This is an optimization exercise on Yosys and OpenROAD, whose aim is small area, not a production implementation.
At most, simulation tests tie the RTL to the original design; equivalence was not proved.
Not every run is shown, and edits may drop behaviour that the tests do not exercise.
No functional check of the RTL was part of runs 5 and 6.

File: design.v
module dirc_updater(
    input [1:0] dirc,
    input [6:0] x, y,
    output [6:0] update_x, update_y
);
    wire [6:0] c = dirc[1] ? y : x;
    wire [6:0] n = dirc[0] ? ((c == 7'd74) ? 7'd0 : c + 7'd1)
                           : ((c == 7'd0) ? 7'd74 : c - 7'd1);
    assign update_x = dirc[1] ? x : n;
    assign update_y = dirc[1] ? n : y;
endmodule
module waddr_gen(input [6:0] x, y, output [12:0] a);
    wire s0, c0;
    assign {c0, s0} = x[0] + y[0];
    wire s1, c1;
    assign {c1, s1} = x[1] + y[1] + y[0];
    wire s2, c2;
    assign {c2, s2} = c0 + s1;
    wire s3, c3;
    assign {c3, s3} = x[2] + y[2] + y[1];
    wire s4, c4;
    assign {c4, s4} = c1 + c2 + s3;
    wire s5, c5;
    assign {c5, s5} = x[3] + y[3] + y[2];
    wire s6, c6;
    assign {c6, s6} = y[0] + c3 + c4;
    wire s7, c7;
    assign {c7, s7} = s5 + s6;
    wire s8, c8;
    assign {c8, s8} = x[4] + y[4] + y[3];
    wire s9, c9;
    assign {c9, s9} = y[1] + c5 + c6;
    wire s10, c10;
    assign {c10, s10} = c7 + s8 + s9;
    wire s11, c11;
    assign {c11, s11} = x[5] + y[5] + y[4];
    wire s12, c12;
    assign {c12, s12} = y[2] + c8 + c9;
    wire s13, c13;
    assign {c13, s13} = c10 + s11 + s12;
    wire s14, c14;
    assign {c14, s14} = x[6] + y[6] + y[5];
    wire s15, c15;
    assign {c15, s15} = y[3] + y[0] + c11;
    wire s16, c16;
    assign {c16, s16} = c12 + c13 + s14;
    wire s17, c17;
    assign {c17, s17} = s15 + s16;
    wire s18, c18;
    assign {c18, s18} = y[6] + y[4] + y[1];
    wire s19, c19;
    assign {c19, s19} = c14 + c15 + c16;
    wire s20, c20;
    assign {c20, s20} = c17 + s18 + s19;
    wire s21, c21;
    assign {c21, s21} = y[5] + y[2] + c18;
    wire s22, c22;
    assign {c22, s22} = c19 + c20 + s21;
    wire s23, c23;
    assign {c23, s23} = y[6] + y[3] + c21;
    wire s24, c24;
    assign {c24, s24} = c22 + s23;
    wire s25, c25;
    assign {c25, s25} = y[4] + c23 + c24;
    wire s26, c26;
    assign {c26, s26} = y[5] + c25;
    wire s27, c27;
    assign {c27, s27} = y[6] + c26;
    assign a = {s27, s26, s25, s24, s22, s20, s17, s13, s10, s7, s4, s2, s0};
endmodule
module rand_core(
    input             clk,
    input             rstn,
    input             new_en,
    output reg [31:0] rand_code,
    output reg [6:0]  rand_x,      
    output reg [6:0]  rand_y       
);
parameter seed = 32'h3ecd12;
parameter feedback = 32'h280c97;
reg new_d;
wire feedback_item = ^( feedback & rand_code );
function [6:0] half75(input [6:0] r, input b);
    half75 = { 1'b0, r[6:1] } + ( ( r[0] == b ) ? 7'd0 : ( b ? 7'd37 : 7'd38 ) );
endfunction
function [6:0] top75(input [6:0] h, input t);
    top75 = t ? ( ( h >= 7'd7 ) ? h - 7'd7 : h + 7'd68 ) : h;
endfunction
always @( posedge clk ) begin
    if( !rstn )
        new_d <= 1'b0;
    else
        new_d <= new_en;
end
always @( posedge clk ) begin
    if( !rstn ) begin
        rand_code <= seed;
        rand_x <= seed[31:16] % 75;
        rand_y <= seed[15:0] % 75;
    end
    else if( ~new_d & new_en ) begin
        rand_code <= { feedback_item, rand_code[31:1] };
        rand_x <= top75( half75( rand_x, rand_code[16] ), feedback_item );
        rand_y <= top75( half75( rand_y, rand_code[0] ), rand_code[16] );
    end
end
endmodule
`timescale 1ns / 1ps
module play_core #(
    parameter time_per_step = 200,
    parameter time_per_food = 3,
    parameter total_food = 36,
    parameter food_a_color = 12'h48F,
    parameter food_b_color = 12'h00F,
    parameter WRITE_SNAKE = 2'b00,
    parameter UPDATE_SNAKE = 2'b01,
    parameter PAUSING = 2'b10,
    parameter GAME_OVER = 2'b11,
    parameter IDLE = 5'b00000,
    parameter DEL_TAILA = 5'b00001,
    parameter DEL_TAILB = 5'b00010,
    parameter PNT_TAILA = 5'b00011,
    parameter PNT_TAILB = 5'b00100,
    parameter PNT_HEADA = 5'b00101,
    parameter PNT_HEADB = 5'b00110,
    parameter JUG_EATA = 5'b00111,
    parameter JUG_EATB = 5'b01000,
    parameter CHANGE_DIRC_TAILA = 5'b01001,
    parameter CHANGE_DIRC_TAILB = 5'b01010,
    parameter EXT_TAILA = 5'b01011,
    parameter GET_INFO_TAILA = 5'b01100,
    parameter CHANGE_TO_TAILB = 5'b01101,
    parameter GET_INFO_TAILB = 5'b01110,
    parameter EXT_TAILB = 5'b01111,
    parameter SET_FOOD = 5'b10000,
    parameter GET_INFO_FOOD = 5'b10001,
    parameter JUG_FOOD_LOCTION = 5'b10010,
    parameter CHANGE_DIRC = 5'b10011,
    parameter LOCK_A = 5'b10100,
    parameter LOCK_B = 5'b10101,
    parameter LOCK = 5'b10110
)(
    input clk,
    input rst,
    input play, pause,
    input [11:0] head_a_color, head_b_color,
    input [11:0] body_a_color, body_b_color,
    input BTNL_a, BTNR_a, BTNU_a, BTND_a,
    input BTNL_b, BTNR_b, BTNU_b, BTND_b,
    input [15:0] rdata,
    output reg [1:0] who_win,
    output reg over,
    output [31:0] len_a, len_b,
    output [2:0] food_time_out,
    output reg [5:0] food_count,
    output wire [12:0] waddr,
    output reg [15:0] wdata,
    output reg we
);
    reg [1:0] state;
    reg paint_a;
    reg [4:0] update_state;
    wire st_go = ( state == GAME_OVER );
    wire st_ws = ( state == WRITE_SNAKE );
    wire st_up = ( state == UPDATE_SNAKE );
    wire u_idle   = st_up & ( update_state == IDLE );
    wire u_dela   = st_up & ( update_state == DEL_TAILA );
    wire u_delb   = st_up & ( update_state == DEL_TAILB );
    wire u_pnta   = st_up & ( update_state == PNT_TAILA );
    wire u_pntb   = st_up & ( update_state == PNT_TAILB );
    wire u_hda    = st_up & ( update_state == PNT_HEADA );
    wire u_hdb    = st_up & ( update_state == PNT_HEADB );
    wire u_jea    = st_up & ( update_state == JUG_EATA );
    wire u_jeb    = st_up & ( update_state == JUG_EATB );
    wire u_cdta   = st_up & ( update_state == CHANGE_DIRC_TAILA );
    wire u_cdtb   = st_up & ( update_state == CHANGE_DIRC_TAILB );
    wire u_exta   = st_up & ( update_state == EXT_TAILA );
    wire u_gia    = st_up & ( update_state == GET_INFO_TAILA );
    wire u_cttb   = st_up & ( update_state == CHANGE_TO_TAILB );
    wire u_gib    = st_up & ( update_state == GET_INFO_TAILB );
    wire u_extb   = st_up & ( update_state == EXT_TAILB );
    wire u_setf   = st_up & ( update_state == SET_FOOD );
    wire u_gif    = st_up & ( update_state == GET_INFO_FOOD );
    wire u_jfl    = st_up & ( update_state == JUG_FOOD_LOCTION );
    wire u_cd     = st_up & ( update_state == CHANGE_DIRC );
    wire u_locka  = st_up & ( update_state == LOCK_A );
    wire u_lockb  = st_up & ( update_state == LOCK_B );
    reg s1, s2, s3;
    wire play_PS = s2 & (~s3);
    always@(posedge clk)begin
        if ( rst ) begin
            s1 <= 0;
            s2 <= 0;
            s3 <= 0;
        end
        else begin
            s1 <= play;
            s2 <= s1;
            s3 <= s2;
        end
    end
    wire start = st_go & play_PS;
    reg [31:0] time_count;
    wire expire = ( time_count[31:8] == 24'd0 ) &&
                  ( time_count[7:0] == 8'd92 + { food_count, 1'b0 } + food_count );
    always @( posedge clk ) begin
        if ( rst | st_go | st_ws )
            time_count <= 0;
        else if ( st_up ) begin
            if ( expire ) time_count <= 1;
            else time_count <= time_count + 1;
        end
    end
    reg eaten;
    reg [4:0] eat_a, eat_b;
    reg [2:0] ft_hi;
    reg [3:0] ft_lo;
    wire [6:0] food_time = { ft_hi, ft_lo };
    assign food_time_out = ft_hi;
    wire [31:0] rand_num;
    wire [6:0] rand_x, rand_y;
    rand_core rand_gen(
        clk, ~rst,
        time_count[1:0] == 2'b00,
        rand_num, rand_x, rand_y
    );
    reg [6:0] head_a_x, tail_a_x, head_b_x, tail_b_x, write_x;
    reg [6:0] head_a_y, tail_a_y, head_b_y, tail_b_y, write_y;
    reg [1:0] dirc_a, dirc_b;
    reg [1:0] tail_dirc_b;
    wire kind_empty = ( rdata[1:0] == 2'b00 );
    wire grow_a = u_exta & ( eat_a != 0 ) & kind_empty;
    wire grow_b = u_extb & ( eat_b != 0 ) & kind_empty;
    wire end_a  = u_exta & ~( ( eat_a != 0 ) & kind_empty );
    wire end_b  = u_extb & ~( ( eat_b != 0 ) & kind_empty );
    wire place_food = u_setf & eaten & ( food_count != 0 );
    wire retry_food = u_jfl & ( rdata[1] | rdata[0] );
    reg [1:0] dirc;
    reg [6:0] ptr_x, ptr_y;
    wire [6:0] uptr_x, uptr_y;
    always @(*) begin
        if ( u_pnta | u_cdta ) begin
            ptr_x = tail_a_x; ptr_y = tail_a_y;
        end
        else if ( u_pntb | u_cttb ) begin
            ptr_x = tail_b_x; ptr_y = tail_b_y;
        end
        else if ( u_hda ) begin
            ptr_x = head_a_x; ptr_y = head_a_y;
        end
        else if ( u_hdb ) begin
            ptr_x = head_b_x; ptr_y = head_b_y;
        end
        else begin
            ptr_x = write_x; ptr_y = write_y;
        end
        if ( st_ws )
            dirc = { 1'b1, ~paint_a };        
        else if ( u_pnta | u_pntb )
            dirc = rdata[3:2];
        else if ( u_cdta )
            dirc = { rdata[3], ~rdata[2] };
        else if ( u_hda )
            dirc = dirc_a;
        else if ( u_hdb )
            dirc = dirc_b;
        else if ( u_cttb )
            dirc = tail_dirc_b;
        else
            dirc = { wdata[3], ~wdata[2] };
    end
    dirc_updater updater( dirc, ptr_x, ptr_y, uptr_x, uptr_y );
    wire ws_a_end = paint_a & ( write_y == 25 );
    wire ws_b_end = ~paint_a & ( write_y == 49 );
    always @( posedge clk ) begin
        if ( rst ) begin
            write_x <= 0; write_y <= 0;
        end
        else if ( start ) begin
            write_x <= 25; write_y <= 49;
        end
        else if ( st_ws ) begin
            if ( ws_a_end ) write_x <= 49;
            else if ( !ws_b_end ) write_y <= uptr_y;
        end
        else if ( u_dela | u_jea ) begin
            write_x <= tail_a_x; write_y <= tail_a_y;
        end
        else if ( u_delb | u_jeb ) begin
            write_x <= tail_b_x; write_y <= tail_b_y;
        end
        else if ( u_pnta ) begin
            write_x <= head_a_x; write_y <= head_a_y;
        end
        else if ( u_pntb ) begin
            write_x <= head_b_x; write_y <= head_b_y;
        end
        else if ( u_hda | u_hdb | u_cdta | u_cttb | grow_a | grow_b ) begin
            write_x <= uptr_x; write_y <= uptr_y;
        end
        else if ( place_food | retry_food ) begin
            write_x <= rand_x; write_y <= rand_y;
        end
    end
    always @( posedge clk ) begin
        if ( start ) begin
            head_a_x <= 25; tail_a_x <= 25; head_b_x <= 49; tail_b_x <= 49;
            head_a_y <= 49; tail_a_y <= 25; head_b_y <= 25; tail_b_y <= 49;
        end
        else begin
            if ( u_pnta ) begin
                tail_a_x <= uptr_x; tail_a_y <= uptr_y;
            end
            else if ( grow_a ) begin
                tail_a_x <= write_x; tail_a_y <= write_y;
            end
            if ( u_pntb ) begin
                tail_b_x <= uptr_x; tail_b_y <= uptr_y;
            end
            else if ( grow_b ) begin
                tail_b_x <= write_x; tail_b_y <= write_y;
            end
            if ( u_hda ) begin
                head_a_x <= uptr_x; head_a_y <= uptr_y;
            end
            if ( u_hdb ) begin
                head_b_x <= uptr_x; head_b_y <= uptr_y;
            end
        end
        if ( u_cdtb ) tail_dirc_b <= { rdata[3], ~rdata[2] };
    end
    waddr_gen addr( write_x, write_y, waddr );
    wire heads_meet = ( head_a_x == head_b_x ) && ( head_a_y == head_b_y );
    wire turn_a = dirc_a[1] ? ( BTNL_a | BTNR_a ) : ( BTNU_a | BTND_a );
    wire [1:0] new_dirc_a = dirc_a[1] ? { 1'b0, ~BTNL_a } : { 1'b1, ~BTNU_a };
    wire turn_b = dirc_b[1] ? ( BTNL_b | BTNR_b ) : ( BTNU_b | BTND_b );
    wire [1:0] new_dirc_b = dirc_b[1] ? { 1'b0, ~BTNL_b } : { 1'b1, ~BTNU_b };
    always @( posedge clk ) begin
        if ( start ) begin
            dirc_a <= 2'b11; dirc_b <= 2'b10;
        end
        else begin
            if ( ( u_cd | u_lockb ) & turn_a ) dirc_a <= new_dirc_a;
            if ( ( u_cd | u_locka ) & turn_b ) dirc_b <= new_dirc_b;
        end
    end
    wire [1:0] len_cmp = ( len_a_r == len_b_r ) ? 2'b11 :
                         ( len_a_r < len_b_r ) ? 2'b01 : 2'b10;
    wire a_hit = ( rdata[1:0] == 2'b01 ) | ( rdata[1:0] == 2'b10 );
    wire food_end = u_setf & eaten & ( food_count == 0 );
    wire jeb_over = u_jeb & ( a_hit | who_win[0] );
    always @( posedge clk ) begin
        if ( rst )
            state <= GAME_OVER;
        else if ( start )
            state <= WRITE_SNAKE;
        else if ( st_ws & ws_b_end )
            state <= UPDATE_SNAKE;
        else if ( jeb_over | food_end )
            state <= GAME_OVER;
        else if ( pause & ( u_cd | u_locka ) )
            state <= PAUSING;
        else if ( ( state == PAUSING ) & play_PS )
            state <= UPDATE_SNAKE;
    end
    always @( posedge clk ) begin
        if ( start ) paint_a <= 1;
        else if ( st_ws & ws_a_end ) paint_a <= 0;
    end
    always @( posedge clk ) begin
        if ( st_go )
            update_state <= play_PS ? IDLE : LOCK;
        else if ( st_up ) begin
            if ( u_dela ) update_state <= DEL_TAILB;
            else if ( u_delb ) update_state <= PNT_TAILA;
            else if ( u_pnta ) update_state <= PNT_TAILB;
            else if ( u_pntb ) update_state <= PNT_HEADA;
            else if ( u_hda ) update_state <= PNT_HEADB;
            else if ( u_hdb ) update_state <= JUG_EATA;
            else if ( u_jea ) update_state <= JUG_EATB;
            else if ( u_jeb ) update_state <= CHANGE_DIRC_TAILA;
            else if ( u_cdta ) update_state <= CHANGE_DIRC_TAILB;
            else if ( u_cdtb ) update_state <= EXT_TAILA;
            else if ( grow_a ) update_state <= GET_INFO_TAILA;
            else if ( end_a ) update_state <= CHANGE_TO_TAILB;
            else if ( u_gia ) update_state <= EXT_TAILA;
            else if ( u_cttb ) update_state <= GET_INFO_TAILB;
            else if ( u_gib ) update_state <= EXT_TAILB;
            else if ( grow_b ) update_state <= GET_INFO_TAILB;
            else if ( end_b ) update_state <= SET_FOOD;
            else if ( place_food | retry_food ) update_state <= GET_INFO_FOOD;
            else if ( u_setf & ~eaten ) update_state <= CHANGE_DIRC;
            else if ( u_gif ) update_state <= JUG_FOOD_LOCTION;
            else if ( u_jfl ) update_state <= CHANGE_DIRC;
            else if ( u_cd & turn_b ) update_state <= LOCK_B;
            else if ( u_cd & turn_a ) update_state <= LOCK_A;
            else if ( ( u_locka & turn_b ) | ( u_lockb & turn_a ) ) update_state <= LOCK;
            else if ( expire ) update_state <= DEL_TAILA;
        end
    end
    always @( posedge clk ) begin
        if ( rst )
            we <= 0;
        else if ( start | u_dela | u_cdta | ( u_jfl & ~( rdata[1] | rdata[0] ) ) )
            we <= 1;
        else if ( st_go | ( st_ws & ws_b_end ) | u_idle | u_jea | place_food |
                  ( u_setf & ~eaten ) | u_cd )
            we <= 0;
    end
    always @( posedge clk ) begin
        if ( start )
            wdata <= { head_a_color, 4'b1101 };
        else if ( st_ws ) begin
            if ( ws_a_end ) wdata <= { head_b_color, 4'b1010 };
            else if ( paint_a ) wdata <= { body_a_color, 4'b1101 };
            else if ( !ws_b_end ) wdata <= { body_b_color, 4'b1010 };
        end
        else if ( u_dela | u_delb )
            wdata <= 0;
        else if ( u_pnta )
            wdata <= { body_a_color, dirc_a, 2'b01 };
        else if ( u_pntb )
            wdata <= { body_b_color, dirc_b, 2'b10 };
        else if ( u_hda )
            wdata <= { head_a_color, dirc_a, 2'b01 };
        else if ( u_hdb )
            wdata <= { head_b_color, dirc_b, 2'b10 };
        else if ( u_cdta | end_a | end_b )
            wdata <= rdata;
        else if ( u_cttb )
            wdata <= { body_b_color, tail_dirc_b[1], ~tail_dirc_b[0], 2'b10 };
        else if ( place_food )
            wdata <= ( food_count[1:0] == 2'b01 ) ? { food_b_color, 4'b0111 }
                                                  : { food_a_color, 4'b0011 };
    end
    reg [10:0] len_a_r, len_b_r;
    assign len_a = { 21'd0, len_a_r };
    assign len_b = { 21'd0, len_b_r };
    always @( posedge clk ) begin
        if ( rst ) begin
            over <= 0;
            who_win <= 0;
            len_a_r <= 0; len_b_r <= 0;
            food_count <= 0;
            ft_hi <= 0;
        end
        else begin
            over <= jeb_over | food_end;
            if ( u_idle ) who_win <= 0;
            else if ( u_jea & a_hit ) who_win <= 2'b01;
            else if ( u_jeb & ( rdata[1:0] == 2'b01 ) )
                who_win <= ( who_win[0] | heads_meet ) ? len_cmp : 2'b10;
            else if ( u_jeb & ( rdata[1:0] == 2'b10 ) )
                who_win <= who_win[0] ? len_cmp : 2'b10;
            else if ( food_end ) who_win <= len_cmp;
            if ( start ) begin
                len_a_r <= 25; len_b_r <= 25;
            end
            else begin
                if ( grow_a ) len_a_r <= len_a_r + 1;
                if ( grow_b ) len_b_r <= len_b_r + 1;
            end
            if ( u_idle ) food_count <= total_food;
            else if ( place_food ) food_count <= food_count - 1;
            if ( u_idle ) ft_hi <= 0;
            else if ( ( u_jea | u_jeb ) & ( rdata[2:0] == 3'b111 ) ) ft_hi <= 0;
            else if ( place_food ) ft_hi <= ( food_count[1:0] == 2'b01 ) ? 3'b111 : 3'b000;
            else if ( u_setf & ~eaten & ( food_count[1:0] == 2'b00 ) & ( food_time != 0 ) )
                ft_hi <= ft_hi - ( ft_lo == 0 );
        end
    end
    always @( posedge clk ) begin
        if ( u_idle ) ft_lo <= 0;
        else if ( ( u_jea | u_jeb ) & ( rdata[2:0] == 3'b111 ) ) ft_lo <= 0;
        else if ( place_food ) ft_lo <= ( food_count[1:0] == 2'b01 ) ? 4'b1111 : 4'b0000;
        else if ( u_setf & ~eaten & ( food_count[1:0] == 2'b00 ) & ( food_time != 0 ) )
            ft_lo <= ft_lo - 1;
        if ( u_idle | place_food ) eaten <= u_idle;
        else if ( ( u_jea | u_jeb ) & ( rdata[1:0] == 2'b11 ) ) eaten <= 1;
        if ( u_idle ) eat_a <= 0;
        else if ( u_jea & ( rdata[1:0] == 2'b11 ) )
            eat_a <= rdata[2] ? { 1'b1, food_time[6:3] } : 5'd16;
        else if ( end_a ) eat_a <= 0;
        else if ( grow_a ) eat_a <= eat_a - 1;
        if ( u_idle ) eat_b <= 0;
        else if ( u_jeb & ( rdata[1:0] == 2'b11 ) )
            eat_b <= rdata[2] ? { 1'b1, food_time[6:3] } : 5'd16;
        else if ( end_b ) eat_b <= 0;
        else if ( grow_b ) eat_b <= eat_b - 1;
    end
endmodule
File: run.sh
#!/bin/bash
# synth_recipe.tcl (not shown) runs the flow's synth.tcl, then flattens the netlist and writes it again
# the make line also repeats each setting of config.mk as NAME=value (left out here)
make -C /OpenROAD-flow-scripts/flow DESIGN_CONFIG=/design/flow/config.mk WORK_HOME=/design/flow/orfs CLKGATE_MAP_FILE= SYNTH_SCRIPT=/design/flow/synth_recipe.tcl finish
File: config.mk
export PLATFORM = sky130hd
export DESIGN_NAME = play_core
export DESIGN_NICKNAME = play_core
export VERILOG_FILES = /design/flow/design.v
export SDC_FILE = /design/flow/constraint.sdc
export NUM_CORES = 4
export LEC_CHECK = 0
export ABC_AREA = 1
export CAP_MARGIN = 20
export CORE_MARGIN = 2
export CORE_UTILIZATION = 60
export PLACE_DENSITY = 0.75
export SLEW_MARGIN = 20
File: constraint.sdc
create_clock -name core_clock -period 12.0 [get_ports {clk}]
set_input_delay 2.4000 -clock core_clock [delete_from_list [all_inputs] [get_ports {clk}]]
set_output_delay 2.4000 -clock core_clock [all_outputs]
set_load 0.01 [all_outputs]
Figure 1. Wires after detailed routing (run 1).
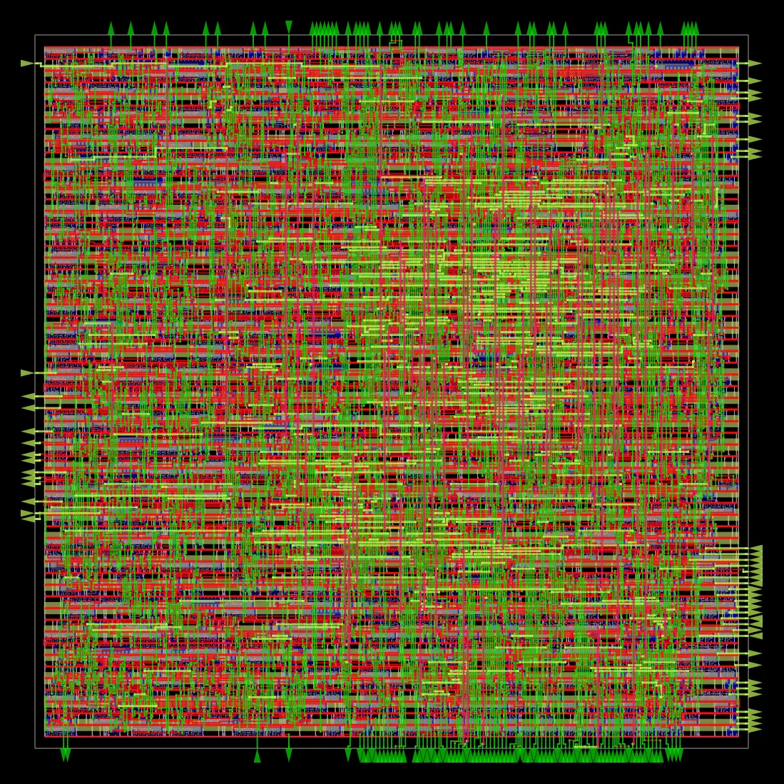
met1 WL: 20.2 mm
detailed-route wire length: 49.4 mm
top routing layer used: met4
GRT Resource Usage Total: 34.5%

Figure 2. Clock tree after CTS (run 1).
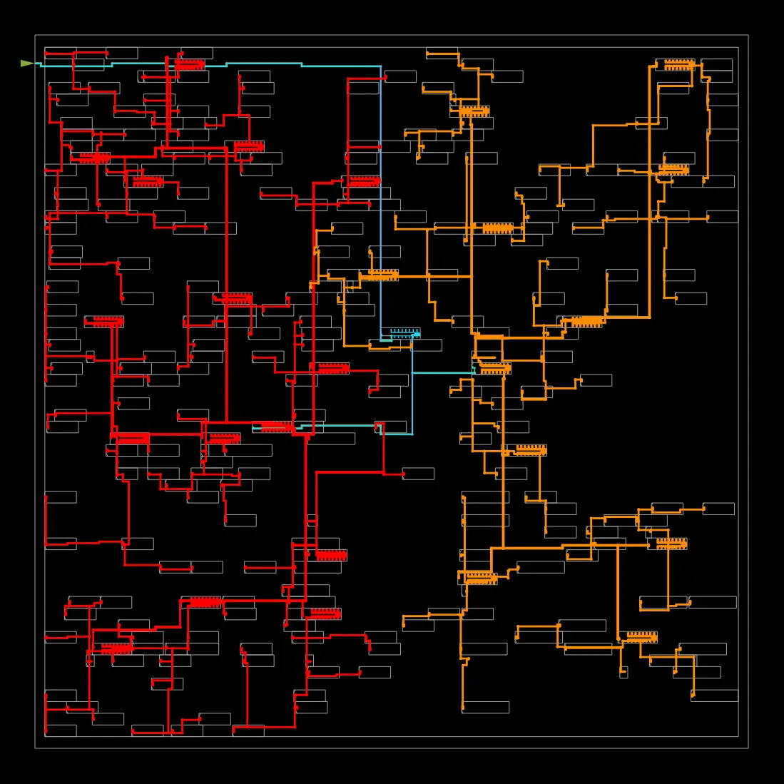
Seq cells: 232
H-tree depth: 1
clk sinks: 232
clk root buf: clkbuf_16

==> results_dict.tcl, run 1 <==
set metrics [dict create \
    final_max_slew_viol_count 0 \
    max_clock_freq_mhz 104 \
    synth-xor-area-share_pct 2.72 \
    final_hold_viol_count 0 \
    design_area_um2 18000 \
    wl_per_cell_um 17.8 \
    synth_edf_count 20 \
    dr.pass1.iters 8 \
    cts_setup_buffers 0 \
    numCtsBuffers 27 \
    critical_path.cell_chain "fa_1 > ha_1 > fa_1 > fa_1 > fa_1 > fa_1 > fa_1 > inv_1 > fa_1 > inv_1 > fa_1 > fa_1 > fa_1 > ha_1 > fa_1 > ha_1 > xor2_1 > clkdlybuf4s50_1" \
    post-place-ws_ps 2990 \
    dp_hpwl_mm 36.0 \
    startpoint "write_y[1]" \
    fin_crit_sh_pct 79.8 \
    r2r-end "write_y[2]" \
    synthMuxAreaShare_pct 0 \
    arrival_ps 7180 \
    grt_overflow_total 0 \
    synth-compound-area-share_pct 18.4 \
    die_w_um 166 \
    synth_top_family_by_area "simple AND/OR/NAND/NOR gates" \
    wl_met2_mm 22.6 \
    slew-limit-headroom_pct 31.5 \
    fin_nets 2585 \
    setup_viol 0 \
    grt_pass1_wl_mm 78.1 \
    yosysTopAreaCell "dfxtp_1" \
    antenna_found_initial 0 \
    async_reset_ff_share_pct 0 \
    crit_path_end "waddr[12]" \
    synthAdderAreaFrac_pct 8.21 \
    post_dp_cell_area_um2 17200 \
    fin_hold_ws_ps 408 \
    portBuffers 139 \
    cap_violations 0 \
    yosys-top-cells-count "nand2_1, inv_1, nor2_1" \
    synth.avg_cell_area_um2 6.78 \
    clkLatencyLatePin_ps 560 \
    yosysMostFrequentCell "nand2_1" \
    ant_nets 0 \
    core_area_um2 25900 \
    critPathKind "reg -> out" \
    synth_top_area_share_pct 26.9 \
    status "finished clean" \
    clock-skew-final_ps 12.2 \
    finalCriticalPeriod_ps 9580 \
    path_common_cell "fa_1" \
    area_growth_pct 14.4 \
    clock_path_buffers 3 \
    start_kind "flip-flop" \
    drt_iter0_drc 1760 \
    layout.cells.non_filler 2775 \
    grt_max_degree 47 \
    row_count 59 \
    reg2regPathDepth 18 \
    ys_types 57 \
    worstReg2RegStart "state[1]" \
    cpPeakStageDelay_ps 610 \
    setup_tns_ps 0 \
    path_max_fanout 9 \
    diodes 0 \
    grt_setup_unrepaired "false" \
    worst_slew_pin_slew_ps 1020 \
]
Figure 3. Met2 routing (run 1).
The bar under the picture is 50 um long. Cells faint in the background.
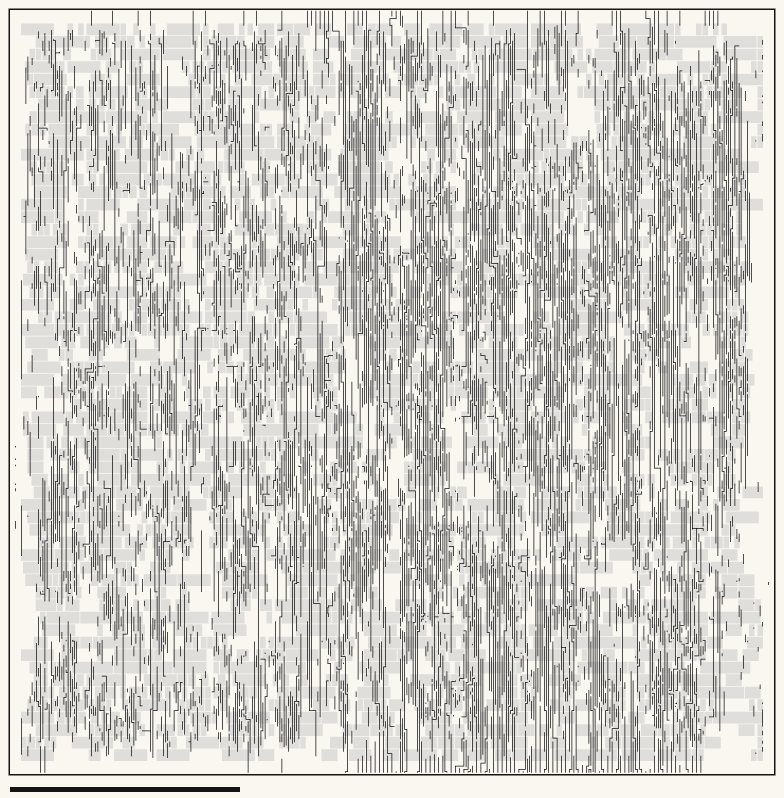
main direction: vertical
wire length on this layer: 22.6 mm
met2 usage: 57.2%
via count: 16300

## run 1: layout make-up
cell class | instances | area (um2) | share of cell area (%)
clock inverters | 10 | 93.8 | 0.520
repair buffers | 157 | 1530 | 8.47
multi-input cells | 1698 | 9230 | 51.2
flip-flops and latches | 232 | 4840 | 26.9
inverters | 304 | 1140 | 6.33
clock buffers | 39 | 772 | 4.28
well taps | 335 | 419 | 2.32
## run 1: state kept, by name (all words and copies together), names as in the netlist, 5 cells and up
signal,count
rand_gen.rand_x,7
write_x,7
rand_gen.rand_code,32
time_count,32
update_state,5
food_count,6
tail_a_x,7
tail_b_y,7
rand_gen.rand_y,7
head_b_x,7
len_b_r,11
eat_a,5
tail_a_y,7
head_b_y,7
len_a_r,11
head_a_x,7
eat_b,5
wdata,16
head_a_y,7
tail_b_x,7
write_y,7
## run 1: layer usage
layer  up-vias  global-route usage (%)
met1      7540                    44.5
li1       7819                       -
met5         -                       0
met3       158                    4.24
met2       763                    57.2
met4         0                    17.4
## run 1: worst min-delay path by stage
| stage | from | endpoint | slack, ps | cells past startpoint |
|---|---|---|---|---|
| global placement | s1 | s2 | 410 | 2 |
| floorplan | s1 | s2 | 390 | 2 |
| detailed placement | s1 | s2 | 410 | 2 |
| CTS | s1 | s2 | 410 | 2 |
| global route | s1 | s2 | 430 | 2 |
| finish | s1 | s2 | 410 | 2 |
## run 1: cells in the final DEF, fill, tap and decap left out, drive strengths merged, types with 18 or more instances in the layout
cell | synthesis | layout
o211ai | 26 | 26
clkdlybuf4s50 | 0 | 139
nand2 | 488 | 488
ha | 65 | 65
conb | 1 | 42
or2 | 22 | 22
nor4 | 20 | 20
clkbuf | 68 | 39
nor2 | 272 | 272
buf | 63 | 18
xor2 | 31 | 31
inv | 297 | 299
fa | 24 | 24
a21oi | 177 | 177
a31oi | 23 | 23
nor3 | 42 | 42
xnor2 | 18 | 18
nand4 | 23 | 23
o221ai | 21 | 21
o21ai | 177 | 177
nand3 | 137 | 137
edfxtp | 20 | 20
dfxtp | 212 | 212
## run 1: worst max-delay path, delay by kind of cell, from the launching register on
kind       cells  cell delay, ps
fa+ha+maj     14            5210
flops          1             610
buf+inv        3             690
xor+xnor       1             120
## Run 2: files that changed since run 1, shown whole
==> design.v <==
module dirc_updater(
    input move,
    input [1:0] dirc,
    input [6:0] x, y,
    output [6:0] update_x, update_y
);
    wire up = dirc[0];
    wire [6:0] c = dirc[1] ? y : x;
    wire [7:0] t;
    assign t[0] = 1'b1;
    genvar i;
    generate for ( i = 0; i < 7; i = i + 1 ) begin : g_step
        assign t[i+1] = t[i] & ( c[i] ~^ up );
    end endgenerate
    wire at_edge = up ? ( c == 7'd74 ) : ( c == 7'd0 );
    wire [6:0] n = at_edge ? ( up ? 7'd0 : 7'd74 ) : ( c ^ t[6:0] );
    assign update_x = ( move & ~dirc[1] ) ? n : x;
    assign update_y = ( move & dirc[1] ) ? n : y;
endmodule
module waddr_gen(input [6:0] x, y, output [12:0] a);
    wire s0, c0;
    assign {c0, s0} = x[0] + y[0];
    wire s1, c1;
    assign {c1, s1} = x[1] + y[1] + y[0];
    wire s2, c2;
    assign {c2, s2} = c0 + s1;
    wire s3, c3;
    assign {c3, s3} = x[2] + y[2] + y[1];
    wire s4, c4;
    assign {c4, s4} = c1 + c2 + s3;
    wire s5, c5;
    assign {c5, s5} = x[3] + y[3] + y[2];
    wire s6, c6;
    assign {c6, s6} = y[0] + c3 + c4;
    wire s7, c7;
    assign {c7, s7} = s5 + s6;
    wire s8, c8;
    assign {c8, s8} = x[4] + y[4] + y[3];
    wire s9, c9;
    assign {c9, s9} = y[1] + c5 + c6;
    wire s10, c10;
    assign {c10, s10} = c7 + s8 + s9;
    wire s11, c11;
    assign {c11, s11} = x[5] + y[5] + y[4];
    wire s12, c12;
    assign {c12, s12} = y[2] + c8 + c9;
    wire s13, c13;
    assign {c13, s13} = c10 + s11 + s12;
    wire s14, c14;
    assign {c14, s14} = x[6] + y[6] + y[5];
    wire s15, c15;
    assign {c15, s15} = y[3] + y[0] + c11;
    wire s16, c16;
    assign {c16, s16} = c12 + c13 + s14;
    wire s17, c17;
    assign {c17, s17} = s15 + s16;
    wire s18, c18;
    assign {c18, s18} = y[6] + y[4] + y[1];
    wire s19, c19;
    assign {c19, s19} = c14 + c15 + c16;
    wire s20, c20;
    assign {c20, s20} = c17 + s18 + s19;
    wire s21, c21;
    assign {c21, s21} = y[5] + y[2] + c18;
    wire s22, c22;
    assign {c22, s22} = c19 + c20 + s21;
    wire s23, c23;
    assign {c23, s23} = y[6] + y[3] + c21;
    wire s24, c24;
    assign {c24, s24} = c22 + s23;
    wire s25, c25;
    assign {c25, s25} = y[4] + c23 + c24;
    wire s26, c26;
    assign {c26, s26} = y[5] + c25;
    wire s27, c27;
    assign {c27, s27} = y[6] + c26;
    assign a = {s27, s26, s25, s24, s22, s20, s17, s13, s10, s7, s4, s2, s0};
endmodule
module rand_core(
    input             clk,
    input             rstn,
    input             new_en,
    output reg [31:0] rand_code,
    output reg [6:0]  rand_x,      
    output reg [6:0]  rand_y       
);
parameter seed = 32'h3ecd12;
parameter feedback = 32'h280c97;
reg new_d;
wire feedback_item = ^( feedback & rand_code );
function [7:0] add7(input [6:0] a, input [6:0] b);
    integer i;
    reg c;
    begin
        c = 1'b0;
        for ( i = 0; i < 7; i = i + 1 ) begin
            add7[i] = a[i] ^ b[i] ^ c;
            c = ( a[i] & b[i] ) | ( c & ( a[i] ^ b[i] ) );
        end
        add7[7] = c;
    end
endfunction
function [6:0] next75(input [6:0] r, input b, input t);
    reg [6:0] k;
    reg [7:0] s, u;
    begin
        case ( { t, r[0] == b, b } )
            3'b000: k = 7'd38;
            3'b001: k = 7'd37;
            3'b010, 3'b011: k = 7'd0;
            3'b100: k = 7'd31;        
            3'b101: k = 7'd30;        
            default: k = 7'd68;
        endcase
        s = add7( { 1'b0, r[6:1] }, k );
        u = add7( s[6:0], 7'd53 );    
        next75 = u[7] ? u[6:0] : s[6:0];
    end
endfunction
always @( posedge clk ) begin
    if( !rstn )
        new_d <= 1'b0;
    else
        new_d <= new_en;
end
always @( posedge clk ) begin
    if( !rstn ) begin
        rand_code <= seed;
        rand_x <= 7'd62;     
        rand_y <= 7'd73;     
    end
    else if( ~new_d & new_en ) begin
        rand_code <= { feedback_item, rand_code[31:1] };
        rand_x <= next75( rand_x, rand_code[16], feedback_item );
        rand_y <= next75( rand_y, rand_code[0], rand_code[16] );
    end
end
endmodule
`timescale 1ns / 1ps
module play_core #(
    parameter time_per_step = 200,
    parameter time_per_food = 3,
    parameter total_food = 36,
    parameter food_a_color = 12'h48F,
    parameter food_b_color = 12'h00F,
    parameter WRITE_SNAKE = 2'b00,
    parameter UPDATE_SNAKE = 2'b01,
    parameter PAUSING = 2'b10,
    parameter GAME_OVER = 2'b11,
    parameter IDLE = 5'b00000,
    parameter DEL_TAILA = 5'b00001,
    parameter DEL_TAILB = 5'b00010,
    parameter PNT_TAILA = 5'b00011,
    parameter PNT_TAILB = 5'b00100,
    parameter PNT_HEADA = 5'b00101,
    parameter PNT_HEADB = 5'b00110,
    parameter JUG_EATA = 5'b00111,
    parameter JUG_EATB = 5'b01000,
    parameter CHANGE_DIRC_TAILA = 5'b01001,
    parameter CHANGE_DIRC_TAILB = 5'b01010,
    parameter EXT_TAILA = 5'b01011,
    parameter GET_INFO_TAILA = 5'b01100,
    parameter CHANGE_TO_TAILB = 5'b01101,
    parameter GET_INFO_TAILB = 5'b01110,
    parameter EXT_TAILB = 5'b01111,
    parameter SET_FOOD = 5'b10000,
    parameter GET_INFO_FOOD = 5'b10001,
    parameter JUG_FOOD_LOCTION = 5'b10010,
    parameter CHANGE_DIRC = 5'b10011,
    parameter LOCK_A = 5'b10100,
    parameter LOCK_B = 5'b10101,
    parameter LOCK = 5'b10110,
    parameter GROW_TAILB = 5'b10111
)(
    input clk,
    input rst,
    input play, pause,
    input [11:0] head_a_color, head_b_color,
    input [11:0] body_a_color, body_b_color,
    input BTNL_a, BTNR_a, BTNU_a, BTND_a,
    input BTNL_b, BTNR_b, BTNU_b, BTND_b,
    input [15:0] rdata,
    output reg [1:0] who_win,
    output reg over,
    output [31:0] len_a, len_b,
    output [2:0] food_time_out,
    output reg [5:0] food_count,
    output wire [12:0] waddr,
    output reg [15:0] wdata,
    output reg we
);
    reg [1:0] state;
    reg paint_a;
    reg [4:0] update_state;
    wire st_go = ( state == GAME_OVER );
    wire st_ws = ( state == WRITE_SNAKE );
    wire st_up = ( state == UPDATE_SNAKE );
    wire u_idle   = st_up & ( update_state == IDLE );
    wire u_dela   = st_up & ( update_state == DEL_TAILA );
    wire u_delb   = st_up & ( update_state == DEL_TAILB );
    wire u_pnta   = st_up & ( update_state == PNT_TAILA );
    wire u_pntb   = st_up & ( update_state == PNT_TAILB );
    wire u_hda    = st_up & ( update_state == PNT_HEADA );
    wire u_hdb    = st_up & ( update_state == PNT_HEADB );
    wire u_jea    = st_up & ( update_state == JUG_EATA );
    wire u_jeb    = st_up & ( update_state == JUG_EATB );
    wire u_cdta   = st_up & ( update_state == CHANGE_DIRC_TAILA );
    wire u_cdtb   = st_up & ( update_state == CHANGE_DIRC_TAILB );
    wire u_exta   = st_up & ( update_state == EXT_TAILA );
    wire u_gia    = st_up & ( update_state == GET_INFO_TAILA );
    wire u_cttb   = st_up & ( update_state == CHANGE_TO_TAILB );
    wire u_gib    = st_up & ( update_state == GET_INFO_TAILB );
    wire u_grb    = st_up & ( update_state == GROW_TAILB );
    wire u_extb   = st_up & ( update_state == EXT_TAILB );
    wire u_setf   = st_up & ( update_state == SET_FOOD );
    wire u_gif    = st_up & ( update_state == GET_INFO_FOOD );
    wire u_jfl    = st_up & ( update_state == JUG_FOOD_LOCTION );
    wire u_cd     = st_up & ( update_state == CHANGE_DIRC );
    wire u_locka  = st_up & ( update_state == LOCK_A );
    wire u_lockb  = st_up & ( update_state == LOCK_B );
    function [10:0] inc11(input [10:0] a);
        integer i;
        reg c;
        begin
            c = 1'b1;
            for ( i = 0; i < 11; i = i + 1 ) begin
                inc11[i] = a[i] ^ c;
                c = c & a[i];
            end
        end
    endfunction
    function [6:0] dec7(input [6:0] a);
        integer i;
        reg b;
        begin
            b = 1'b1;
            for ( i = 0; i < 7; i = i + 1 ) begin
                dec7[i] = a[i] ^ b;
                b = b & ~a[i];
            end
        end
    endfunction
    function [10:0] inc11e(input [10:0] a, input en);
        integer i;
        reg c;
        begin
            c = en;
            for ( i = 0; i < 11; i = i + 1 ) begin
                inc11e[i] = a[i] ^ c;
                c = c & a[i];
            end
        end
    endfunction
    function [6:0] dec7e(input [6:0] a, input en);
        integer i;
        reg b;
        begin
            b = en;
            for ( i = 0; i < 7; i = i + 1 ) begin
                dec7e[i] = a[i] ^ b;
                b = b & ~a[i];
            end
        end
    endfunction
    function [1:0] cmp11(input [10:0] a, input [10:0] b);
        integer i;
        reg eq, lt;
        begin
            eq = 1'b1; lt = 1'b0;
            for ( i = 0; i < 11; i = i + 1 ) begin
                lt = ( ~a[i] & b[i] ) | ( ( a[i] ~^ b[i] ) & lt );
                eq = eq & ( a[i] ~^ b[i] );
            end
            cmp11 = { eq, lt };
        end
    endfunction
    reg s1, s2, s3;
    wire play_PS = s2 & (~s3);
    always@(posedge clk)begin
        if ( rst ) begin
            s1 <= 0;
            s2 <= 0;
            s3 <= 0;
        end
        else begin
            s1 <= play;
            s2 <= s1;
            s3 <= s2;
        end
    end
    wire start = st_go & play_PS;
    reg [31:0] time_count;
    reg [7:0] step_limit;        
    always @(*) begin
        case ( food_count )
            6'd0: step_limit = 8'd92;    6'd1: step_limit = 8'd95;
            6'd2: step_limit = 8'd98;    6'd3: step_limit = 8'd101;
            6'd4: step_limit = 8'd104;   6'd5: step_limit = 8'd107;
            6'd6: step_limit = 8'd110;   6'd7: step_limit = 8'd113;
            6'd8: step_limit = 8'd116;   6'd9: step_limit = 8'd119;
            6'd10: step_limit = 8'd122;  6'd11: step_limit = 8'd125;
            6'd12: step_limit = 8'd128;  6'd13: step_limit = 8'd131;
            6'd14: step_limit = 8'd134;  6'd15: step_limit = 8'd137;
            6'd16: step_limit = 8'd140;  6'd17: step_limit = 8'd143;
            6'd18: step_limit = 8'd146;  6'd19: step_limit = 8'd149;
            6'd20: step_limit = 8'd152;  6'd21: step_limit = 8'd155;
            6'd22: step_limit = 8'd158;  6'd23: step_limit = 8'd161;
            6'd24: step_limit = 8'd164;  6'd25: step_limit = 8'd167;
            6'd26: step_limit = 8'd170;  6'd27: step_limit = 8'd173;
            6'd28: step_limit = 8'd176;  6'd29: step_limit = 8'd179;
            6'd30: step_limit = 8'd182;  6'd31: step_limit = 8'd185;
            6'd32: step_limit = 8'd188;  6'd33: step_limit = 8'd191;
            6'd34: step_limit = 8'd194;  6'd35: step_limit = 8'd197;
            default: step_limit = 8'd200;
        endcase
    end
    wire expire = ( time_count[31:8] == 24'd0 ) && ( time_count[7:0] == step_limit );
    wire [31:0] tc_carry;
    assign tc_carry[0] = st_up;
    genvar gi;
    generate for ( gi = 1; gi < 32; gi = gi + 1 ) begin : g_tc
        assign tc_carry[gi] = tc_carry[gi-1] & time_count[gi-1];
    end endgenerate
    wire tc_clr = rst | st_go | st_ws;
    always @( posedge clk ) begin
        time_count[31:8] <= {24{~tc_clr}} & ( time_count[31:8] ^ tc_carry[31:8] );
        if ( tc_clr )
            time_count[7:0] <= 0;
        else if ( st_up & expire )
            time_count[7:0] <= 1;
        else
            time_count[7:0] <= time_count[7:0] ^ tc_carry[7:0];
    end
    reg eaten;
    reg [4:0] eat_a, eat_b;
    reg [2:0] ft_hi;
    reg [3:0] ft_lo;
    wire [6:0] food_time = { ft_hi, ft_lo };
    assign food_time_out = ft_hi;
    wire [31:0] rand_num;
    wire [6:0] rand_x, rand_y;
    rand_core rand_gen(
        clk, ~rst,
        time_count[1:0] == 2'b00,
        rand_num, rand_x, rand_y
    );
    reg [6:0] head_a_x, tail_a_x, head_b_x, tail_b_x, write_x;
    reg [6:0] head_a_y, tail_a_y, head_b_y, tail_b_y, write_y;
    reg [1:0] dirc_a, dirc_b;
    reg [1:0] tail_dirc_a, tail_dirc_b;
    wire kind_empty = ( rdata[1:0] == 2'b00 );
    wire grow_a = u_exta & ( eat_a != 0 ) & kind_empty;
    wire grow_b = u_extb & ( eat_b != 0 ) & kind_empty;
    wire end_a  = u_exta & ~( ( eat_a != 0 ) & kind_empty );
    wire end_b  = u_extb & ~( ( eat_b != 0 ) & kind_empty );
    wire place_food = u_setf & eaten & ( food_count != 0 );
    wire retry_food = u_jfl & ( rdata[1] | rdata[0] );
    wire ws_a_end = paint_a & ( write_y == 25 );
    wire ws_b_end = ~paint_a & ( write_y == 49 );
    wire ws_move = st_ws & ~ws_a_end & ~ws_b_end;
    wire p_ta = u_dela | u_jea | u_cdta | u_gia;
    wire p_tb = u_delb | u_jeb | u_cttb | u_grb;
    wire p_ha = u_pnta | u_hda;
    wire p_hb = u_pntb | u_hdb;
    wire p_w  = ~( p_ta | p_tb | p_ha | p_hb );
    wire [6:0] ptr_x = ( {7{p_ta}} & tail_a_x ) | ( {7{p_tb}} & tail_b_x ) |
                       ( {7{p_ha}} & head_a_x ) | ( {7{p_hb}} & head_b_x ) |
                       ( {7{p_w}} & write_x );
    wire [6:0] ptr_y = ( {7{p_ta}} & tail_a_y ) | ( {7{p_tb}} & tail_b_y ) |
                       ( {7{p_ha}} & head_a_y ) | ( {7{p_hb}} & head_b_y ) |
                       ( {7{p_w}} & write_y );
    reg [1:0] dirc;
    always @(*) begin
        if ( st_ws )
            dirc = { 1'b1, ~paint_a };        
        else if ( u_jea )
            dirc = tail_dirc_a;
        else if ( u_jeb )
            dirc = tail_dirc_b;
        else if ( u_cdta )
            dirc = { rdata[3], ~rdata[2] };
        else if ( u_cttb )
            dirc = { tail_dirc_b[1], ~tail_dirc_b[0] };
        else if ( u_hda )
            dirc = dirc_a;
        else if ( u_hdb )
            dirc = dirc_b;
        else
            dirc = { wdata[3], ~wdata[2] };
    end
    wire move_w = ws_move | u_hda | u_hdb | u_jea | u_jeb | u_cdta | u_cttb |
                  grow_a | grow_b;
    wire move = move_w | u_gia | u_grb;
    wire [6:0] uptr_x, uptr_y;
    dirc_updater updater( move, dirc, ptr_x, ptr_y, uptr_x, uptr_y );
    wire w_upd = move_w | u_dela | u_delb | u_pnta | u_pntb;
    wire w_rand = place_food | retry_food;
    always @( posedge clk ) begin
        if ( rst ) begin
            write_x <= 0; write_y <= 0;
        end
        else if ( start ) begin
            write_x <= 25; write_y <= 49;
        end
        else if ( st_ws & ws_a_end ) begin
            write_x <= 49; write_y <= 25;
        end
        else if ( w_upd ) begin
            write_x <= uptr_x; write_y <= uptr_y;
        end
        else if ( w_rand ) begin
            write_x <= rand_x; write_y <= rand_y;
        end
    end
    always @( posedge clk ) begin
        if ( start ) begin
            head_a_x <= 25; tail_a_x <= 25; head_b_x <= 49; tail_b_x <= 49;
            head_a_y <= 49; tail_a_y <= 25; head_b_y <= 25; tail_b_y <= 49;
        end
        else begin
            if ( u_jea | u_gia ) begin
                tail_a_x <= uptr_x; tail_a_y <= uptr_y;
            end
            if ( u_jeb | u_grb ) begin
                tail_b_x <= uptr_x; tail_b_y <= uptr_y;
            end
            if ( u_hda ) begin
                head_a_x <= uptr_x; head_a_y <= uptr_y;
            end
            if ( u_hdb ) begin
                head_b_x <= uptr_x; head_b_y <= uptr_y;
            end
        end
        if ( u_pnta ) tail_dirc_a <= rdata[3:2];
        if ( u_pntb | u_cdtb ) tail_dirc_b <= rdata[3:2];
    end
    waddr_gen addr( write_x, write_y, waddr );
    wire heads_meet = ( head_a_x == head_b_x ) && ( head_a_y == head_b_y );
    wire turn_a = dirc_a[1] ? ( BTNL_a | BTNR_a ) : ( BTNU_a | BTND_a );
    wire [1:0] new_dirc_a = dirc_a[1] ? { 1'b0, ~BTNL_a } : { 1'b1, ~BTNU_a };
    wire turn_b = dirc_b[1] ? ( BTNL_b | BTNR_b ) : ( BTNU_b | BTND_b );
    wire [1:0] new_dirc_b = dirc_b[1] ? { 1'b0, ~BTNL_b } : { 1'b1, ~BTNU_b };
    always @( posedge clk ) begin
        if ( start ) begin
            dirc_a <= 2'b11; dirc_b <= 2'b10;
        end
        else begin
            if ( ( u_cd | u_lockb ) & turn_a ) dirc_a <= new_dirc_a;
            if ( ( u_cd | u_locka ) & turn_b ) dirc_b <= new_dirc_b;
        end
    end
    wire [6:0] fc_dec = dec7e( { 1'b0, food_count }, place_food );
    wire ft_run = u_setf & ~eaten & ( food_count[1:0] == 2'b00 ) & ( food_time != 0 );
    wire [6:0] ft_dec = dec7e( food_time, ft_run );
    wire [6:0] ea_dec = dec7e( { 2'b0, eat_a }, grow_a );
    wire [6:0] eb_dec = dec7e( { 2'b0, eat_b }, grow_b );
    wire [1:0] len_rel = cmp11( len_a_r, len_b_r );
    wire [1:0] len_cmp = len_rel[1] ? 2'b11 : len_rel[0] ? 2'b01 : 2'b10;
    wire a_hit = ( rdata[1:0] == 2'b01 ) | ( rdata[1:0] == 2'b10 );
    wire food_end = u_setf & eaten & ( food_count == 0 );
    wire jeb_over = u_jeb & ( a_hit | who_win[0] );
    always @( posedge clk ) begin
        if ( rst )
            state <= GAME_OVER;
        else if ( start )
            state <= WRITE_SNAKE;
        else if ( st_ws & ws_b_end )
            state <= UPDATE_SNAKE;
        else if ( jeb_over | food_end )
            state <= GAME_OVER;
        else if ( pause & ( u_cd | u_locka ) )
            state <= PAUSING;
        else if ( ( state == PAUSING ) & play_PS )
            state <= UPDATE_SNAKE;
    end
    always @( posedge clk ) begin
        if ( start ) paint_a <= 1;
        else if ( st_ws & ws_a_end ) paint_a <= 0;
    end
    always @( posedge clk ) begin
        if ( st_go )
            update_state <= play_PS ? IDLE : LOCK;
        else if ( st_up ) begin
            if ( u_dela ) update_state <= DEL_TAILB;
            else if ( u_delb ) update_state <= PNT_TAILA;
            else if ( u_pnta ) update_state <= PNT_TAILB;
            else if ( u_pntb ) update_state <= PNT_HEADA;
            else if ( u_hda ) update_state <= PNT_HEADB;
            else if ( u_hdb ) update_state <= JUG_EATA;
            else if ( u_jea ) update_state <= JUG_EATB;
            else if ( u_jeb ) update_state <= CHANGE_DIRC_TAILA;
            else if ( u_cdta ) update_state <= CHANGE_DIRC_TAILB;
            else if ( u_cdtb ) update_state <= EXT_TAILA;
            else if ( grow_a ) update_state <= GET_INFO_TAILA;
            else if ( end_a ) update_state <= CHANGE_TO_TAILB;
            else if ( u_gia ) update_state <= EXT_TAILA;
            else if ( u_cttb ) update_state <= GET_INFO_TAILB;
            else if ( u_gib | u_grb ) update_state <= EXT_TAILB;
            else if ( grow_b ) update_state <= GROW_TAILB;
            else if ( end_b ) update_state <= SET_FOOD;
            else if ( place_food | retry_food ) update_state <= GET_INFO_FOOD;
            else if ( u_setf & ~eaten ) update_state <= CHANGE_DIRC;
            else if ( u_gif ) update_state <= JUG_FOOD_LOCTION;
            else if ( u_jfl ) update_state <= CHANGE_DIRC;
            else if ( u_cd & turn_b ) update_state <= LOCK_B;
            else if ( u_cd & turn_a ) update_state <= LOCK_A;
            else if ( ( u_locka & turn_b ) | ( u_lockb & turn_a ) ) update_state <= LOCK;
            else if ( expire ) update_state <= DEL_TAILA;
        end
    end
    always @( posedge clk ) begin
        if ( rst )
            we <= 0;
        else if ( start | u_dela | u_cdta | ( u_jfl & ~( rdata[1] | rdata[0] ) ) )
            we <= 1;
        else if ( st_go | ( st_ws & ws_b_end ) | u_idle | u_jea | place_food |
                  ( u_setf & ~eaten ) | u_cd )
            we <= 0;
    end
    wire wd_hac = start | u_hda;
    wire wd_hbc = ( st_ws & ws_a_end ) | u_hdb;
    wire wd_bac = ( st_ws & paint_a & ~ws_a_end ) | u_pnta;
    wire wd_bbc = ( st_ws & ~paint_a & ~ws_b_end ) | u_pntb | u_cttb;
    wire wd_rd  = u_cdta | end_a | end_b;
    wire wd_zero = u_dela | u_delb;
    wire wd_food = place_food;
    wire wd_hold = ~( wd_hac | wd_hbc | wd_bac | wd_bbc | wd_rd | wd_zero | wd_food );
    wire food_b = ( food_count[1:0] == 2'b01 );
    wire wd_a = wd_hac | wd_bac;
    wire wd_b = wd_hbc | wd_bbc;
    wire [1:0] wd_dir = start ? 2'b11 :
                        st_ws ? { 1'b1, paint_a & ~ws_a_end } :
                        u_cttb ? tail_dirc_b :
                        wd_a ? dirc_a : dirc_b;
    always @( posedge clk ) begin
        wdata[15:4] <= ( {12{wd_hac}} & head_a_color ) |
                       ( {12{wd_hbc}} & head_b_color ) |
                       ( {12{wd_bac}} & body_a_color ) |
                       ( {12{wd_bbc}} & body_b_color ) |
                       ( {12{wd_rd}} & rdata[15:4] ) |
                       ( {12{wd_food}} & ( food_b ? food_b_color : food_a_color ) ) |
                       ( {12{wd_hold}} & wdata[15:4] );
        wdata[3:2] <= ( {2{wd_a | wd_b}} & wd_dir ) |
                      ( {2{wd_rd}} & rdata[3:2] ) |
                      ( {2{wd_food}} & { 1'b0, food_b } ) |
                      ( {2{wd_hold}} & wdata[3:2] );
        wdata[1:0] <= ( {2{wd_rd}} & rdata[1:0] ) |
                      { wd_b | wd_food, wd_a | wd_food } |
                      ( {2{wd_hold}} & wdata[1:0] );
    end
    reg [10:0] len_a_r, len_b_r;
    assign len_a = { 21'd0, len_a_r };
    assign len_b = { 21'd0, len_b_r };
    always @( posedge clk ) begin
        if ( rst ) begin
            over <= 0;
            who_win <= 0;
            len_a_r <= 0; len_b_r <= 0;
            food_count <= 0;
            ft_hi <= 0;
        end
        else begin
            over <= jeb_over | food_end;
            if ( u_idle ) who_win <= 0;
            else if ( u_jea & a_hit ) who_win <= 2'b01;
            else if ( u_jeb & ( rdata[1:0] == 2'b01 ) )
                who_win <= ( who_win[0] | heads_meet ) ? len_cmp : 2'b10;
            else if ( u_jeb & ( rdata[1:0] == 2'b10 ) )
                who_win <= who_win[0] ? len_cmp : 2'b10;
            else if ( food_end ) who_win <= len_cmp;
            if ( start ) begin
                len_a_r <= 25; len_b_r <= 25;
            end
            else begin
                len_a_r <= inc11e( len_a_r, grow_a );
                len_b_r <= inc11e( len_b_r, grow_b );
            end
            if ( u_idle ) food_count <= total_food;
            else food_count <= fc_dec[5:0];
            if ( u_idle ) ft_hi <= 0;
            else if ( ( u_jea | u_jeb ) & ( rdata[2:0] == 3'b111 ) ) ft_hi <= 0;
            else if ( place_food ) ft_hi <= ( food_count[1:0] == 2'b01 ) ? 3'b111 : 3'b000;
            else ft_hi <= ft_dec[6:4];
        end
    end
    always @( posedge clk ) begin
        if ( u_idle ) ft_lo <= 0;
        else if ( ( u_jea | u_jeb ) & ( rdata[2:0] == 3'b111 ) ) ft_lo <= 0;
        else if ( place_food ) ft_lo <= ( food_count[1:0] == 2'b01 ) ? 4'b1111 : 4'b0000;
        else ft_lo <= ft_dec[3:0];
        if ( u_idle | place_food ) eaten <= u_idle;
        else if ( ( u_jea | u_jeb ) & ( rdata[1:0] == 2'b11 ) ) eaten <= 1;
        if ( u_jea )
            eat_a <= ( rdata[1:0] != 2'b11 ) ? 5'd0 :
                     rdata[2] ? { 1'b1, food_time[6:3] } : 5'd16;
        else eat_a <= ea_dec[4:0];
        if ( u_jeb )
            eat_b <= ( rdata[1:0] != 2'b11 ) ? 5'd0 :
                     rdata[2] ? { 1'b1, food_time[6:3] } : 5'd16;
        else eat_b <= eb_dec[4:0];
    end
endmodule
==> config.mk <==
export PLATFORM = sky130hd
export DESIGN_NAME = play_core
export DESIGN_NICKNAME = play_core
export VERILOG_FILES = /design/flow/design.v
export SDC_FILE = /design/flow/constraint.sdc
export NUM_CORES = 4
export LEC_CHECK = 0
export ABC_AREA = 1
export CAP_MARGIN = 20
export CORE_MARGIN = 2
export CORE_UTILIZATION = 60
export CTS_BUF_LIST = sky130_fd_sc_hd__clkbuf_4
export PLACE_DENSITY = 0.75
export SLEW_MARGIN = 20
Figure 4. Cell density map (run 2).
The bar under the picture is 50 um long. 16 x 16 tiles, from dark purple (low) to yellow (high), 0 to 100% covered.
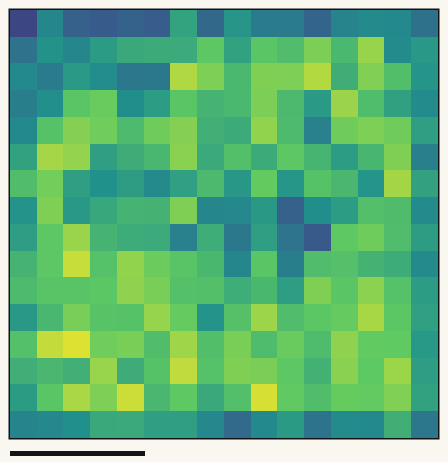
mean over tiles: 64%
tiles over 75% full: 27%
fullest tile: 95%
emptiest ninth of the die: top left
core area: 23400 um2
fin util: 70.1%

Figure 5. Met2 routing (run 2).
The bar under the picture is 50 um long. Cells faint in the background.
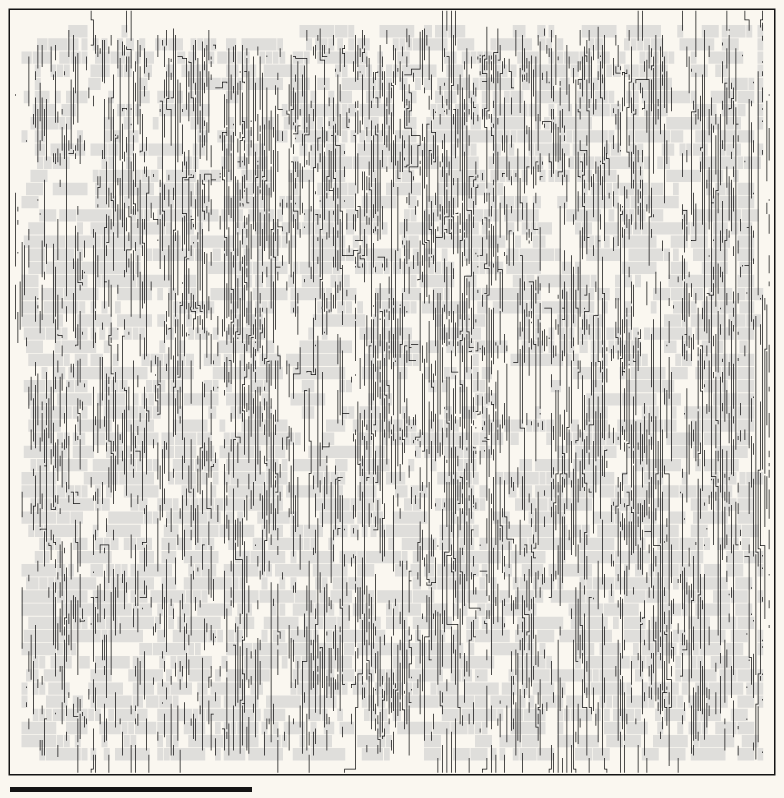
share of all routed wire: 45%
wire length on this layer: 17300 um
nets with wire on the layer: 1831
main direction: vertical
detailed-route wire length: 38.7 mm
met2 usage: 49.9%
via count: 13100

==> results_dict.tcl, run 2 <==
set metrics [dict create \
    status "finished clean" \
    grt_overflow_total 0 \
    yosys-top-cells-count "nand2_1, inv_1, dfxtp_1" \
    yosys-top-cells-area "dfxtp_1, ha_1, nand2_1" \
    cap_violations 0 \
    finalCriticalPeriod_ps 9640 \
    yosysTopAreaCell "dfxtp_1" \
    synth_cells 1921 \
    min_path_cells 2 \
    wl_met1_mm 16.8 \
    ys_types 54 \
    layout_commonest_cell "nand2_1" \
    cts_setup_buffers 0 \
    initial_utilization_pct 60.9 \
    worst_slew_pin_slew_ps 742 \
    async_reset_ff_share_pct 0 \
    tritoncts "yes" \
    wl_met2_mm 17.3 \
    max_clock_freq_mhz 104 \
    root_buffer "clkbuf_4" \
    routed.top_layer "met4" \
    fill_cells 2028 \
    cp-end-kind "primary output" \
    dp_hpwl_mm 29.1 \
    top_regs "rand_gen.rand_code: 32 flops, time_count: 32 flops, wdata: 16 flops" \
    slew-limit-headroom_pct 50.4 \
    reg2regPathDepth 34 \
    clkTransAtPathRegs_ps 60 \
    numCtsBuffers 60 \
    synth.avg_cell_area_um2 7.42 \
    fin_nets 2292 \
    hp-start "s1" \
    arrival_ps 7240 \
    die_w_um 158 \
    hold_buffers 0 \
    synth_edf_count 10 \
    final_max_slew_viol_count 0 \
    portBuffers 139 \
    fp.dieArea_um2 25000 \
    grt_setup_unrepaired "false" \
    clkLatencyLatePin_ps 710 \
    setup_tns_ps 0 \
    dr.pass1.iters 6 \
    grt_max_degree 54 \
    syn_area_um2 14200 \
    cts.sinks 234 \
    clock_path_buffers 3 \
    mostFrequentLayoutCells "nand2_1, inv_1, dfxtp_1" \
    grt_usage_pct 30.9 \
    grt_pass1_wl_mm 61.0 \
    critPathKind "reg -> out" \
    start_kind "flip-flop" \
    synth_top_area_share_pct 31.5 \
    worstReg2RegStart "state[1]" \
    drt_iter0_drc 1027 \
    setup_viol 0 \
    final_hold_viol_count 0 \
    fin_crit_sh_pct 80.3 \
    row_count 56 \
    multi_input_area_um2 7930 \
    htree_num_levels 2 \
    startpoint "write_y[1]" \
    path_max_fanout 6 \
    area_growth_pct 15.2 \
    regArea_um2 4780 \
    wl_per_cell_um 15.9 \
    clock-skew-final_ps 58.3 \
    yosysMostFrequentCell "nand2_1" \
    grt_pass1_vias 12200 \
    ant_nets 0 \
    antenna_found_initial 1 \
    io_pins 182 \
]
==> run 2: cells by family (layout without fill, tap and decap cells) <==
logic type | after synthesis | count (layout) | synth area share (%)
fa+ha+maj | 144 | 144 | 14.3
buf+inv | 391 | 539 | 11.9
flops | 234 | 234 | 33.6
other cells | 1 | 43 | 0.0263
simple gates | 834 | 834 | 26.3
xor+xnor | 38 | 38 | 2.39
compound gates | 279 | 279 | 11.5
==> run 2: worst paths after layout <==
kind                     to
max               waddr[12]
min                      s2
max reg2reg  time_count[31]
min reg2reg              s2
==> run 2: metal layers <==
metal	global-route usage, %	vias up
met5	0	-
met4	10.2	0
met3	7.04	69
met2	49.9	524
met1	41.0	6054
li1	-	6421
==> run 2: layout make-up <==
cell class                 instances  area share (%)
clock inverter                     9           0.305
sequential                       234            29.1
timing repair buffer             147            8.96
tap                              319            2.43
multi-input combinational       1337            48.3
inverter                         292            6.69
antenna                            1          0.0152
clock buffer                      91            4.16
==> run 2: worst max-delay path, cell delays in order, from the launching register on <==
cell and delay [ps]:
dfxtp_1 400, fa_1 550, ha_1 170, fa_1 170
inv_1 60, fa_1 440, fa_1 540, inv_1 60
fa_1 450, fa_1 420, fa_1 410, fa_1 520
fa_1 440, fa_1 390, ha_1 210, fa_1 420
ha_1 210, xor2_1 140, clkdlybuf4s50_1 560
==> run 2: metrics by stage <==
stage	hold WS (ps)	area, um2	std cells	setup slack [ps]	util [%]
CTS	424	16400	2428	2280	70.0
global route	451	16400	2430	2030	70.1
finish	420	16400	2430	2360	70.1
detailed placement	405	15700	2328	3000	66.9
global placement	394	15700	2328	3160	66.9
floorplan	388	14400	1962	3740	-
==> run 3, diff against run 2 <==
--- a/config.mk
+++ b/config.mk
@@ -9,6 +9,8 @@
 export CAP_MARGIN = 20
 export CORE_MARGIN = 2
 export CORE_UTILIZATION = 60
-export CTS_BUF_LIST = sky130_fd_sc_hd__clkbuf_4
+export CTS_BUF_LIST = sky130_fd_sc_hd__clkbuf_16
+export CTS_CLUSTER_DIAMETER = 100
+export CTS_CLUSTER_SIZE = 30
 export PLACE_DENSITY = 0.75
 export SLEW_MARGIN = 20
Figure 6. Wires after detailed routing (run 3).
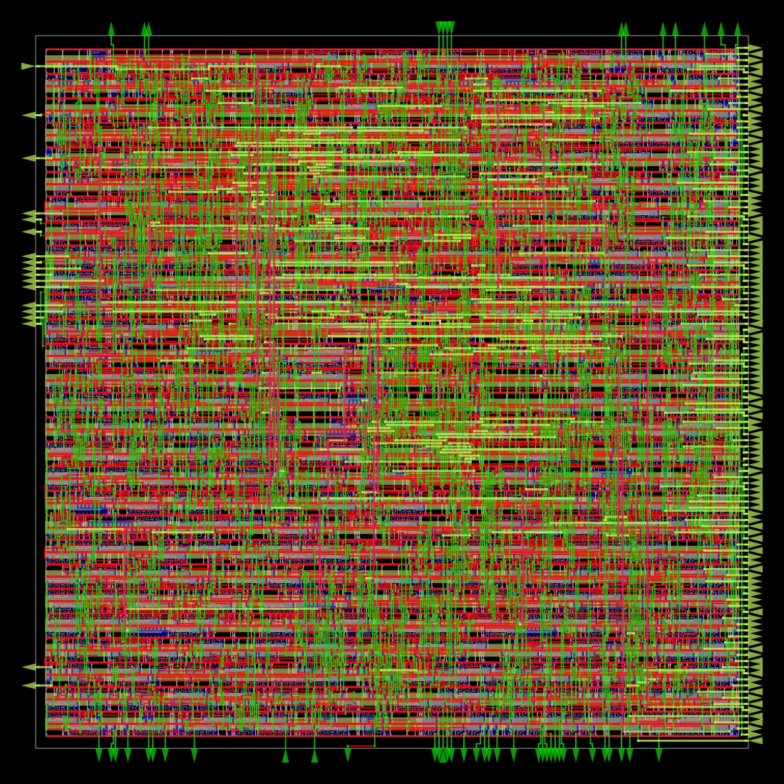
wire per inst: 16.1 um
via count: 12600
metal2 WL: 16.9 mm
GRT Resource Usage Total: 30.0%
routed wl met3: 3.44 mm

Figure 7. Clock tree after CTS (run 3).
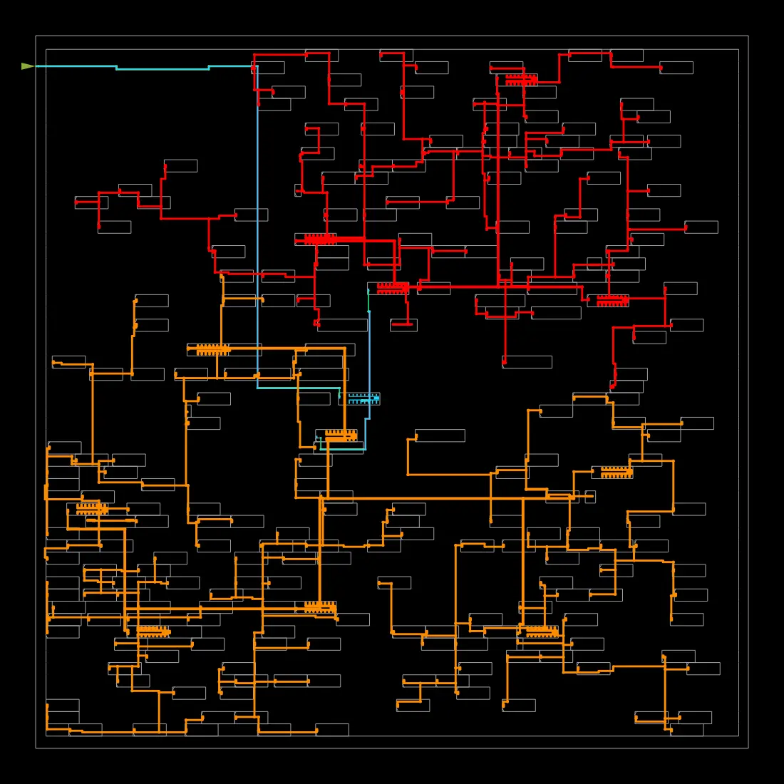
CTS Buf Count: 12
Seq cells: 234
clk sinks: 234

==> results_dict.tcl, run 3 <==
set metrics [dict create \
    clock_path_buffers 3 \
    antenna_found_initial 0 \
    grt_pass1_wl_mm 59.7 \
    fin_crit_sh_pct 79.0 \
    mostFrequentLayoutCells "nand2_1, inv_1, dfxtp_1" \
    portBuffers 139 \
    path_delay_family "adder cells" \
    status "finished clean" \
    top_regs "rand_gen.rand_code: 32 flops, time_count: 32 flops, wdata: 16 flops" \
    yosys-top-cells-count "nand2_1, inv_1, dfxtp_1" \
    final_max_slew_viol_count 0 \
    finalCriticalPeriod_ps 9480 \
    layout_commonest_cell "nand2_1" \
    critPathKind "reg -> out" \
    arrival_ps 7080 \
    reg2regPathDepth 34 \
    cap_violations 0 \
    yosysTopAreaCell "dfxtp_1" \
    cpPeakStageDelay_ps 560 \
    initial_utilization_pct 60.9 \
    path_max_fanout 6 \
    root_buffer "clkbuf_16" \
    ant_nets 0 \
    start_kind "flip-flop" \
    crit_buf_inv 3 \
    worst_slew_pin_slew_ps 747 \
    dr.pass1.iters 8 \
    multi_input_area_um2 7930 \
    yosys-top-cells-area "dfxtp_1, ha_1, nand2_1" \
    r2r-end "time_count[31]" \
    async_reset_ff_share_pct 0 \
    tritoncts "yes" \
    diodes 0 \
    fin_nets 2243 \
    grt_max_degree 54 \
    setup_viol 0 \
    regArea_um2 4780 \
    cp-end-kind "primary output" \
    syn_area_um2 14200 \
    post_dp_cell_area_um2 15700 \
    design_area_um2 16000 \
    wl_mm 37.9 \
    die_w_um 158 \
    hp-start "s1" \
    grt_pass1_vias 11700 \
    synth.avg_cell_area_um2 7.42 \
    min_path_cells 2 \
    fin_hold_ws_ps 419 \
    critical_path.cell_chain "fa_1 > ha_1 > fa_1 > inv_1 > fa_1 > fa_1 > inv_1 > fa_1 > fa_1 > fa_1 > fa_1 > fa_1 > fa_1 > ha_1 > fa_1 > ha_1 > xor2_1 > clkdlybuf4s50_1" \
    area_growth_pct 12.5 \
    clkTransAtPathRegs_ps 120 \
    fill_cells 2044 \
    clkLatencyLatePin_ps 510 \
]
-- run 3: how the worst max path moves through the flow --
stage	depth (start not counted)	from	slack, ps	to
after floorplan	17	write_y[1]	3740	waddr[12]
after global placement	18	write_y[1]	3160	waddr[12]
after detailed placement	18	write_y[1]	3000	waddr[12]
after CTS	18	write_y[1]	2470	waddr[12]
after global routing	18	write_y[1]	2210	waddr[12]
final	18	write_y[1]	2520	waddr[12]
-- run 3: cell families after synthesis --
| kind of cell | count (synthesis) | share of synthesized area [%] |
|---|---|---|
| adders and majority gates | 144 | 14.3 |
| other | 1 | 0.0263 |
| buffers and inverters | 391 | 11.9 |
| DFF | 234 | 33.6 |
| xor gates and xnor gates | 38 | 2.39 |
| and+or+nand+nor | 834 | 26.3 |
| AOI/OAI and AO/OA | 279 | 11.5 |
-- run 3: layout make-up --
| class | count | share of cell area, % |
|---|---|---|
| tap | 319 | 2.49 |
| multi-input combinational | 1337 | 49.5 |
| clock buffer | 12 | 1.87 |
| sequential | 234 | 29.9 |
| clock inverter | 7 | 0.453 |
| timing repair buffer | 146 | 9.01 |
| inverter | 292 | 6.86 |
-- run 3: metrics by stage --
step	setup slack (ps)	cells	util, %
finish	2520	2347	68.5
global route	2210	2347	68.5
floorplan	3740	1962	-
detailed placement	3000	2328	66.9
CTS	2470	2347	68.5
global placement	3160	2328	66.9
-- run 3: routing by layer --
metal | vias up | global-route usage (%) | wire (um)
li1 | 6274 | - | -
met1 | 5814 | 41.3 | 16700
met2 | 475 | 49.0 | 16900
met3 | 54 | 5.39 | 3440
met4 | 0 | 7.89 | 863
met5 | - | 0 | 0
-- run 3: worst register-to-register path, delay by kind of cell (launching register included) --
kind / cells / cell delay (ps)
xor gates and xnor gates: 1 / 130
adders and majority gates: 31 / 5650
DFF: 1 / 470
and+or+nand+nor: 2 / 170
==> run 4, diff against run 3 <==
==> flow/run.sh (new file) <==
#!/bin/bash
# The standard layout (standard.sh) with three changes to how it is made:
#  - synthesis maps adders with plain logic: no full/half-adder extraction
#    (ADDER_MAP_FILE empty) and no Kogge-Stone carry unit (the
#    SYNTH_OPERATIONS_ARGS default); the registers are the same as the
#    standard synthesis's
#  - the port buffers that global placement adds are buf_1 cells
# Each tool's full output is in standard.log and in orfs/logs/.
set -euo pipefail
bash standard.sh \
    ADDER_MAP_FILE= \
    SYNTH_OPERATIONS_ARGS=-noshare \
    "BUFFER_PORTS_ARGS=-buffer_cell sky130_fd_sc_hd__buf_1" \
    finish > standard.log 2>&1
==> standard.sh (new file) <==
#!/bin/bash
# synth_recipe.tcl (not shown) runs the flow's synth.tcl, then flattens the netlist and writes it again
# the make line also repeats each setting of config.mk as NAME=value (left out here)
make -C /OpenROAD-flow-scripts/flow DESIGN_CONFIG=/design/flow/config.mk WORK_HOME=/design/flow/orfs CLKGATE_MAP_FILE= SYNTH_SCRIPT=/design/flow/synth_recipe.tcl "${@:-finish}"
--- a/config.mk
+++ b/config.mk
@@ -9,8 +9,6 @@
 export CAP_MARGIN = 20
 export CORE_MARGIN = 2
 export CORE_UTILIZATION = 60
-export CTS_BUF_LIST = sky130_fd_sc_hd__clkbuf_16
-export CTS_CLUSTER_DIAMETER = 100
-export CTS_CLUSTER_SIZE = 30
+export CTS_BUF_LIST = sky130_fd_sc_hd__clkbuf_4
 export PLACE_DENSITY = 0.75
 export SLEW_MARGIN = 20
removed: run.sh
Figure 8. Met2 routing (run 4).
The bar under the picture is 50 um long. Cells faint in the background.
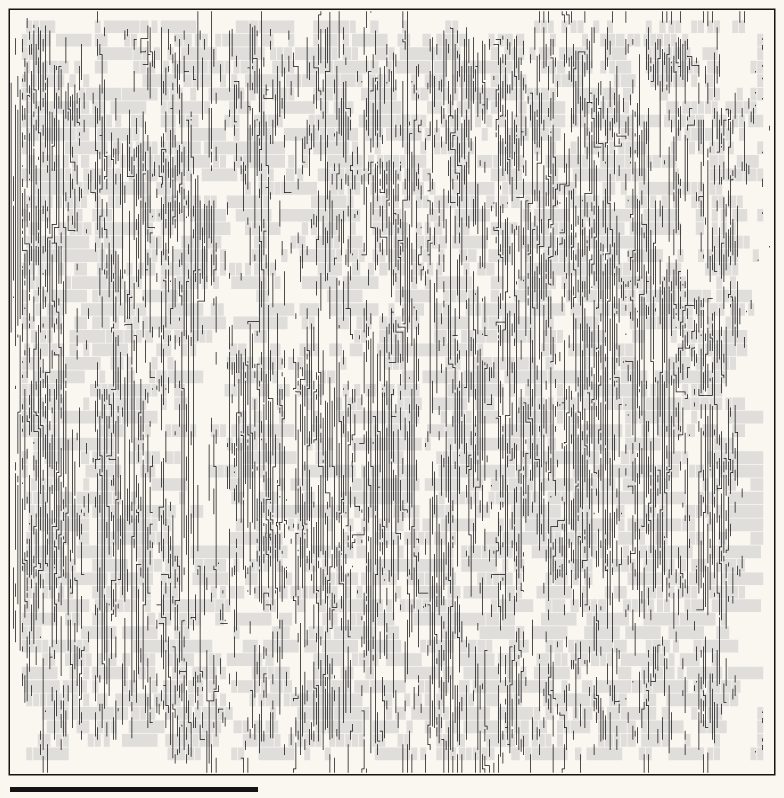
nets with wire on the layer: 1843
main direction: vertical

Figure 9. Clock tree after CTS (run 4).
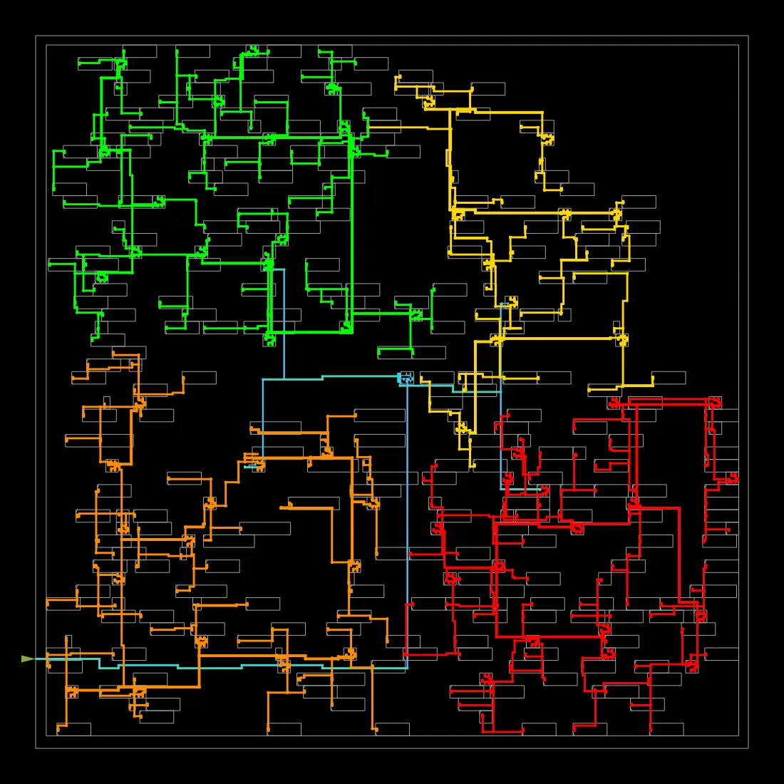
H-tree depth: 2
CTS Buf Count: 61
clk root buf: clkbuf_4

==> results_dict.tcl, run 4 <==
set metrics [dict create \
    fill_cells 2124 \
    synthAdderAreaFrac_pct 0.0738 \
    synth_top_area_share_pct 33.1 \
    top_regs "rand_gen.rand_code: 32 flops, time_count: 32 flops, wdata: 16 flops" \
    portBuffers 139 \
    path_common_cell "nand2_1" \
    slew-limit-headroom_pct 28.6 \
    setup_tns_ps 0 \
    start_kind "flip-flop" \
    fp.dieArea_um2 23800 \
    grt_pass1_vias 12800 \
    critPathKind "reg -> out" \
    synthSimpleGateAreaFrac_pct 31.2 \
    clock_path_buffers 3 \
    multi_input_area_um2 7330 \
    finalCriticalPeriod_ps 6970 \
    layout_commonest_cell "nand2_1" \
    fp.dieH_um 154 \
    dr.pass1.iters 5 \
    startpoint "write_y[1]" \
    regArea_um2 4780 \
    synth.avg_cell_area_um2 6.58 \
    fin_hold_ws_ps 446 \
    ys_types 62 \
    reg2regPathDepth 26 \
    clock-skew-final_ps 48.2 \
    grt_setup_unrepaired "false" \
    yosysTopAreaCell "dfxtp_1" \
    antenna_found_initial 1 \
    grt_usage_pct 32.2 \
    hold_buffers 0 \
    hold_path_end "s3" \
    async_reset_ff_share_pct 0 \
    arrival_ps 4570 \
    io_pins 182 \
    wl_per_cell_um 15.4 \
    synthMuxAreaShare_pct 0.0738 \
    die_w_um 154 \
    clkLatencyLatePin_ps 720 \
    hp-start "s2" \
    grt_max_degree 51 \
    clkTransAtPathRegs_ps 60 \
    synth-compound-area-share_pct 17.4 \
    synth_top_family_by_area "simple AND/OR/NAND/NOR gates" \
    r2r-end "write_y[6]" \
    path_delay_family "simple AND/OR/NAND/NOR gates" \
    tritoncts "yes" \
    grt_overflow_total 0 \
    crit_required_ps 9600 \
    final_max_slew_viol_count 0 \
    synth_edf_count 10 \
    vias 13900 \
    cap_violations 0 \
    crit_slowest_cell "dfxtp_1" \
    mostFrequentLayoutCells "nand2_1, inv_1, nor2_1" \
    dp_hpwl_mm 28.8 \
    synth-xor-area-share_pct 4.00 \
    status "finished clean" \
    area_growth_pct 10.1 \
    crit_buf_inv 3 \
    synth_cells 2060 \
    min_path_cells 2 \
    initial_utilization_pct 60.5 \
    ant_nets 0 \
    max_clock_freq_mhz 143 \
    yosysMostFrequentCell "nand2_1" \
    fin_crit_sh_pct 58.1 \
    core_area_um2 22400 \
    setup_viol 0 \
    row_count 55 \
    cts_setup_buffers 0 \
    cp-end-kind "primary output" \
    path_max_fanout 9 \
    final_hold_viol_count 0 \
    final_core_util_pct 66.6 \
    worstReg2RegStart "state[1]" \
    wl_mm 39.1 \
    cpPeakStageDelay_ps 470 \
    routabilityCongestion 0.982 \
    syn_area_um2 13600 \
    cts.sinks 234 \
    yosys-top-cells-count "nand2_1, inv_1, nor2_1" \
    synth_ff_type "dfxtp_1" \
    grt_pass1_wl_mm 62.8 \
    drt_iter0_drc 964 \
    yosys-top-cells-area "dfxtp_1, nand2_1, inv_1" \
    fin_nets 2286 \
    worst_slew_pin_slew_ps 1070 \
]
run 4: cell families (layout without fill, tap and decap cells):
family / Yosys count / count (layout)
flip-flops: 234 / 234
multiplexers: 1 / 1
AND/OR/NAND/NOR: 967 / 967
AO/OA/AOI/OAI: 411 / 411
other: 1 / 43
XOR/XNOR: 62 / 62
adder cells (fa/ha/maj): 1 / 1
buffers and inverters: 383 / 535
run 4: worst max path at each step:
stage / end / slack [ps] / depth (start not counted)
3_5_place_dp: waddr[12] / 5750 / 29
5_1_grt: waddr[12] / 4340 / 30
2_1_floorplan: waddr[12] / 6310 / 27
3_3_place_gp: waddr[12] / 5890 / 29
4_1_cts: waddr[12] / 5030 / 29
6_report: waddr[12] / 5030 / 29
run 4: area by class of cell:
type                    count  share of cell area (%)
clock inverters            16                   0.821
repair buffers            151                    4.11
diodes                      1                  0.0168
multi-input cells        1484                    49.1
flip-flops and latches    234                    32.0
well taps                 285                    2.39
inverters                 278                    7.02
clock buffers              90                    4.52
run 4: per-layer routing:
layer / wire, um / share of wire (%) / GRT usage [%] / vias up
met5: 0 / 0 / 0 / -
met3: 2670 / 6.8 / 4.60 / 98
met1: 17000 / 43 / 41.6 / 6261
met4: 1270 / 3.2 / 13.2 / 0
li1: - / - / - / 6971
met2: 18200 / 47 / 54.4 / 538
run 4: worst reg2reg max path, delay by kind of cell (launching register included):
family | cells | cell delay [ps]
AOI/OAI and AO/OA | 8 | 1600
xor gates and xnor gates | 1 | 130
buffers and inverters | 3 | 630
DFF | 1 | 480
and+or+nand+nor | 14 | 2110
run 4: per-stage QoR:
stage / setup slack, ps / cells / area (um2)
final: 5030 / 2539 / 14900
after global placement: 5890 / 2432 / 14100
after detailed placement: 5750 / 2432 / 14100
after global routing: 4340 / 2539 / 14900
after CTS: 5030 / 2538 / 14900
after floorplan: 6310 / 2101 / 13700
==> run 5, diff against run 4 <==
--- a/design.v
+++ b/design.v
@@ -264,14 +264,14 @@
     endfunction
     function [1:0] cmp11(input [10:0] a, input [10:0] b);
         integer i;
-        reg eq, lt;
+        reg lt, gt;
         begin
-            eq = 1'b1; lt = 1'b0;
+            lt = 1'b0; gt = 1'b0;
             for ( i = 0; i < 11; i = i + 1 ) begin
-                lt = ( ~a[i] & b[i] ) | ( ( a[i] ~^ b[i] ) & lt );
-                eq = eq & ( a[i] ~^ b[i] );
+                lt = a[i] ? ( b[i] & lt ) : ( b[i] | lt );
+                gt = a[i] ? ( ~b[i] | gt ) : ( ~b[i] & gt );
             end
-            cmp11 = { eq, lt };
+            cmp11 = { ~lt & ~gt, lt };
         end
     endfunction
     reg s1, s2, s3;
==> flow/run.sh (replaced) <==
#!/bin/bash
# The standard layout (standard.sh) with these changes to how it is made:
#  - synthesis is synth_recipe.tcl with one addition (flow/abc_default.tcl):
#    ABC maps the logic with its default script for area; the registers
#    and their names are the same as the standard synthesis's
#  - no full/half-adder extraction before ABC (ADDER_MAP_FILE empty) and
#    no Kogge-Stone carry unit (the SYNTH_OPERATIONS_ARGS default)
#  - the port buffers that global placement adds are buf_1 cells
# Each tool's full output is in standard.log and in orfs/logs/.
set -euo pipefail
{
    head -n 1 synth_recipe.tcl
    cat flow/abc_default.tcl
    tail -n +2 synth_recipe.tcl
} > my_synth.tcl
bash standard.sh \
    ADDER_MAP_FILE= \
    SYNTH_OPERATIONS_ARGS=-noshare \
    "BUFFER_PORTS_ARGS=-buffer_cell sky130_fd_sc_hd__buf_1" \
    SYNTH_SCRIPT="$PWD/my_synth.tcl" \
    finish > standard.log 2>&1
==> flow/abc_default.tcl (new file) <==
# Technology mapping with ABC's own default script for -liberty instead of
# the flow's abc_area / abc_speed script, which sizes and buffers cells for
# a delay target: drop the -script and -D arguments of the abc call.
proc abc {args} {
  set out {}
  set skip 0
  foreach a $args {
    if { $skip } { set skip 0; continue }
    if { $a eq "-script" || $a eq "-D" } { set skip 1; continue }
    lappend out $a
  }
  yosys abc {*}$out
}
--- a/config.mk
+++ b/config.mk
@@ -9,6 +9,8 @@
 export CAP_MARGIN = 20
 export CORE_MARGIN = 2
 export CORE_UTILIZATION = 60
-export CTS_BUF_LIST = sky130_fd_sc_hd__clkbuf_4
+export CTS_BUF_LIST = sky130_fd_sc_hd__clkbuf_16
+export CTS_CLUSTER_DIAMETER = 100
+export CTS_CLUSTER_SIZE = 20
 export PLACE_DENSITY = 0.75
 export SLEW_MARGIN = 20
Figure 10. Wires after detailed routing (run 5).
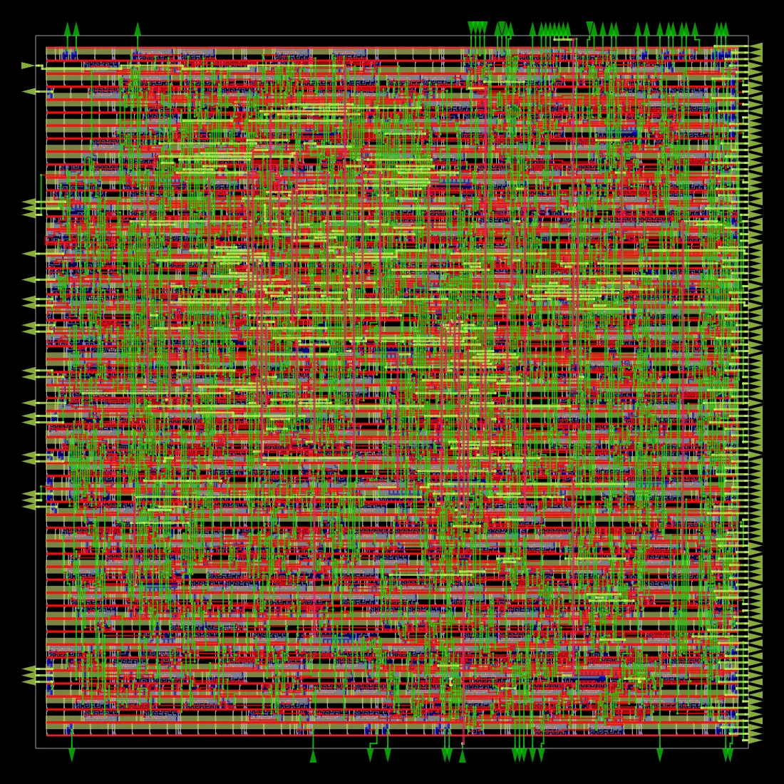
metal2 WL: 16.3 mm
met1 WL: 14.8 mm

Figure 11. Sequential cells colored by netlist name (run 5).
Other sequential cells in the stronger gray, the rest of the logic in the fainter gray.
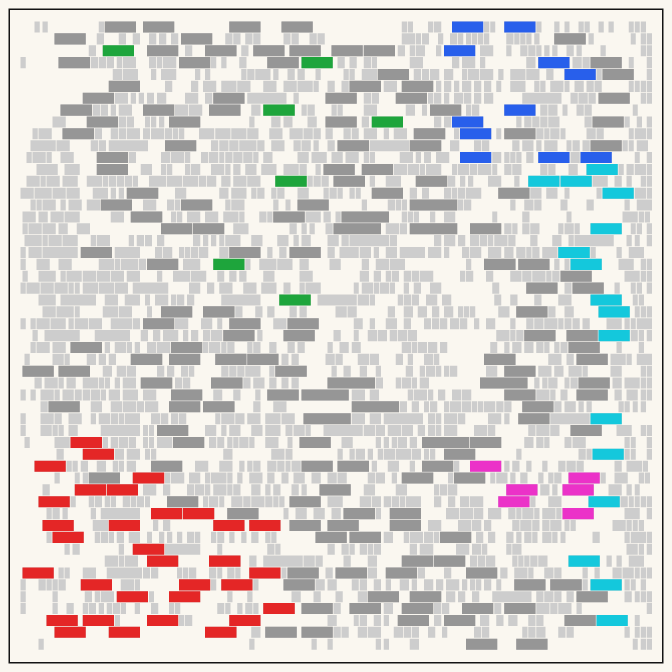
[green] `head_a_y` | flops: 7 | where: top middle
[cyan] `wdata` | flops: 16
[magenta] `food_count` | flops: 6 | where: bottom right
[red] `rand_gen.rand_code` | flops: 32 | where: bottom left
[blue] `len_b_r` | flops: 11 | where: top right
Register Area: 4780 um2
fraction of area in registers: 35.1%

==> results_dict.tcl, run 5 <==
set metrics [dict create \
    core_area_um2 20900 \
    grt_max_degree 69 \
    diodes 0 \
    crit_slowest_cell "dfxtp_1" \
    portBuffers 139 \
    yosysTopAreaCell "dfxtp_1" \
    r2r-end "write_y[6]" \
    final_max_slew_viol_count 0 \
    crit_path_end "waddr[12]" \
    worst_slew_pin_slew_ps 1080 \
    synth.avg_cell_area_um2 7.96 \
    synth_ff_type "dfxtp_1" \
    ys_types 76 \
    critPathKind "reg -> out" \
    fp.dieH_um 149 \
    wl_per_cell_um 17.8 \
    startpoint "write_y[0]" \
    yosys-top-cells-area "dfxtp_1, a21oi_1, nand2_1" \
    grt_pass1_vias 10700 \
    synth_top_family_by_area "simple AND/OR/NAND/NOR gates" \
    fin_crit_sh_pct 63.9 \
    dp_hpwl_mm 25.1 \
    synth_cells 1595 \
    area_growth_pct 7.45 \
    synth-compound-area-share_pct 21.7 \
    cts_setup_buffers 0 \
    layout_commonest_cell "dfxtp_1" \
    worstReg2RegStart "state[1]" \
    fill_cells 1909 \
    clock-skew-final_ps 24.7 \
    crit_required_ps 9600 \
    cpPeakStageDelay_ps 590 \
    reg2regPathDepth 15 \
    clock_path_buffers 3 \
    cts.sinks 234 \
    root_buffer "clkbuf_16" \
    cap_violations 0 \
    dr.pass1.iters 6 \
    slew-limit-headroom_pct 27.5 \
    yosys-top-cells-count "dfxtp_1, nand2_1, a21oi_1" \
    grt_usage_pct 30.1 \
    status "finished clean" \
    vias 11900 \
    die_w_um 149 \
    hold_buffers 0 \
    drt_iter0_drc 1151 \
    setup_viol 0 \
    synthMuxAreaShare_pct 1.86 \
    max_clock_freq_mhz 130 \
    antenna_found_initial 0 \
    yosysMostFrequentCell "dfxtp_1" \
    numCtsBuffers 15 \
    path_max_fanout 11 \
    tritoncts "yes" \
    synth-xor-area-share_pct 8.61 \
    synthAdderAreaFrac_pct 1.88 \
    io_pins 182 \
    final_hold_viol_count 0 \
    clkTransAtPathRegs_ps 90 \
    syn_area_um2 12700 \
    initial_utilization_pct 60.7 \
    htree_num_levels 1 \
    mostFrequentLayoutCells "dfxtp_1, nand2_1, a21oi_1" \
    ant_nets 0 \
    grt_pass1_wl_mm 54.5 \
    arrival_ps 5260 \
    final_core_util_pct 65.3 \
    fin_nets 1764 \
    synth_edf_count 10 \
    setup_tns_ps 0 \
    async_reset_ff_share_pct 0 \
    critical_path.cell_chain "xnor3_1 > nor2_4 > maj3_4 > maj3_1 > maj3_1 > xnor3_1 > maj3_2 > o21ai_2 > xnor3_1 > maj3_2 > nor2_2 > o21ai_2 > maj3_2 > nand2b_4 > xnor2_2 > buf_1" \
    cp-end-kind "primary output" \
    routabilityCongestion 0.983 \
    clkLatencyLatePin_ps 490 \
]
==> run 5: metal layers <==
metal | wire length [um] | vias up | share of wire, % | GRT usage, %
li1 | - | 5804 | - | -
met1 | 14800 | 5429 | 42 | 39.6
met2 | 16300 | 565 | 47 | 51.7
met3 | 2570 | 93 | 7.3 | 3.08
met4 | 1300 | 0 | 3.7 | 10.2
met5 | 0 | - | 0 | 0
==> run 5: layout make-up <==
class / instances / area, um2 / area share [%]
timing repair buffer: 158 / 666 / 4.88
sequential: 234 / 4780 / 35.1
multi-input combinational: 1245 / 7320 / 53.7
clock inverter: 4 / 20.0 / 0.147
inverter: 34 / 128 / 0.936
tap: 275 / 344 / 2.52
clock buffer: 15 / 375 / 2.75
==> run 5: logic make-up (layout without fill, tap and decap cells) <==
kind of cell	after synthesis	count (layout)
and+or+nand+nor	596	596
AOI/OAI and AO/OA	449	449
DFF	234	234
buffers and inverters	157	211
xor gates and xnor gates	112	112
adders and majority gates	23	23
muxes	23	23
other	1	42
==> run 5: how the worst min path moves through the flow <==
| stage | slack (ps) | to | cells past startpoint | from |
|---|---|---|---|---|
| detailed placement | 430 | rand_gen.rand_code[8] | 2 | rand_gen.rand_code[9] |
| global route | 460 | rand_gen.rand_code[8] | 2 | rand_gen.rand_code[9] |
| global placement | 420 | rand_gen.rand_code[17] | 2 | rand_gen.rand_code[18] |
| CTS | 440 | rand_gen.rand_code[8] | 2 | rand_gen.rand_code[9] |
| floorplan | 410 | s2 | 1 | s1 |
| finish | 440 | rand_gen.rand_code[8] | 2 | rand_gen.rand_code[9] |
==> run 5: metrics by stage <==
stage	hold slack, ps	worst slack (ps)	area (um2)	cells
after global placement	424	4950	13200	1946
after global routing	460	4060	13600	1965
after detailed placement	432	4870	13200	1946
after floorplan	414	5250	12800	1636
after CTS	444	4320	13600	1965
final	441	4340	13600	1965
==> run 5: critical path, delay by kind of cell (launching register included) <==
kind | cells | cell delay [ps]
adders and majority gates | 6 | 2130
AOI/OAI and AO/OA | 2 | 270
xor gates and xnor gates | 4 | 1260
buffers and inverters | 1 | 170
DFF | 1 | 590
and+or+nand+nor | 3 | 350
==> run 6, diff against run 5 <==
--- a/config.mk
+++ b/config.mk
@@ -9,8 +9,8 @@
 export CAP_MARGIN = 20
 export CORE_MARGIN = 2
 export CORE_UTILIZATION = 60
-export CTS_BUF_LIST = sky130_fd_sc_hd__clkbuf_16
+export CTS_BUF_LIST = sky130_fd_sc_hd__clkbuf_8
 export CTS_CLUSTER_DIAMETER = 100
-export CTS_CLUSTER_SIZE = 20
+export CTS_CLUSTER_SIZE = 15
 export PLACE_DENSITY = 0.75
 export SLEW_MARGIN = 20
Figure 12. Clock tree after CTS (run 6).
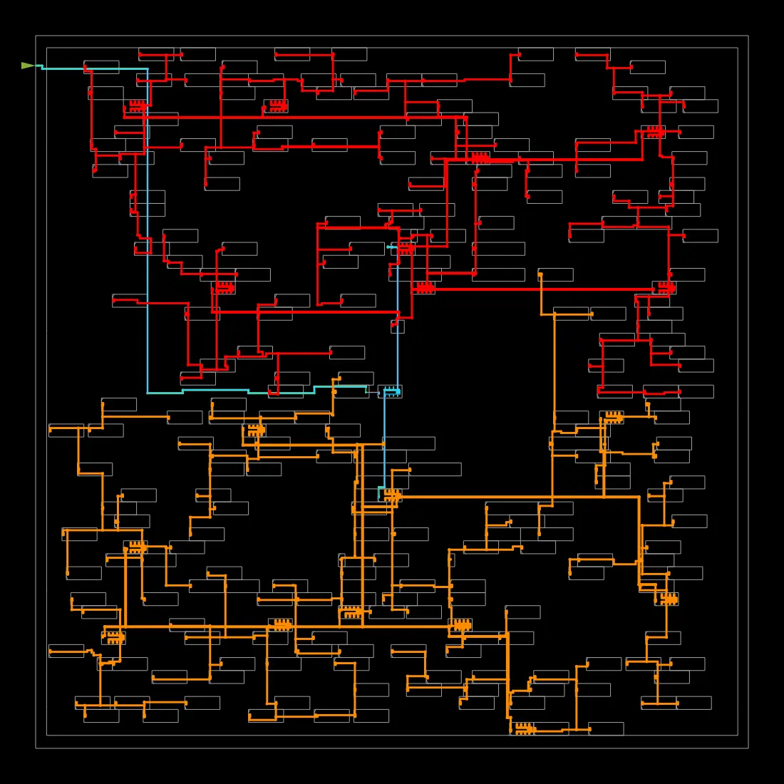
H-tree depth: 1
CTS Buf Count: 19
clk root buf: clkbuf_8

Figure 13. Sequential cells colored by netlist name (run 6).
Other sequential cells in the stronger gray, the rest of the logic in the fainter gray.
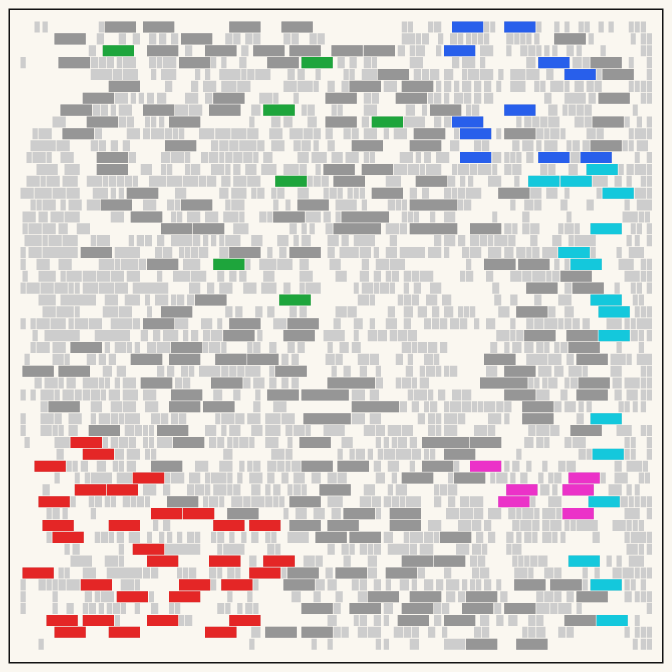
[magenta] `food_count` | flops: 6 | where: bottom right
[cyan] `wdata` | flops: 16
[green] `head_a_y` | flops: 7 | where: top middle
[blue] `len_b_r` | flops: 11 | where: top right
[red] `rand_gen.rand_code` | flops: 32 | where: bottom left
not colored: 162
fraction of area in registers: 35.4%
fin util: 64.8%

==> results_dict.tcl, run 6 <==
set metrics [dict create \
    grt_setup_unrepaired "false" \
    fin_nets 1768 \
    die_w_um 149 \
    synth_ff_type "dfxtp_1" \
    fin_hold_ws_ps 439 \
    cts.sinks 234 \
    design_area_um2 13500 \
    diodes 0 \
    clock-skew-final_ps 15.9 \
    crit_required_ps 9600 \
    top_regs "rand_gen.rand_code: 32 flops, time_count: 32 flops, wdata: 16 flops" \
    routabilityCongestion 0.983 \
    finalCriticalPeriod_ps 7740 \
    setup_viol 0 \
    max_clock_freq_mhz 129 \
    setup_slack_ps 4260 \
    post-place-cells 1946 \
    post-place-ws_ps 4870 \
    dr.pass1.iters 5 \
    final_max_slew_viol_count 0 \
    ant_nets 0 \
    vias 11900 \
    fill_cells 1926 \
    final_hold_viol_count 0 \
    hp-class "reg -> reg" \
    arrival_ps 5340 \
    cap_violations 0 \
    critical_path.cell_chain "xnor3_1 > nor2_4 > maj3_4 > maj3_1 > maj3_1 > xnor3_1 > maj3_2 > o21ai_2 > xnor3_1 > maj3_2 > nor2_2 > o21ai_2 > maj3_2 > nand2b_4 > xnor2_2 > buf_1" \
    clkLatencyLatePin_ps 540 \
    yosysTopAreaCell "dfxtp_1" \
    tritoncts "yes" \
    yosys_warnings 2 \
    grt_pass1_wl_mm 54.3 \
    clkTransAtPathRegs_ps 100 \
    cts-resized-gates 0 \
    layout.cells.non_filler 1971 \
    grt_pass1_vias 10700 \
    synth.avg_cell_area_um2 7.96 \
    row_count 53 \
    cp-end-kind "primary output" \
    drive_gt1_share_pct 4.30 \
    wl_mm 34.8 \
    synth_cells 1595 \
    start_kind "flip-flop" \
    yosys-top-cells-area "dfxtp_1, a21oi_1, nand2_1" \
    cts_setup_buffers 0 \
    clock_path_buffers 3 \
    grt_overflow_total 0 \
    initial_utilization_pct 60.7 \
    synth_edf_count 10 \
    hold_buffers 0 \
    crit_slowest_cell "dfxtp_1" \
    async_reset_ff_share_pct 0 \
    mostFrequentLayoutCells "dfxtp_1, nand2_1, a21oi_1" \
    fin_crit_sh_pct 64.5 \
    post_dp_cell_area_um2 13200 \
    grt_max_degree 69 \
    ys_types 76 \
    core_area_um2 20900 \
    critPathKind "reg -> out" \
    wl_per_cell_um 17.7 \
    cpPeakStageDelay_ps 600 \
    syn_area_um2 12700 \
    setup_tns_ps 0 \
    dp_hpwl_mm 25.1 \
    drc 0 \
    layout_commonest_cell "dfxtp_1" \
    fp.dieH_um 149 \
    antenna_found_initial 0 \
    io_pins 182 \
    path_delay_family "adder cells" \
    worst_slew_pin_slew_ps 1080 \
    synth_sequential_area_ratio_pct 37.7 \
    drt_iter0_drc 1166 \
    path_max_fanout 11 \
    area_growth_pct 6.65 \
    slew-limit-headroom_pct 27.5 \
    status "finished clean" \
    synth-seq-cells 234 \
    yosysMostFrequentCell "dfxtp_1" \
    via_per_inst 6.02 \
    grt_usage_pct 30.0 \
    yosys-top-cells-count "dfxtp_1, nand2_1, a21oi_1" \
    crit_buf_inv 1 \
    portBuffers 139 \
    fp.dieArea_um2 22300 \
    synth_top_area_share_pct 35.3 \
]
-- run 6: cell counts after synthesis --
No cell type changed its count.
-- run 6: cell type report --
type                       count  area (um2)  area share [%]
tap                          275         344            2.54
sequential                   234        4780            35.4
inverter                      34         128           0.943
clock buffer                  19         262            1.93
timing repair buffer         158         666            4.92
clock inverter                 6        31.3           0.231
multi-input combinational   1245        7320            54.1
-- run 6: final timing paths --
kind,start,to,slack (ps),cells past startpoint
setup reg to reg,state[1],write_y[6],6220,15
setup / recovery,write_y[0],waddr[12],4260,16
hold / removal,rand_gen.rand_code[9],rand_gen.rand_code[8],440,2
hold reg to reg,rand_gen.rand_code[9],rand_gen.rand_code[8],440,2
-- run 6: logic make-up (layout without fill, tap and decap cells) --
family / count (synthesis) / after routing / synth area share, %
other cells: 1 / 42 / 0.0296
xor+xnor: 112 / 112 / 8.61
mux: 23 / 23 / 1.86
flops: 234 / 234 / 37.7
compound gates: 449 / 449 / 21.7
buf+inv: 157 / 217 / 6.01
simple gates: 596 / 596 / 22.2
fa+ha+maj: 23 / 23 / 1.88
-- run 6: worst register-to-register path: cells and delay by family, from the launching register on --
| family | cells | cell delay, ps |
|---|---|---|
| AOI/OAI and AO/OA | 3 | 540 |
| buffers and inverters | 1 | 310 |
| DFF | 1 | 480 |
| muxes | 2 | 760 |
| and+or+nand+nor | 9 | 3600 |
-- run 6: layer usage --
layer | global-route usage [%] | routed length [um] | vias to the layer above
li1 | - | - | 5813
met1 | 39.3 | 14900 | 5463
met2 | 51.4 | 16200 | 507
met3 | 3.51 | 2630 | 80
met4 | 10.1 | 1080 | 0
met5 | 0 | 0 | -
==> run 7, diff against run 6 <==
--- a/design.v
+++ b/design.v
@@ -102,19 +102,16 @@
 endfunction
 function [6:0] next75(input [6:0] r, input b, input t);
     reg [6:0] k;
-    reg [7:0] s, u;
+    reg [7:0] s;
     begin
-        case ( { t, r[0] == b, b } )
-            3'b000: k = 7'd38;
-            3'b001: k = 7'd37;
-            3'b010, 3'b011: k = 7'd0;
-            3'b100: k = 7'd31;        
-            3'b101: k = 7'd30;        
-            default: k = 7'd68;
-        endcase
+        if ( r[0] == b )
+            k = t ? ( ( r[6] | r[5] | r[4] | ( r[3] & r[2] & r[1] ) ) ? 7'd121 : 7'd68 ) : 7'd0;    
+        else if ( b )
+            k = t ? 7'd30 : 7'd37;    
+        else
+            k = t ? 7'd31 : 7'd38;    
         s = add7( { 1'b0, r[6:1] }, k );
-        u = add7( s[6:0], 7'd53 );    
-        next75 = u[7] ? u[6:0] : s[6:0];
+        next75 = s[6:0];
     end
 endfunction
 always @( posedge clk ) begin
Figure 14. Clock tree after CTS (run 7).
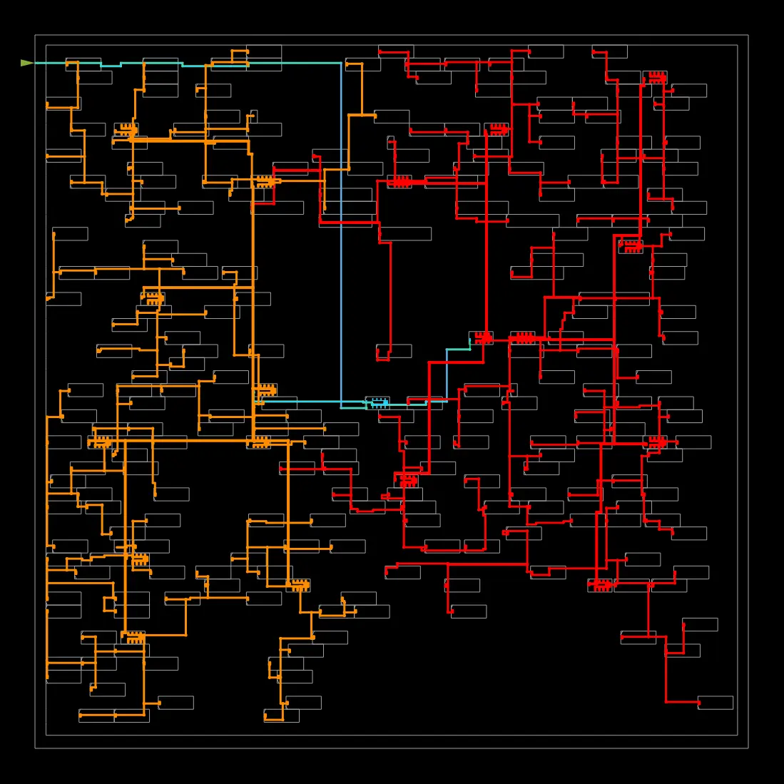

Figure 15. Cells colored by class (run 7).
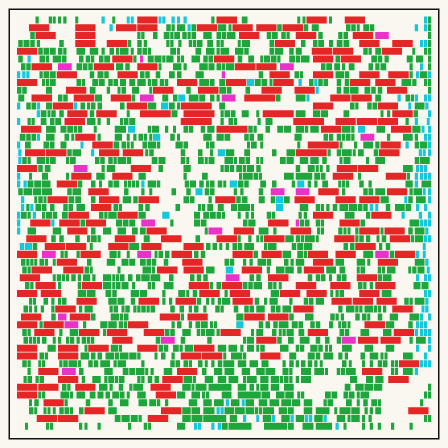
[magenta] clock drivers and dummy loads | cells: 23 | share of their area: 2.2%
[red] registers | cells: 234 | share of their area: 37%
[green] remaining logic cells | cells: 1289 | share of their area: 56%
[cyan] remaining buffers and delay cells | cells: 155 | share of their area: 4.9%
design area: 13400 um2
fraction of area in registers: 35.7%
Placement Rows: 53
core area: 20800 um2
fin util: 64.4%

==> results_dict.tcl, run 7 <==
set metrics [dict create \
    fin_crit_sh_pct 64.4 \
    layout_commonest_cell "nand2_1" \
    routabilityCongestion 1.00 \
    path_delay_family "adder cells" \
    cts.sinks 234 \
    arrival_ps 5330 \
    max_clock_freq_mhz 129 \
    synth.avg_cell_area_um2 7.87 \
    yosys-top-cells-area "dfxtp_1, nand2_1, a21oi_1" \
    cpPeakStageDelay_ps 590 \
    grt_pass1_vias 11000 \
    multi_input_area_um2 7260 \
    antenna_found_initial 0 \
    cp-end-kind "primary output" \
    clkLatencyLatePin_ps 540 \
    grt_setup_unrepaired "false" \
    drc 0 \
    regArea_um2 4780 \
    clock_path_buffers 3 \
    finalCriticalPeriod_ps 7730 \
    dp_hpwl_mm 26.0 \
    grt_usage_pct 31.7 \
    root_buffer "clkbuf_8" \
    cts-resized-gates 0 \
    hp-class "reg -> reg" \
    synth-seq-cells 234 \
    htree_num_levels 1 \
    grt_pass1_wl_mm 56.7 \
    top_regs "rand_gen.rand_code: 32 flops, time_count: 32 flops, wdata: 16 flops" \
    synth_sequential_area_ratio_pct 37.9 \
    min_path_cells 2 \
    wl_per_cell_um 18.4 \
    reg2regPathDepth 16 \
    diodes 0 \
    final_max_slew_viol_count 0 \
    portBuffers 139 \
    mostFrequentLayoutCells "nand2_1, dfxtp_1, a21oi_1" \
    start_kind "flip-flop" \
    crit_required_ps 9600 \
    crit_slowest_cell "dfxtp_1" \
    area_growth_pct 6.34 \
    post-place-ws_ps 4840 \
    critPathKind "reg -> out" \
    setup_slack_ps 4270 \
    worst_slew_pin_slew_ps 1150 \
    vias 12200 \
    clock-skew-final_ps 35.1 \
    fin_nets 1775 \
    synth_cells 1603 \
    final_hold_viol_count 0 \
    status "finished clean" \
]
==> run 7: cell count changes after synthesis, sizes merged, moves of 8 or more <==
cell | before | now
inv | 34 | 26
mux2i | 18 | 9
nand2 | 198 | 245
nor2 | 144 | 134
nor3 | 60 | 48
xor2 | 33 | 41
==> run 7: final timing paths <==
kind              slack [ps]                      to                   start
setup reg to reg        5940              write_y[6]                state[0]
hold reg to reg          440  rand_gen.rand_code[11]  rand_gen.rand_code[12]
setup / recovery        4270               waddr[12]              write_y[0]
hold / removal           440  rand_gen.rand_code[11]  rand_gen.rand_code[12]
==> run 7: metrics by stage <==
step                      hold WS [ps]  utilization, %  instances  instance area, um2
final                              438            64.4       1976               13400
after global routing               458            64.4       1976               13400
after CTS                          440            64.4       1976               13400
after detailed placement           427            63.0       1953               13100
after global placement             420            63.0       1953               13100
after floorplan                    414               -       1644               12800
==> run 7: kinds of logic after synthesis <==
logic type                 after synthesis  synth area share, %
AOI/OAI and AO/OA                      457                 22.3
xor gates and xnor gates               117                 8.73
adders and majority gates               18                 1.48
buffers and inverters                  147                 5.92
DFF                                    234                 37.9
muxes                                   10                0.804
other                                    1               0.0297
and+or+nand+nor                        619                 22.8
==> run 7: tightest hold or removal path, cell delays in order, from the launching register on <==
cell     delay, ps
dfxtp_1        310
nand2_1         50
nand2_1         40
==> run 7: cell type report <==
cell class,instances,area share [%]
clock buffer,19,1.95
timing repair buffer,155,4.80
clock inverter,4,0.149
inverter,26,0.728
tap,275,2.57
sequential,234,35.7
multi-input combinational,1263,54.1
==> run 7: metal layers <==
| layer | up-vias | global-route usage [%] |
|---|---|---|
| met1 | 5690 | 41.4 |
| met2 | 601 | 51.8 |
| met3 | 102 | 5.87 |
| li1 | 5802 | - |
| met5 | - | 0 |
| met4 | 0 | 13.2 |
==> run 8, diff against run 7 <==
==> flow/run.sh (replaced) <==
#!/bin/bash
# The standard layout (standard.sh) with these changes to how it is made:
#  - synthesis is synth_recipe.tcl with flow/synth_extra.tcl added: ABC maps
#    the logic with flow/abc.script, and full/half-adder cells are used
#    only for the board address adder; the registers and their names are
#    the same as the standard synthesis's
#  - no Kogge-Stone carry unit (the SYNTH_OPERATIONS_ARGS default)
#  - the port buffers that global placement adds are buf_1 cells
# Each tool's full output is in standard.log and in orfs/logs/.
set -euo pipefail
{
    head -n 1 synth_recipe.tcl
    cat flow/synth_extra.tcl
    tail -n +2 synth_recipe.tcl
} > my_synth.tcl
export SNAKE_ABC_SCRIPT="$PWD/flow/abc.script"
bash standard.sh \
    SYNTH_OPERATIONS_ARGS=-noshare \
    "BUFFER_PORTS_ARGS=-buffer_cell sky130_fd_sc_hd__buf_1" \
    SYNTH_SCRIPT="$PWD/my_synth.tcl" \
    finish > standard.log 2>&1
==> flow/abc.script (new file) <==
strash
ifraig
scorr
dc2
dretime
strash
&get -n
&dch -f
&nf -R 1000
&put
==> flow/synth_extra.tcl (new file) <==
# Additions to synth_recipe.tcl, defined before it sources the flow's
# synth.tcl. They change only how the logic is mapped to cells; the
# registers and their names stay those of the standard synthesis.

# Technology mapping with flow/abc.script (area-oriented mapping with
# ABC's &nf) instead of the flow's abc_area / abc_speed script, which
# sizes and buffers cells for a delay target: the -script and -D arguments
# of the flow's abc call are replaced.
proc abc {args} {
  set out {}
  set skip 0
  foreach a $args {
    if { $skip } { set skip 0; continue }
    if { $a eq "-script" || $a eq "-D" } { set skip 1; continue }
    lappend out $a
  }
  yosys abc -script $::env(SNAKE_ABC_SCRIPT) {*}$out
}

# Full/half-adder cells only for the board address adder: the fan-in cone
# of waddr back to the registers. Elsewhere ABC maps the arithmetic.
proc extract_fa {args} {
  yosys extract_fa {*}$args {w:waddr} {%ci*:-[C,D,E,R]}
}
--- a/config.mk
+++ b/config.mk
@@ -6,11 +6,11 @@
 export NUM_CORES = 4
 export LEC_CHECK = 0
 export ABC_AREA = 1
-export CAP_MARGIN = 20
+export CAP_MARGIN = 0
 export CORE_MARGIN = 2
 export CORE_UTILIZATION = 60
 export CTS_BUF_LIST = sky130_fd_sc_hd__clkbuf_8
 export CTS_CLUSTER_DIAMETER = 100
 export CTS_CLUSTER_SIZE = 15
 export PLACE_DENSITY = 0.75
-export SLEW_MARGIN = 20
+export SLEW_MARGIN = 0
removed: flow/abc_default.tcl
Figure 16. Clock tree after CTS (run 8).
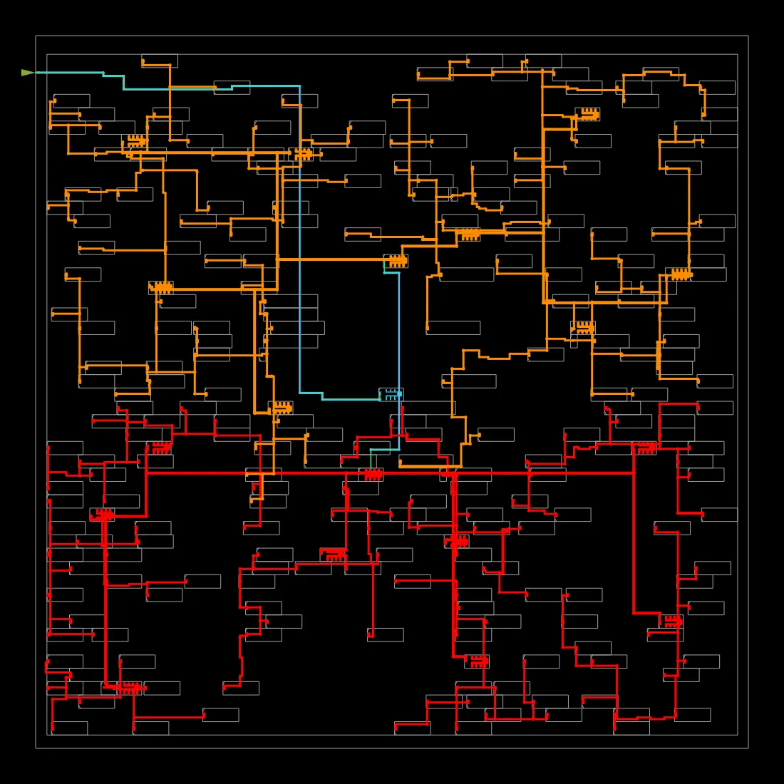

Figure 17. Cell density map (run 8).
The bar under the picture is 50 um long. 15 x 15 tiles, from dark purple (low) to yellow (high), 0 to 100% covered.
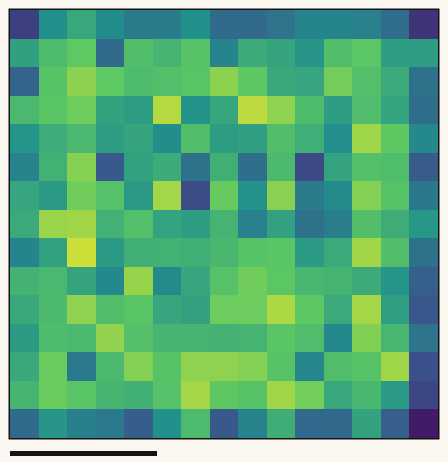
mean over tiles: 60%
tiles over 75% full: 17%
fullest tile: 92%

==> results_dict.tcl, run 8 <==
set metrics [dict create \
    mostFrequentLayoutCells "nand2_1, dfxtp_1, a21oi_1" \
    arrival_ps 6790 \
    cts-resized-gates 0 \
    top_regs "rand_gen.rand_code: 32 flops, time_count: 32 flops, wdata: 16 flops" \
    path_max_fanout 7 \
    yosysMostFrequentCell "nand2_1" \
    final_core_util_pct 66.8 \
    clock_path_buffers 3 \
    worst-path-stages 18 \
    cap_violations 0 \
    cp-end-kind "primary output" \
    dp_hpwl_mm 23.9 \
    critPathKind "reg -> out" \
    routabilityCongestion 0.994 \
    antenna_found_initial 0 \
    synth_ff_type "dfxtp_1" \
    clkLatencyLatePin_ps 540 \
    yosys-top-cells-area "dfxtp_1, a21oi_1, nand2_1" \
    crit_buf_inv 3 \
    hold_buffers 0 \
    via_per_inst 6.07 \
    drc 0 \
    multi_input_area_um2 6880 \
    layout.cells.non_filler 1898 \
    clock-skew-final_ps 20.3 \
    area_growth_pct 8.93 \
    synth-seq-cells 234 \
    post-place-ws_ps 3340 \
    grt_overflow_total 0 \
    grt_pass1_vias 10400 \
    cts.sinks 234 \
    final_hold_viol_count 0 \
    setup_tns_ps 0 \
    finalCriticalPeriod_ps 9190 \
    fin_crit_sh_pct 76.5 \
    status "finished clean" \
    setup_slack_ps 2810 \
    start_kind "flip-flop" \
    hp-class "reg -> reg" \
    worst_slew_pin_slew_ps 1050 \
    wl_per_cell_um 17.6 \
    die_w_um 145 \
    crit_slowest_cell "fa_1" \
    fin_nets 1733 \
    grt_max_degree 72 \
    fp.dieH_um 145 \
    numCtsBuffers 19 \
    path_common_cell "fa_1" \
    post_dp_cell_area_um2 12800 \
    synth_cells 1462 \
    crit_required_ps 9600 \
    fp.dieArea_um2 21100 \
    layout_commonest_cell "nand2_1" \
    reg2regPathDepth 19 \
    grt_usage_pct 30.5 \
    critical_path.cell_chain "fa_1 > ha_1 > fa_1 > clkinv_1 > fa_1 > fa_1 > clkinv_1 > fa_1 > fa_1 > fa_1 > fa_1 > fa_1 > fa_1 > ha_1 > fa_1 > ha_1 > xor2_1 > buf_1" \
    regArea_um2 4780 \
    core_area_um2 19500 \
    post-place-cells 1874 \
    grt_setup_unrepaired "false" \
    clkTransAtPathRegs_ps 90 \
    portBuffers 139 \
    vias 11500 \
    root_buffer "clkbuf_8" \
    setup_viol 0 \
    drive_gt1_share_pct 2.27 \
    max_clock_freq_mhz 109 \
    diodes 0 \
    wl_mm 33.4 \
    synth.avg_cell_area_um2 8.19 \
    min_path_cells 2 \
    synth_sequential_area_ratio_pct 40.0 \
    row_count 51 \
    io_pins 182 \
    yosys_warnings 2 \
    tritoncts "yes" \
]
## run 8: cell types whose count changed in the layout (fill, tap and decap cells not counted), sizes merged, moves of 16 or more
| cell | delta |
|---|---|
| maj3 | -16 |
| nor2 | -17 |
| nand3 | -16 |
| fa | +21 |
| inv | -25 |
| a22o | -16 |
| a22oi | +18 |
| xnor2 | -34 |
| clkinv | +39 |
## run 8: kinds of logic after synthesis
kind of cell             share of synthesized area [%]
multiplexers                                      1.01
flip-flops                                        40.0
AO/OA/AOI/OAI                                     23.1
buffers and inverters                             4.05
adder cells (fa/ha/maj)                           4.31
AND/OR/NAND/NOR                                   22.4
XOR/XNOR                                          5.12
other                                           0.0313
## run 8: worst min-delay path, cell delays in order, from the launching register on
cell and delay [ps]:
dfxtp_1 320, nand2_1 50, nand2_1 40
## run 8: final timing paths
check / startpoint / to / slack (ps)
max reg2reg: state[0] / write_y[6] / 5580
min: wdata[6] / wdata[6] / 440
min reg2reg: wdata[6] / wdata[6] / 440
max: write_y[1] / waddr[12] / 2810
## run 8: layout make-up
class / count / share of cell area, %
clock buffer: 19 / 2.01
clock inverter: 5 / 0.182
inverter: 39 / 1.12
multi-input combinational: 1185 / 52.7
sequential: 234 / 36.7
tap: 265 / 2.54
timing repair buffer: 151 / 4.70
## run 8: routing by layer
| layer | part of all wire (%) | wire [um] | GRT usage (%) | up-vias |
|---|---|---|---|---|
| li1 | - | - | - | 5568 |
| met1 | 43 | 14400 | 43.6 | 5360 |
| met2 | 45 | 14900 | 47.8 | 544 |
| met3 | 10 | 3450 | 5.88 | 58 |
| met4 | 1.9 | 626 | 7.25 | 0 |
| met5 | 0 | 0 | 0 | - |
==> run 9, diff against run 8 <==
--- a/config.mk
+++ b/config.mk
@@ -6,11 +6,11 @@
 export NUM_CORES = 4
 export LEC_CHECK = 0
 export ABC_AREA = 1
-export CAP_MARGIN = 0
+export CAP_MARGIN = 20
 export CORE_MARGIN = 2
 export CORE_UTILIZATION = 60
 export CTS_BUF_LIST = sky130_fd_sc_hd__clkbuf_8
 export CTS_CLUSTER_DIAMETER = 100
 export CTS_CLUSTER_SIZE = 15
 export PLACE_DENSITY = 0.75
-export SLEW_MARGIN = 0
+export SLEW_MARGIN = 20
Figure 18. Met2 routing (run 9).
The bar under the picture is 50 um long. Cells faint in the background.
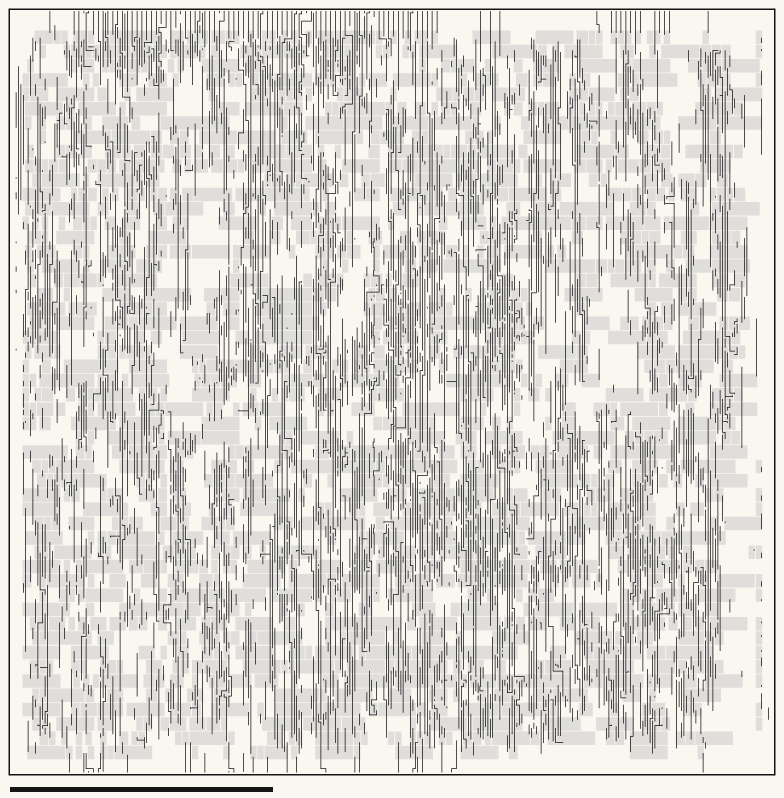
wire length on this layer: 15000 um
longest straight run: 54.4 um
main direction: vertical
detailed-route wire length: 33.4 mm
met2 usage: 47.8%

Figure 19. Clock tree after CTS (run 9).
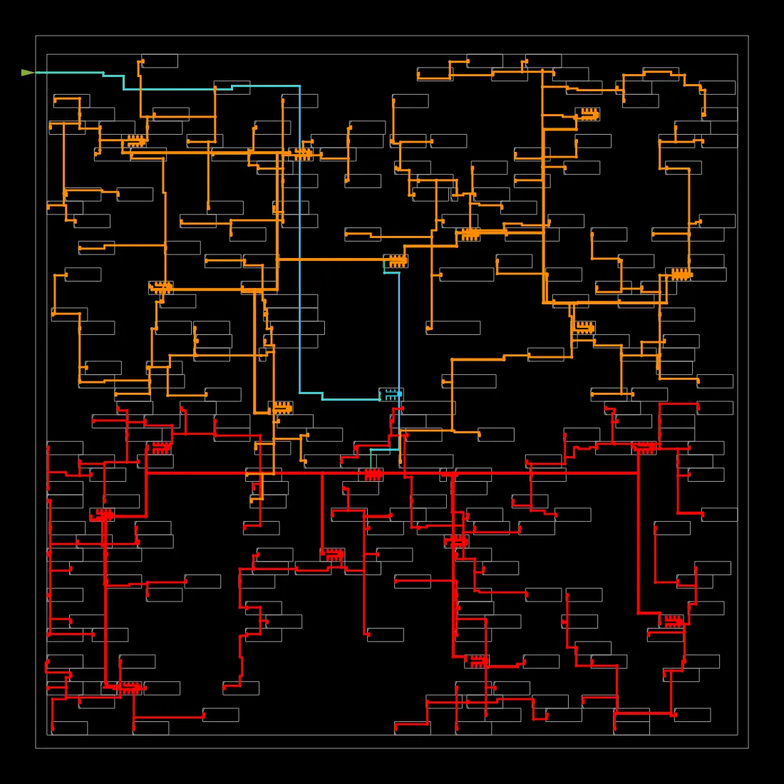

==> results_dict.tcl, run 9 <==
set metrics [dict create \
    critical_path.cell_chain "fa_1 > ha_1 > fa_1 > clkinv_1 > fa_1 > fa_1 > clkinv_1 > fa_1 > fa_1 > fa_1 > fa_1 > fa_1 > fa_1 > ha_1 > fa_1 > ha_1 > xor2_1 > buf_1" \
    dp_hpwl_mm 23.9 \
    synth.avg_cell_area_um2 8.19 \
    async_reset_ff_share_pct 0 \
    fill_cells 1735 \
    cpPeakStageDelay_ps 560 \
    fin_nets 1733 \
    drive_gt1_share_pct 2.33 \
    initial_utilization_pct 61.3 \
    wl_per_cell_um 17.6 \
    max_clock_freq_mhz 109 \
    status "finished clean" \
    via_per_inst 6.08 \
    r2r_slack_ps 5530 \
    die_w_um 145 \
    cap_violations 0 \
    multi_input_area_um2 6880 \
    row_count 51 \
    synth_ff_type "dfxtp_1" \
    io_pins 182 \
    fin_hold_ws_ps 438 \
    clock_path_buffers 3 \
    critPathKind "reg -> out" \
    synth-seq-cells 234 \
    routed.top_layer "met4" \
    grt_pass1_wl_mm 53.4 \
    grt_setup_unrepaired "false" \
    synth_cells 1462 \
    yosysMostFrequentCell "nand2_1" \
    wl_met1_mm 14.5 \
    drc 0 \
    drt_iter0_drc 1046 \
    globalRouteMet3Util_pct 5.88 \
    start_kind "flip-flop" \
    hp-class "reg -> reg" \
    grt_pass1_vias 10400 \
    regArea_um2 4780 \
    worst_slew_pin_slew_ps 983 \
    wl_met2_mm 15.0 \
    synth_top_area_share_pct 37.5 \
    core_area_um2 19500 \
    routabilityCongestion 0.994 \
    worstReg2RegStart "state[0]" \
    synth_sequential_area_ratio_pct 40.0 \
    yosysTopAreaCell "dfxtp_1" \
    grt_max_degree 72 \
    area_growth_pct 8.95 \
    dr.pass1.iters 9 \
    syn_area_um2 12000 \
    r2r-end "write_y[6]" \
    path_common_cell "fa_1" \
    cts_setup_buffers 0 \
    path_max_fanout 7 \
    final_max_slew_viol_count 0 \
    arrival_ps 6790 \
    layout_commonest_cell "nand2_1" \
    crit_path_end "waddr[12]" \
    crit_required_ps 9600 \
    root_buffer "clkbuf_8" \
    numCtsBuffers 19 \
    cts-resized-gates 0 \
    startpoint "write_y[1]" \
    yosys_warnings 2 \
    fp.dieH_um 145 \
    setup_tns_ps 0 \
    ys_types 61 \
    portBuffers 139 \
    cts.sinks 234 \
    hold_buffers 0 \
    yosys-top-cells-count "nand2_1, dfxtp_1, a21oi_1" \
    clock-skew-final_ps 25.2 \
    crit_slowest_cell "fa_1" \
    antenna_found_initial 0 \
    htree_num_levels 1 \
    met3_length_mm 3.23 \
    tritoncts "yes" \
    fin_crit_sh_pct 76.5 \
    clkLatencyLatePin_ps 540 \
    slew-limit-headroom_pct 34.3 \
    synth_edf_count 10 \
    cp-end-kind "primary output" \
    reg2regPathDepth 19 \
    setup_viol 0 \
    clkTransAtPathRegs_ps 90 \
    grt_overflow_total 0 \
    finalCriticalPeriod_ps 9190 \
    final_hold_viol_count 0 \
    mostFrequentLayoutCells "nand2_1, dfxtp_1, a21oi_1" \
    grt_usage_pct 30.5 \
    ant_nets 0 \
    top_regs "rand_gen.rand_code: 32 flops, time_count: 32 flops, wdata: 16 flops" \
    yosys-top-cells-area "dfxtp_1, a21oi_1, nand2_1" \
    grt.met1_usage_pct 43.6 \
    top_usage_layer "met2" \
    fp.dieArea_um2 21100 \
]
## run 9: cell counts after synthesis
Identical to the previous run, type by type.
## run 9: critical path, delay by kind of cell, from the launching register on
| kind | cells | cell delay (ps) |
|---|---|---|
| flip-flops | 1 | 440 |
| adder cells (fa/ha/maj) | 14 | 5370 |
| buffers and inverters | 3 | 320 |
| XOR/XNOR | 1 | 120 |
## run 9: area by class of cell
| class | instances | area share, % |
|---|---|---|
| inverters | 39 | 1.12 |
| well taps | 265 | 2.54 |
| clock inverters | 5 | 0.182 |
| clock buffers | 19 | 2.01 |
| multi-input cells | 1185 | 52.8 |
| flip-flops and latches | 234 | 36.7 |
| repair buffers | 151 | 4.70 |
## run 9: stage by stage
stage | util [%] | area (um2) | worst slack [ps] | cells
global route | 66.8 | 13000 | 2520 | 1898
detailed placement | 65.3 | 12800 | 3340 | 1874
CTS | 66.8 | 13000 | 2760 | 1898
finish | 66.8 | 13000 | 2810 | 1898
floorplan | - | 12100 | 3640 | 1503
global placement | 65.3 | 12800 | 3450 | 1874
## run 9: how the worst min path moves through the flow
stage          slack [ps]     endpoint  cells after the start   startpoint
2_1_floorplan         410           s2                      1           s1
3_3_place_gp          420     wdata[5]                      2     wdata[5]
6_report              440     wdata[6]                      2     wdata[6]
4_1_cts               440     wdata[6]                      2     wdata[6]
3_5_place_dp          430           s2                      1           s1
5_1_grt               460  tail_a_y[4]                      2  tail_a_y[4]
## run 9: cells by family after synthesis
| logic type | after synthesis | share of synthesized area [%] |
|---|---|---|
| muxes | 12 | 1.01 |
| other | 1 | 0.0313 |
| buffers and inverters | 84 | 4.05 |
| DFF | 234 | 40.0 |
| adders and majority gates | 29 | 4.31 |
| and+or+nand+nor | 578 | 22.4 |
| AOI/OAI and AO/OA | 454 | 23.1 |
| xor gates and xnor gates | 70 | 5.12 |

-- re-timing with driven ports --
How much do the figures lean on ideal ports? The routed layouts below were timed once more, with nothing changed but the port constraints. Step 1 assumes that a clkbuf_16 drives the clock port and a buf_2 every other input. Step 2 also shifts input and output timing later by t, the mid clock arrival at the registers, as if the neighbouring blocks saw the same clock. Three values: no drivers, after step 1, after step 2; two values: the first two.
| run | t, ns | setup WS [ns] | worst data-port slew with drivers (ns) |
|---|---|---|---|
| run 1 | 0.604 | 2.423 / 2.372 / 2.976 | 0.07 |
| run 2 | 0.730 | 2.359 / 2.314 / 3.043 | 0.10 |
| run 3 | 0.540 | 2.523 / 2.473 / 3.013 | 0.10 |
| run 4 | 0.743 | 5.030 / 4.986 / 5.699 | 0.04 |
| run 5 | 0.522 | 4.336 / 4.289 / 4.810 | 0.05 |
| run 6 | 0.583 | 4.261 / 4.215 / 4.797 | 0.05 |
| run 7 | 0.565 | 4.273 / 4.230 / 4.795 | 0.06 |
| run 8 | 0.573 | 2.815 / 2.771 / 3.344 | 0.06 |
| run 9 | 0.574 | 2.815 / 2.771 / 3.345 | 0.06 |
After both steps setup and hold are still met in every run listed.
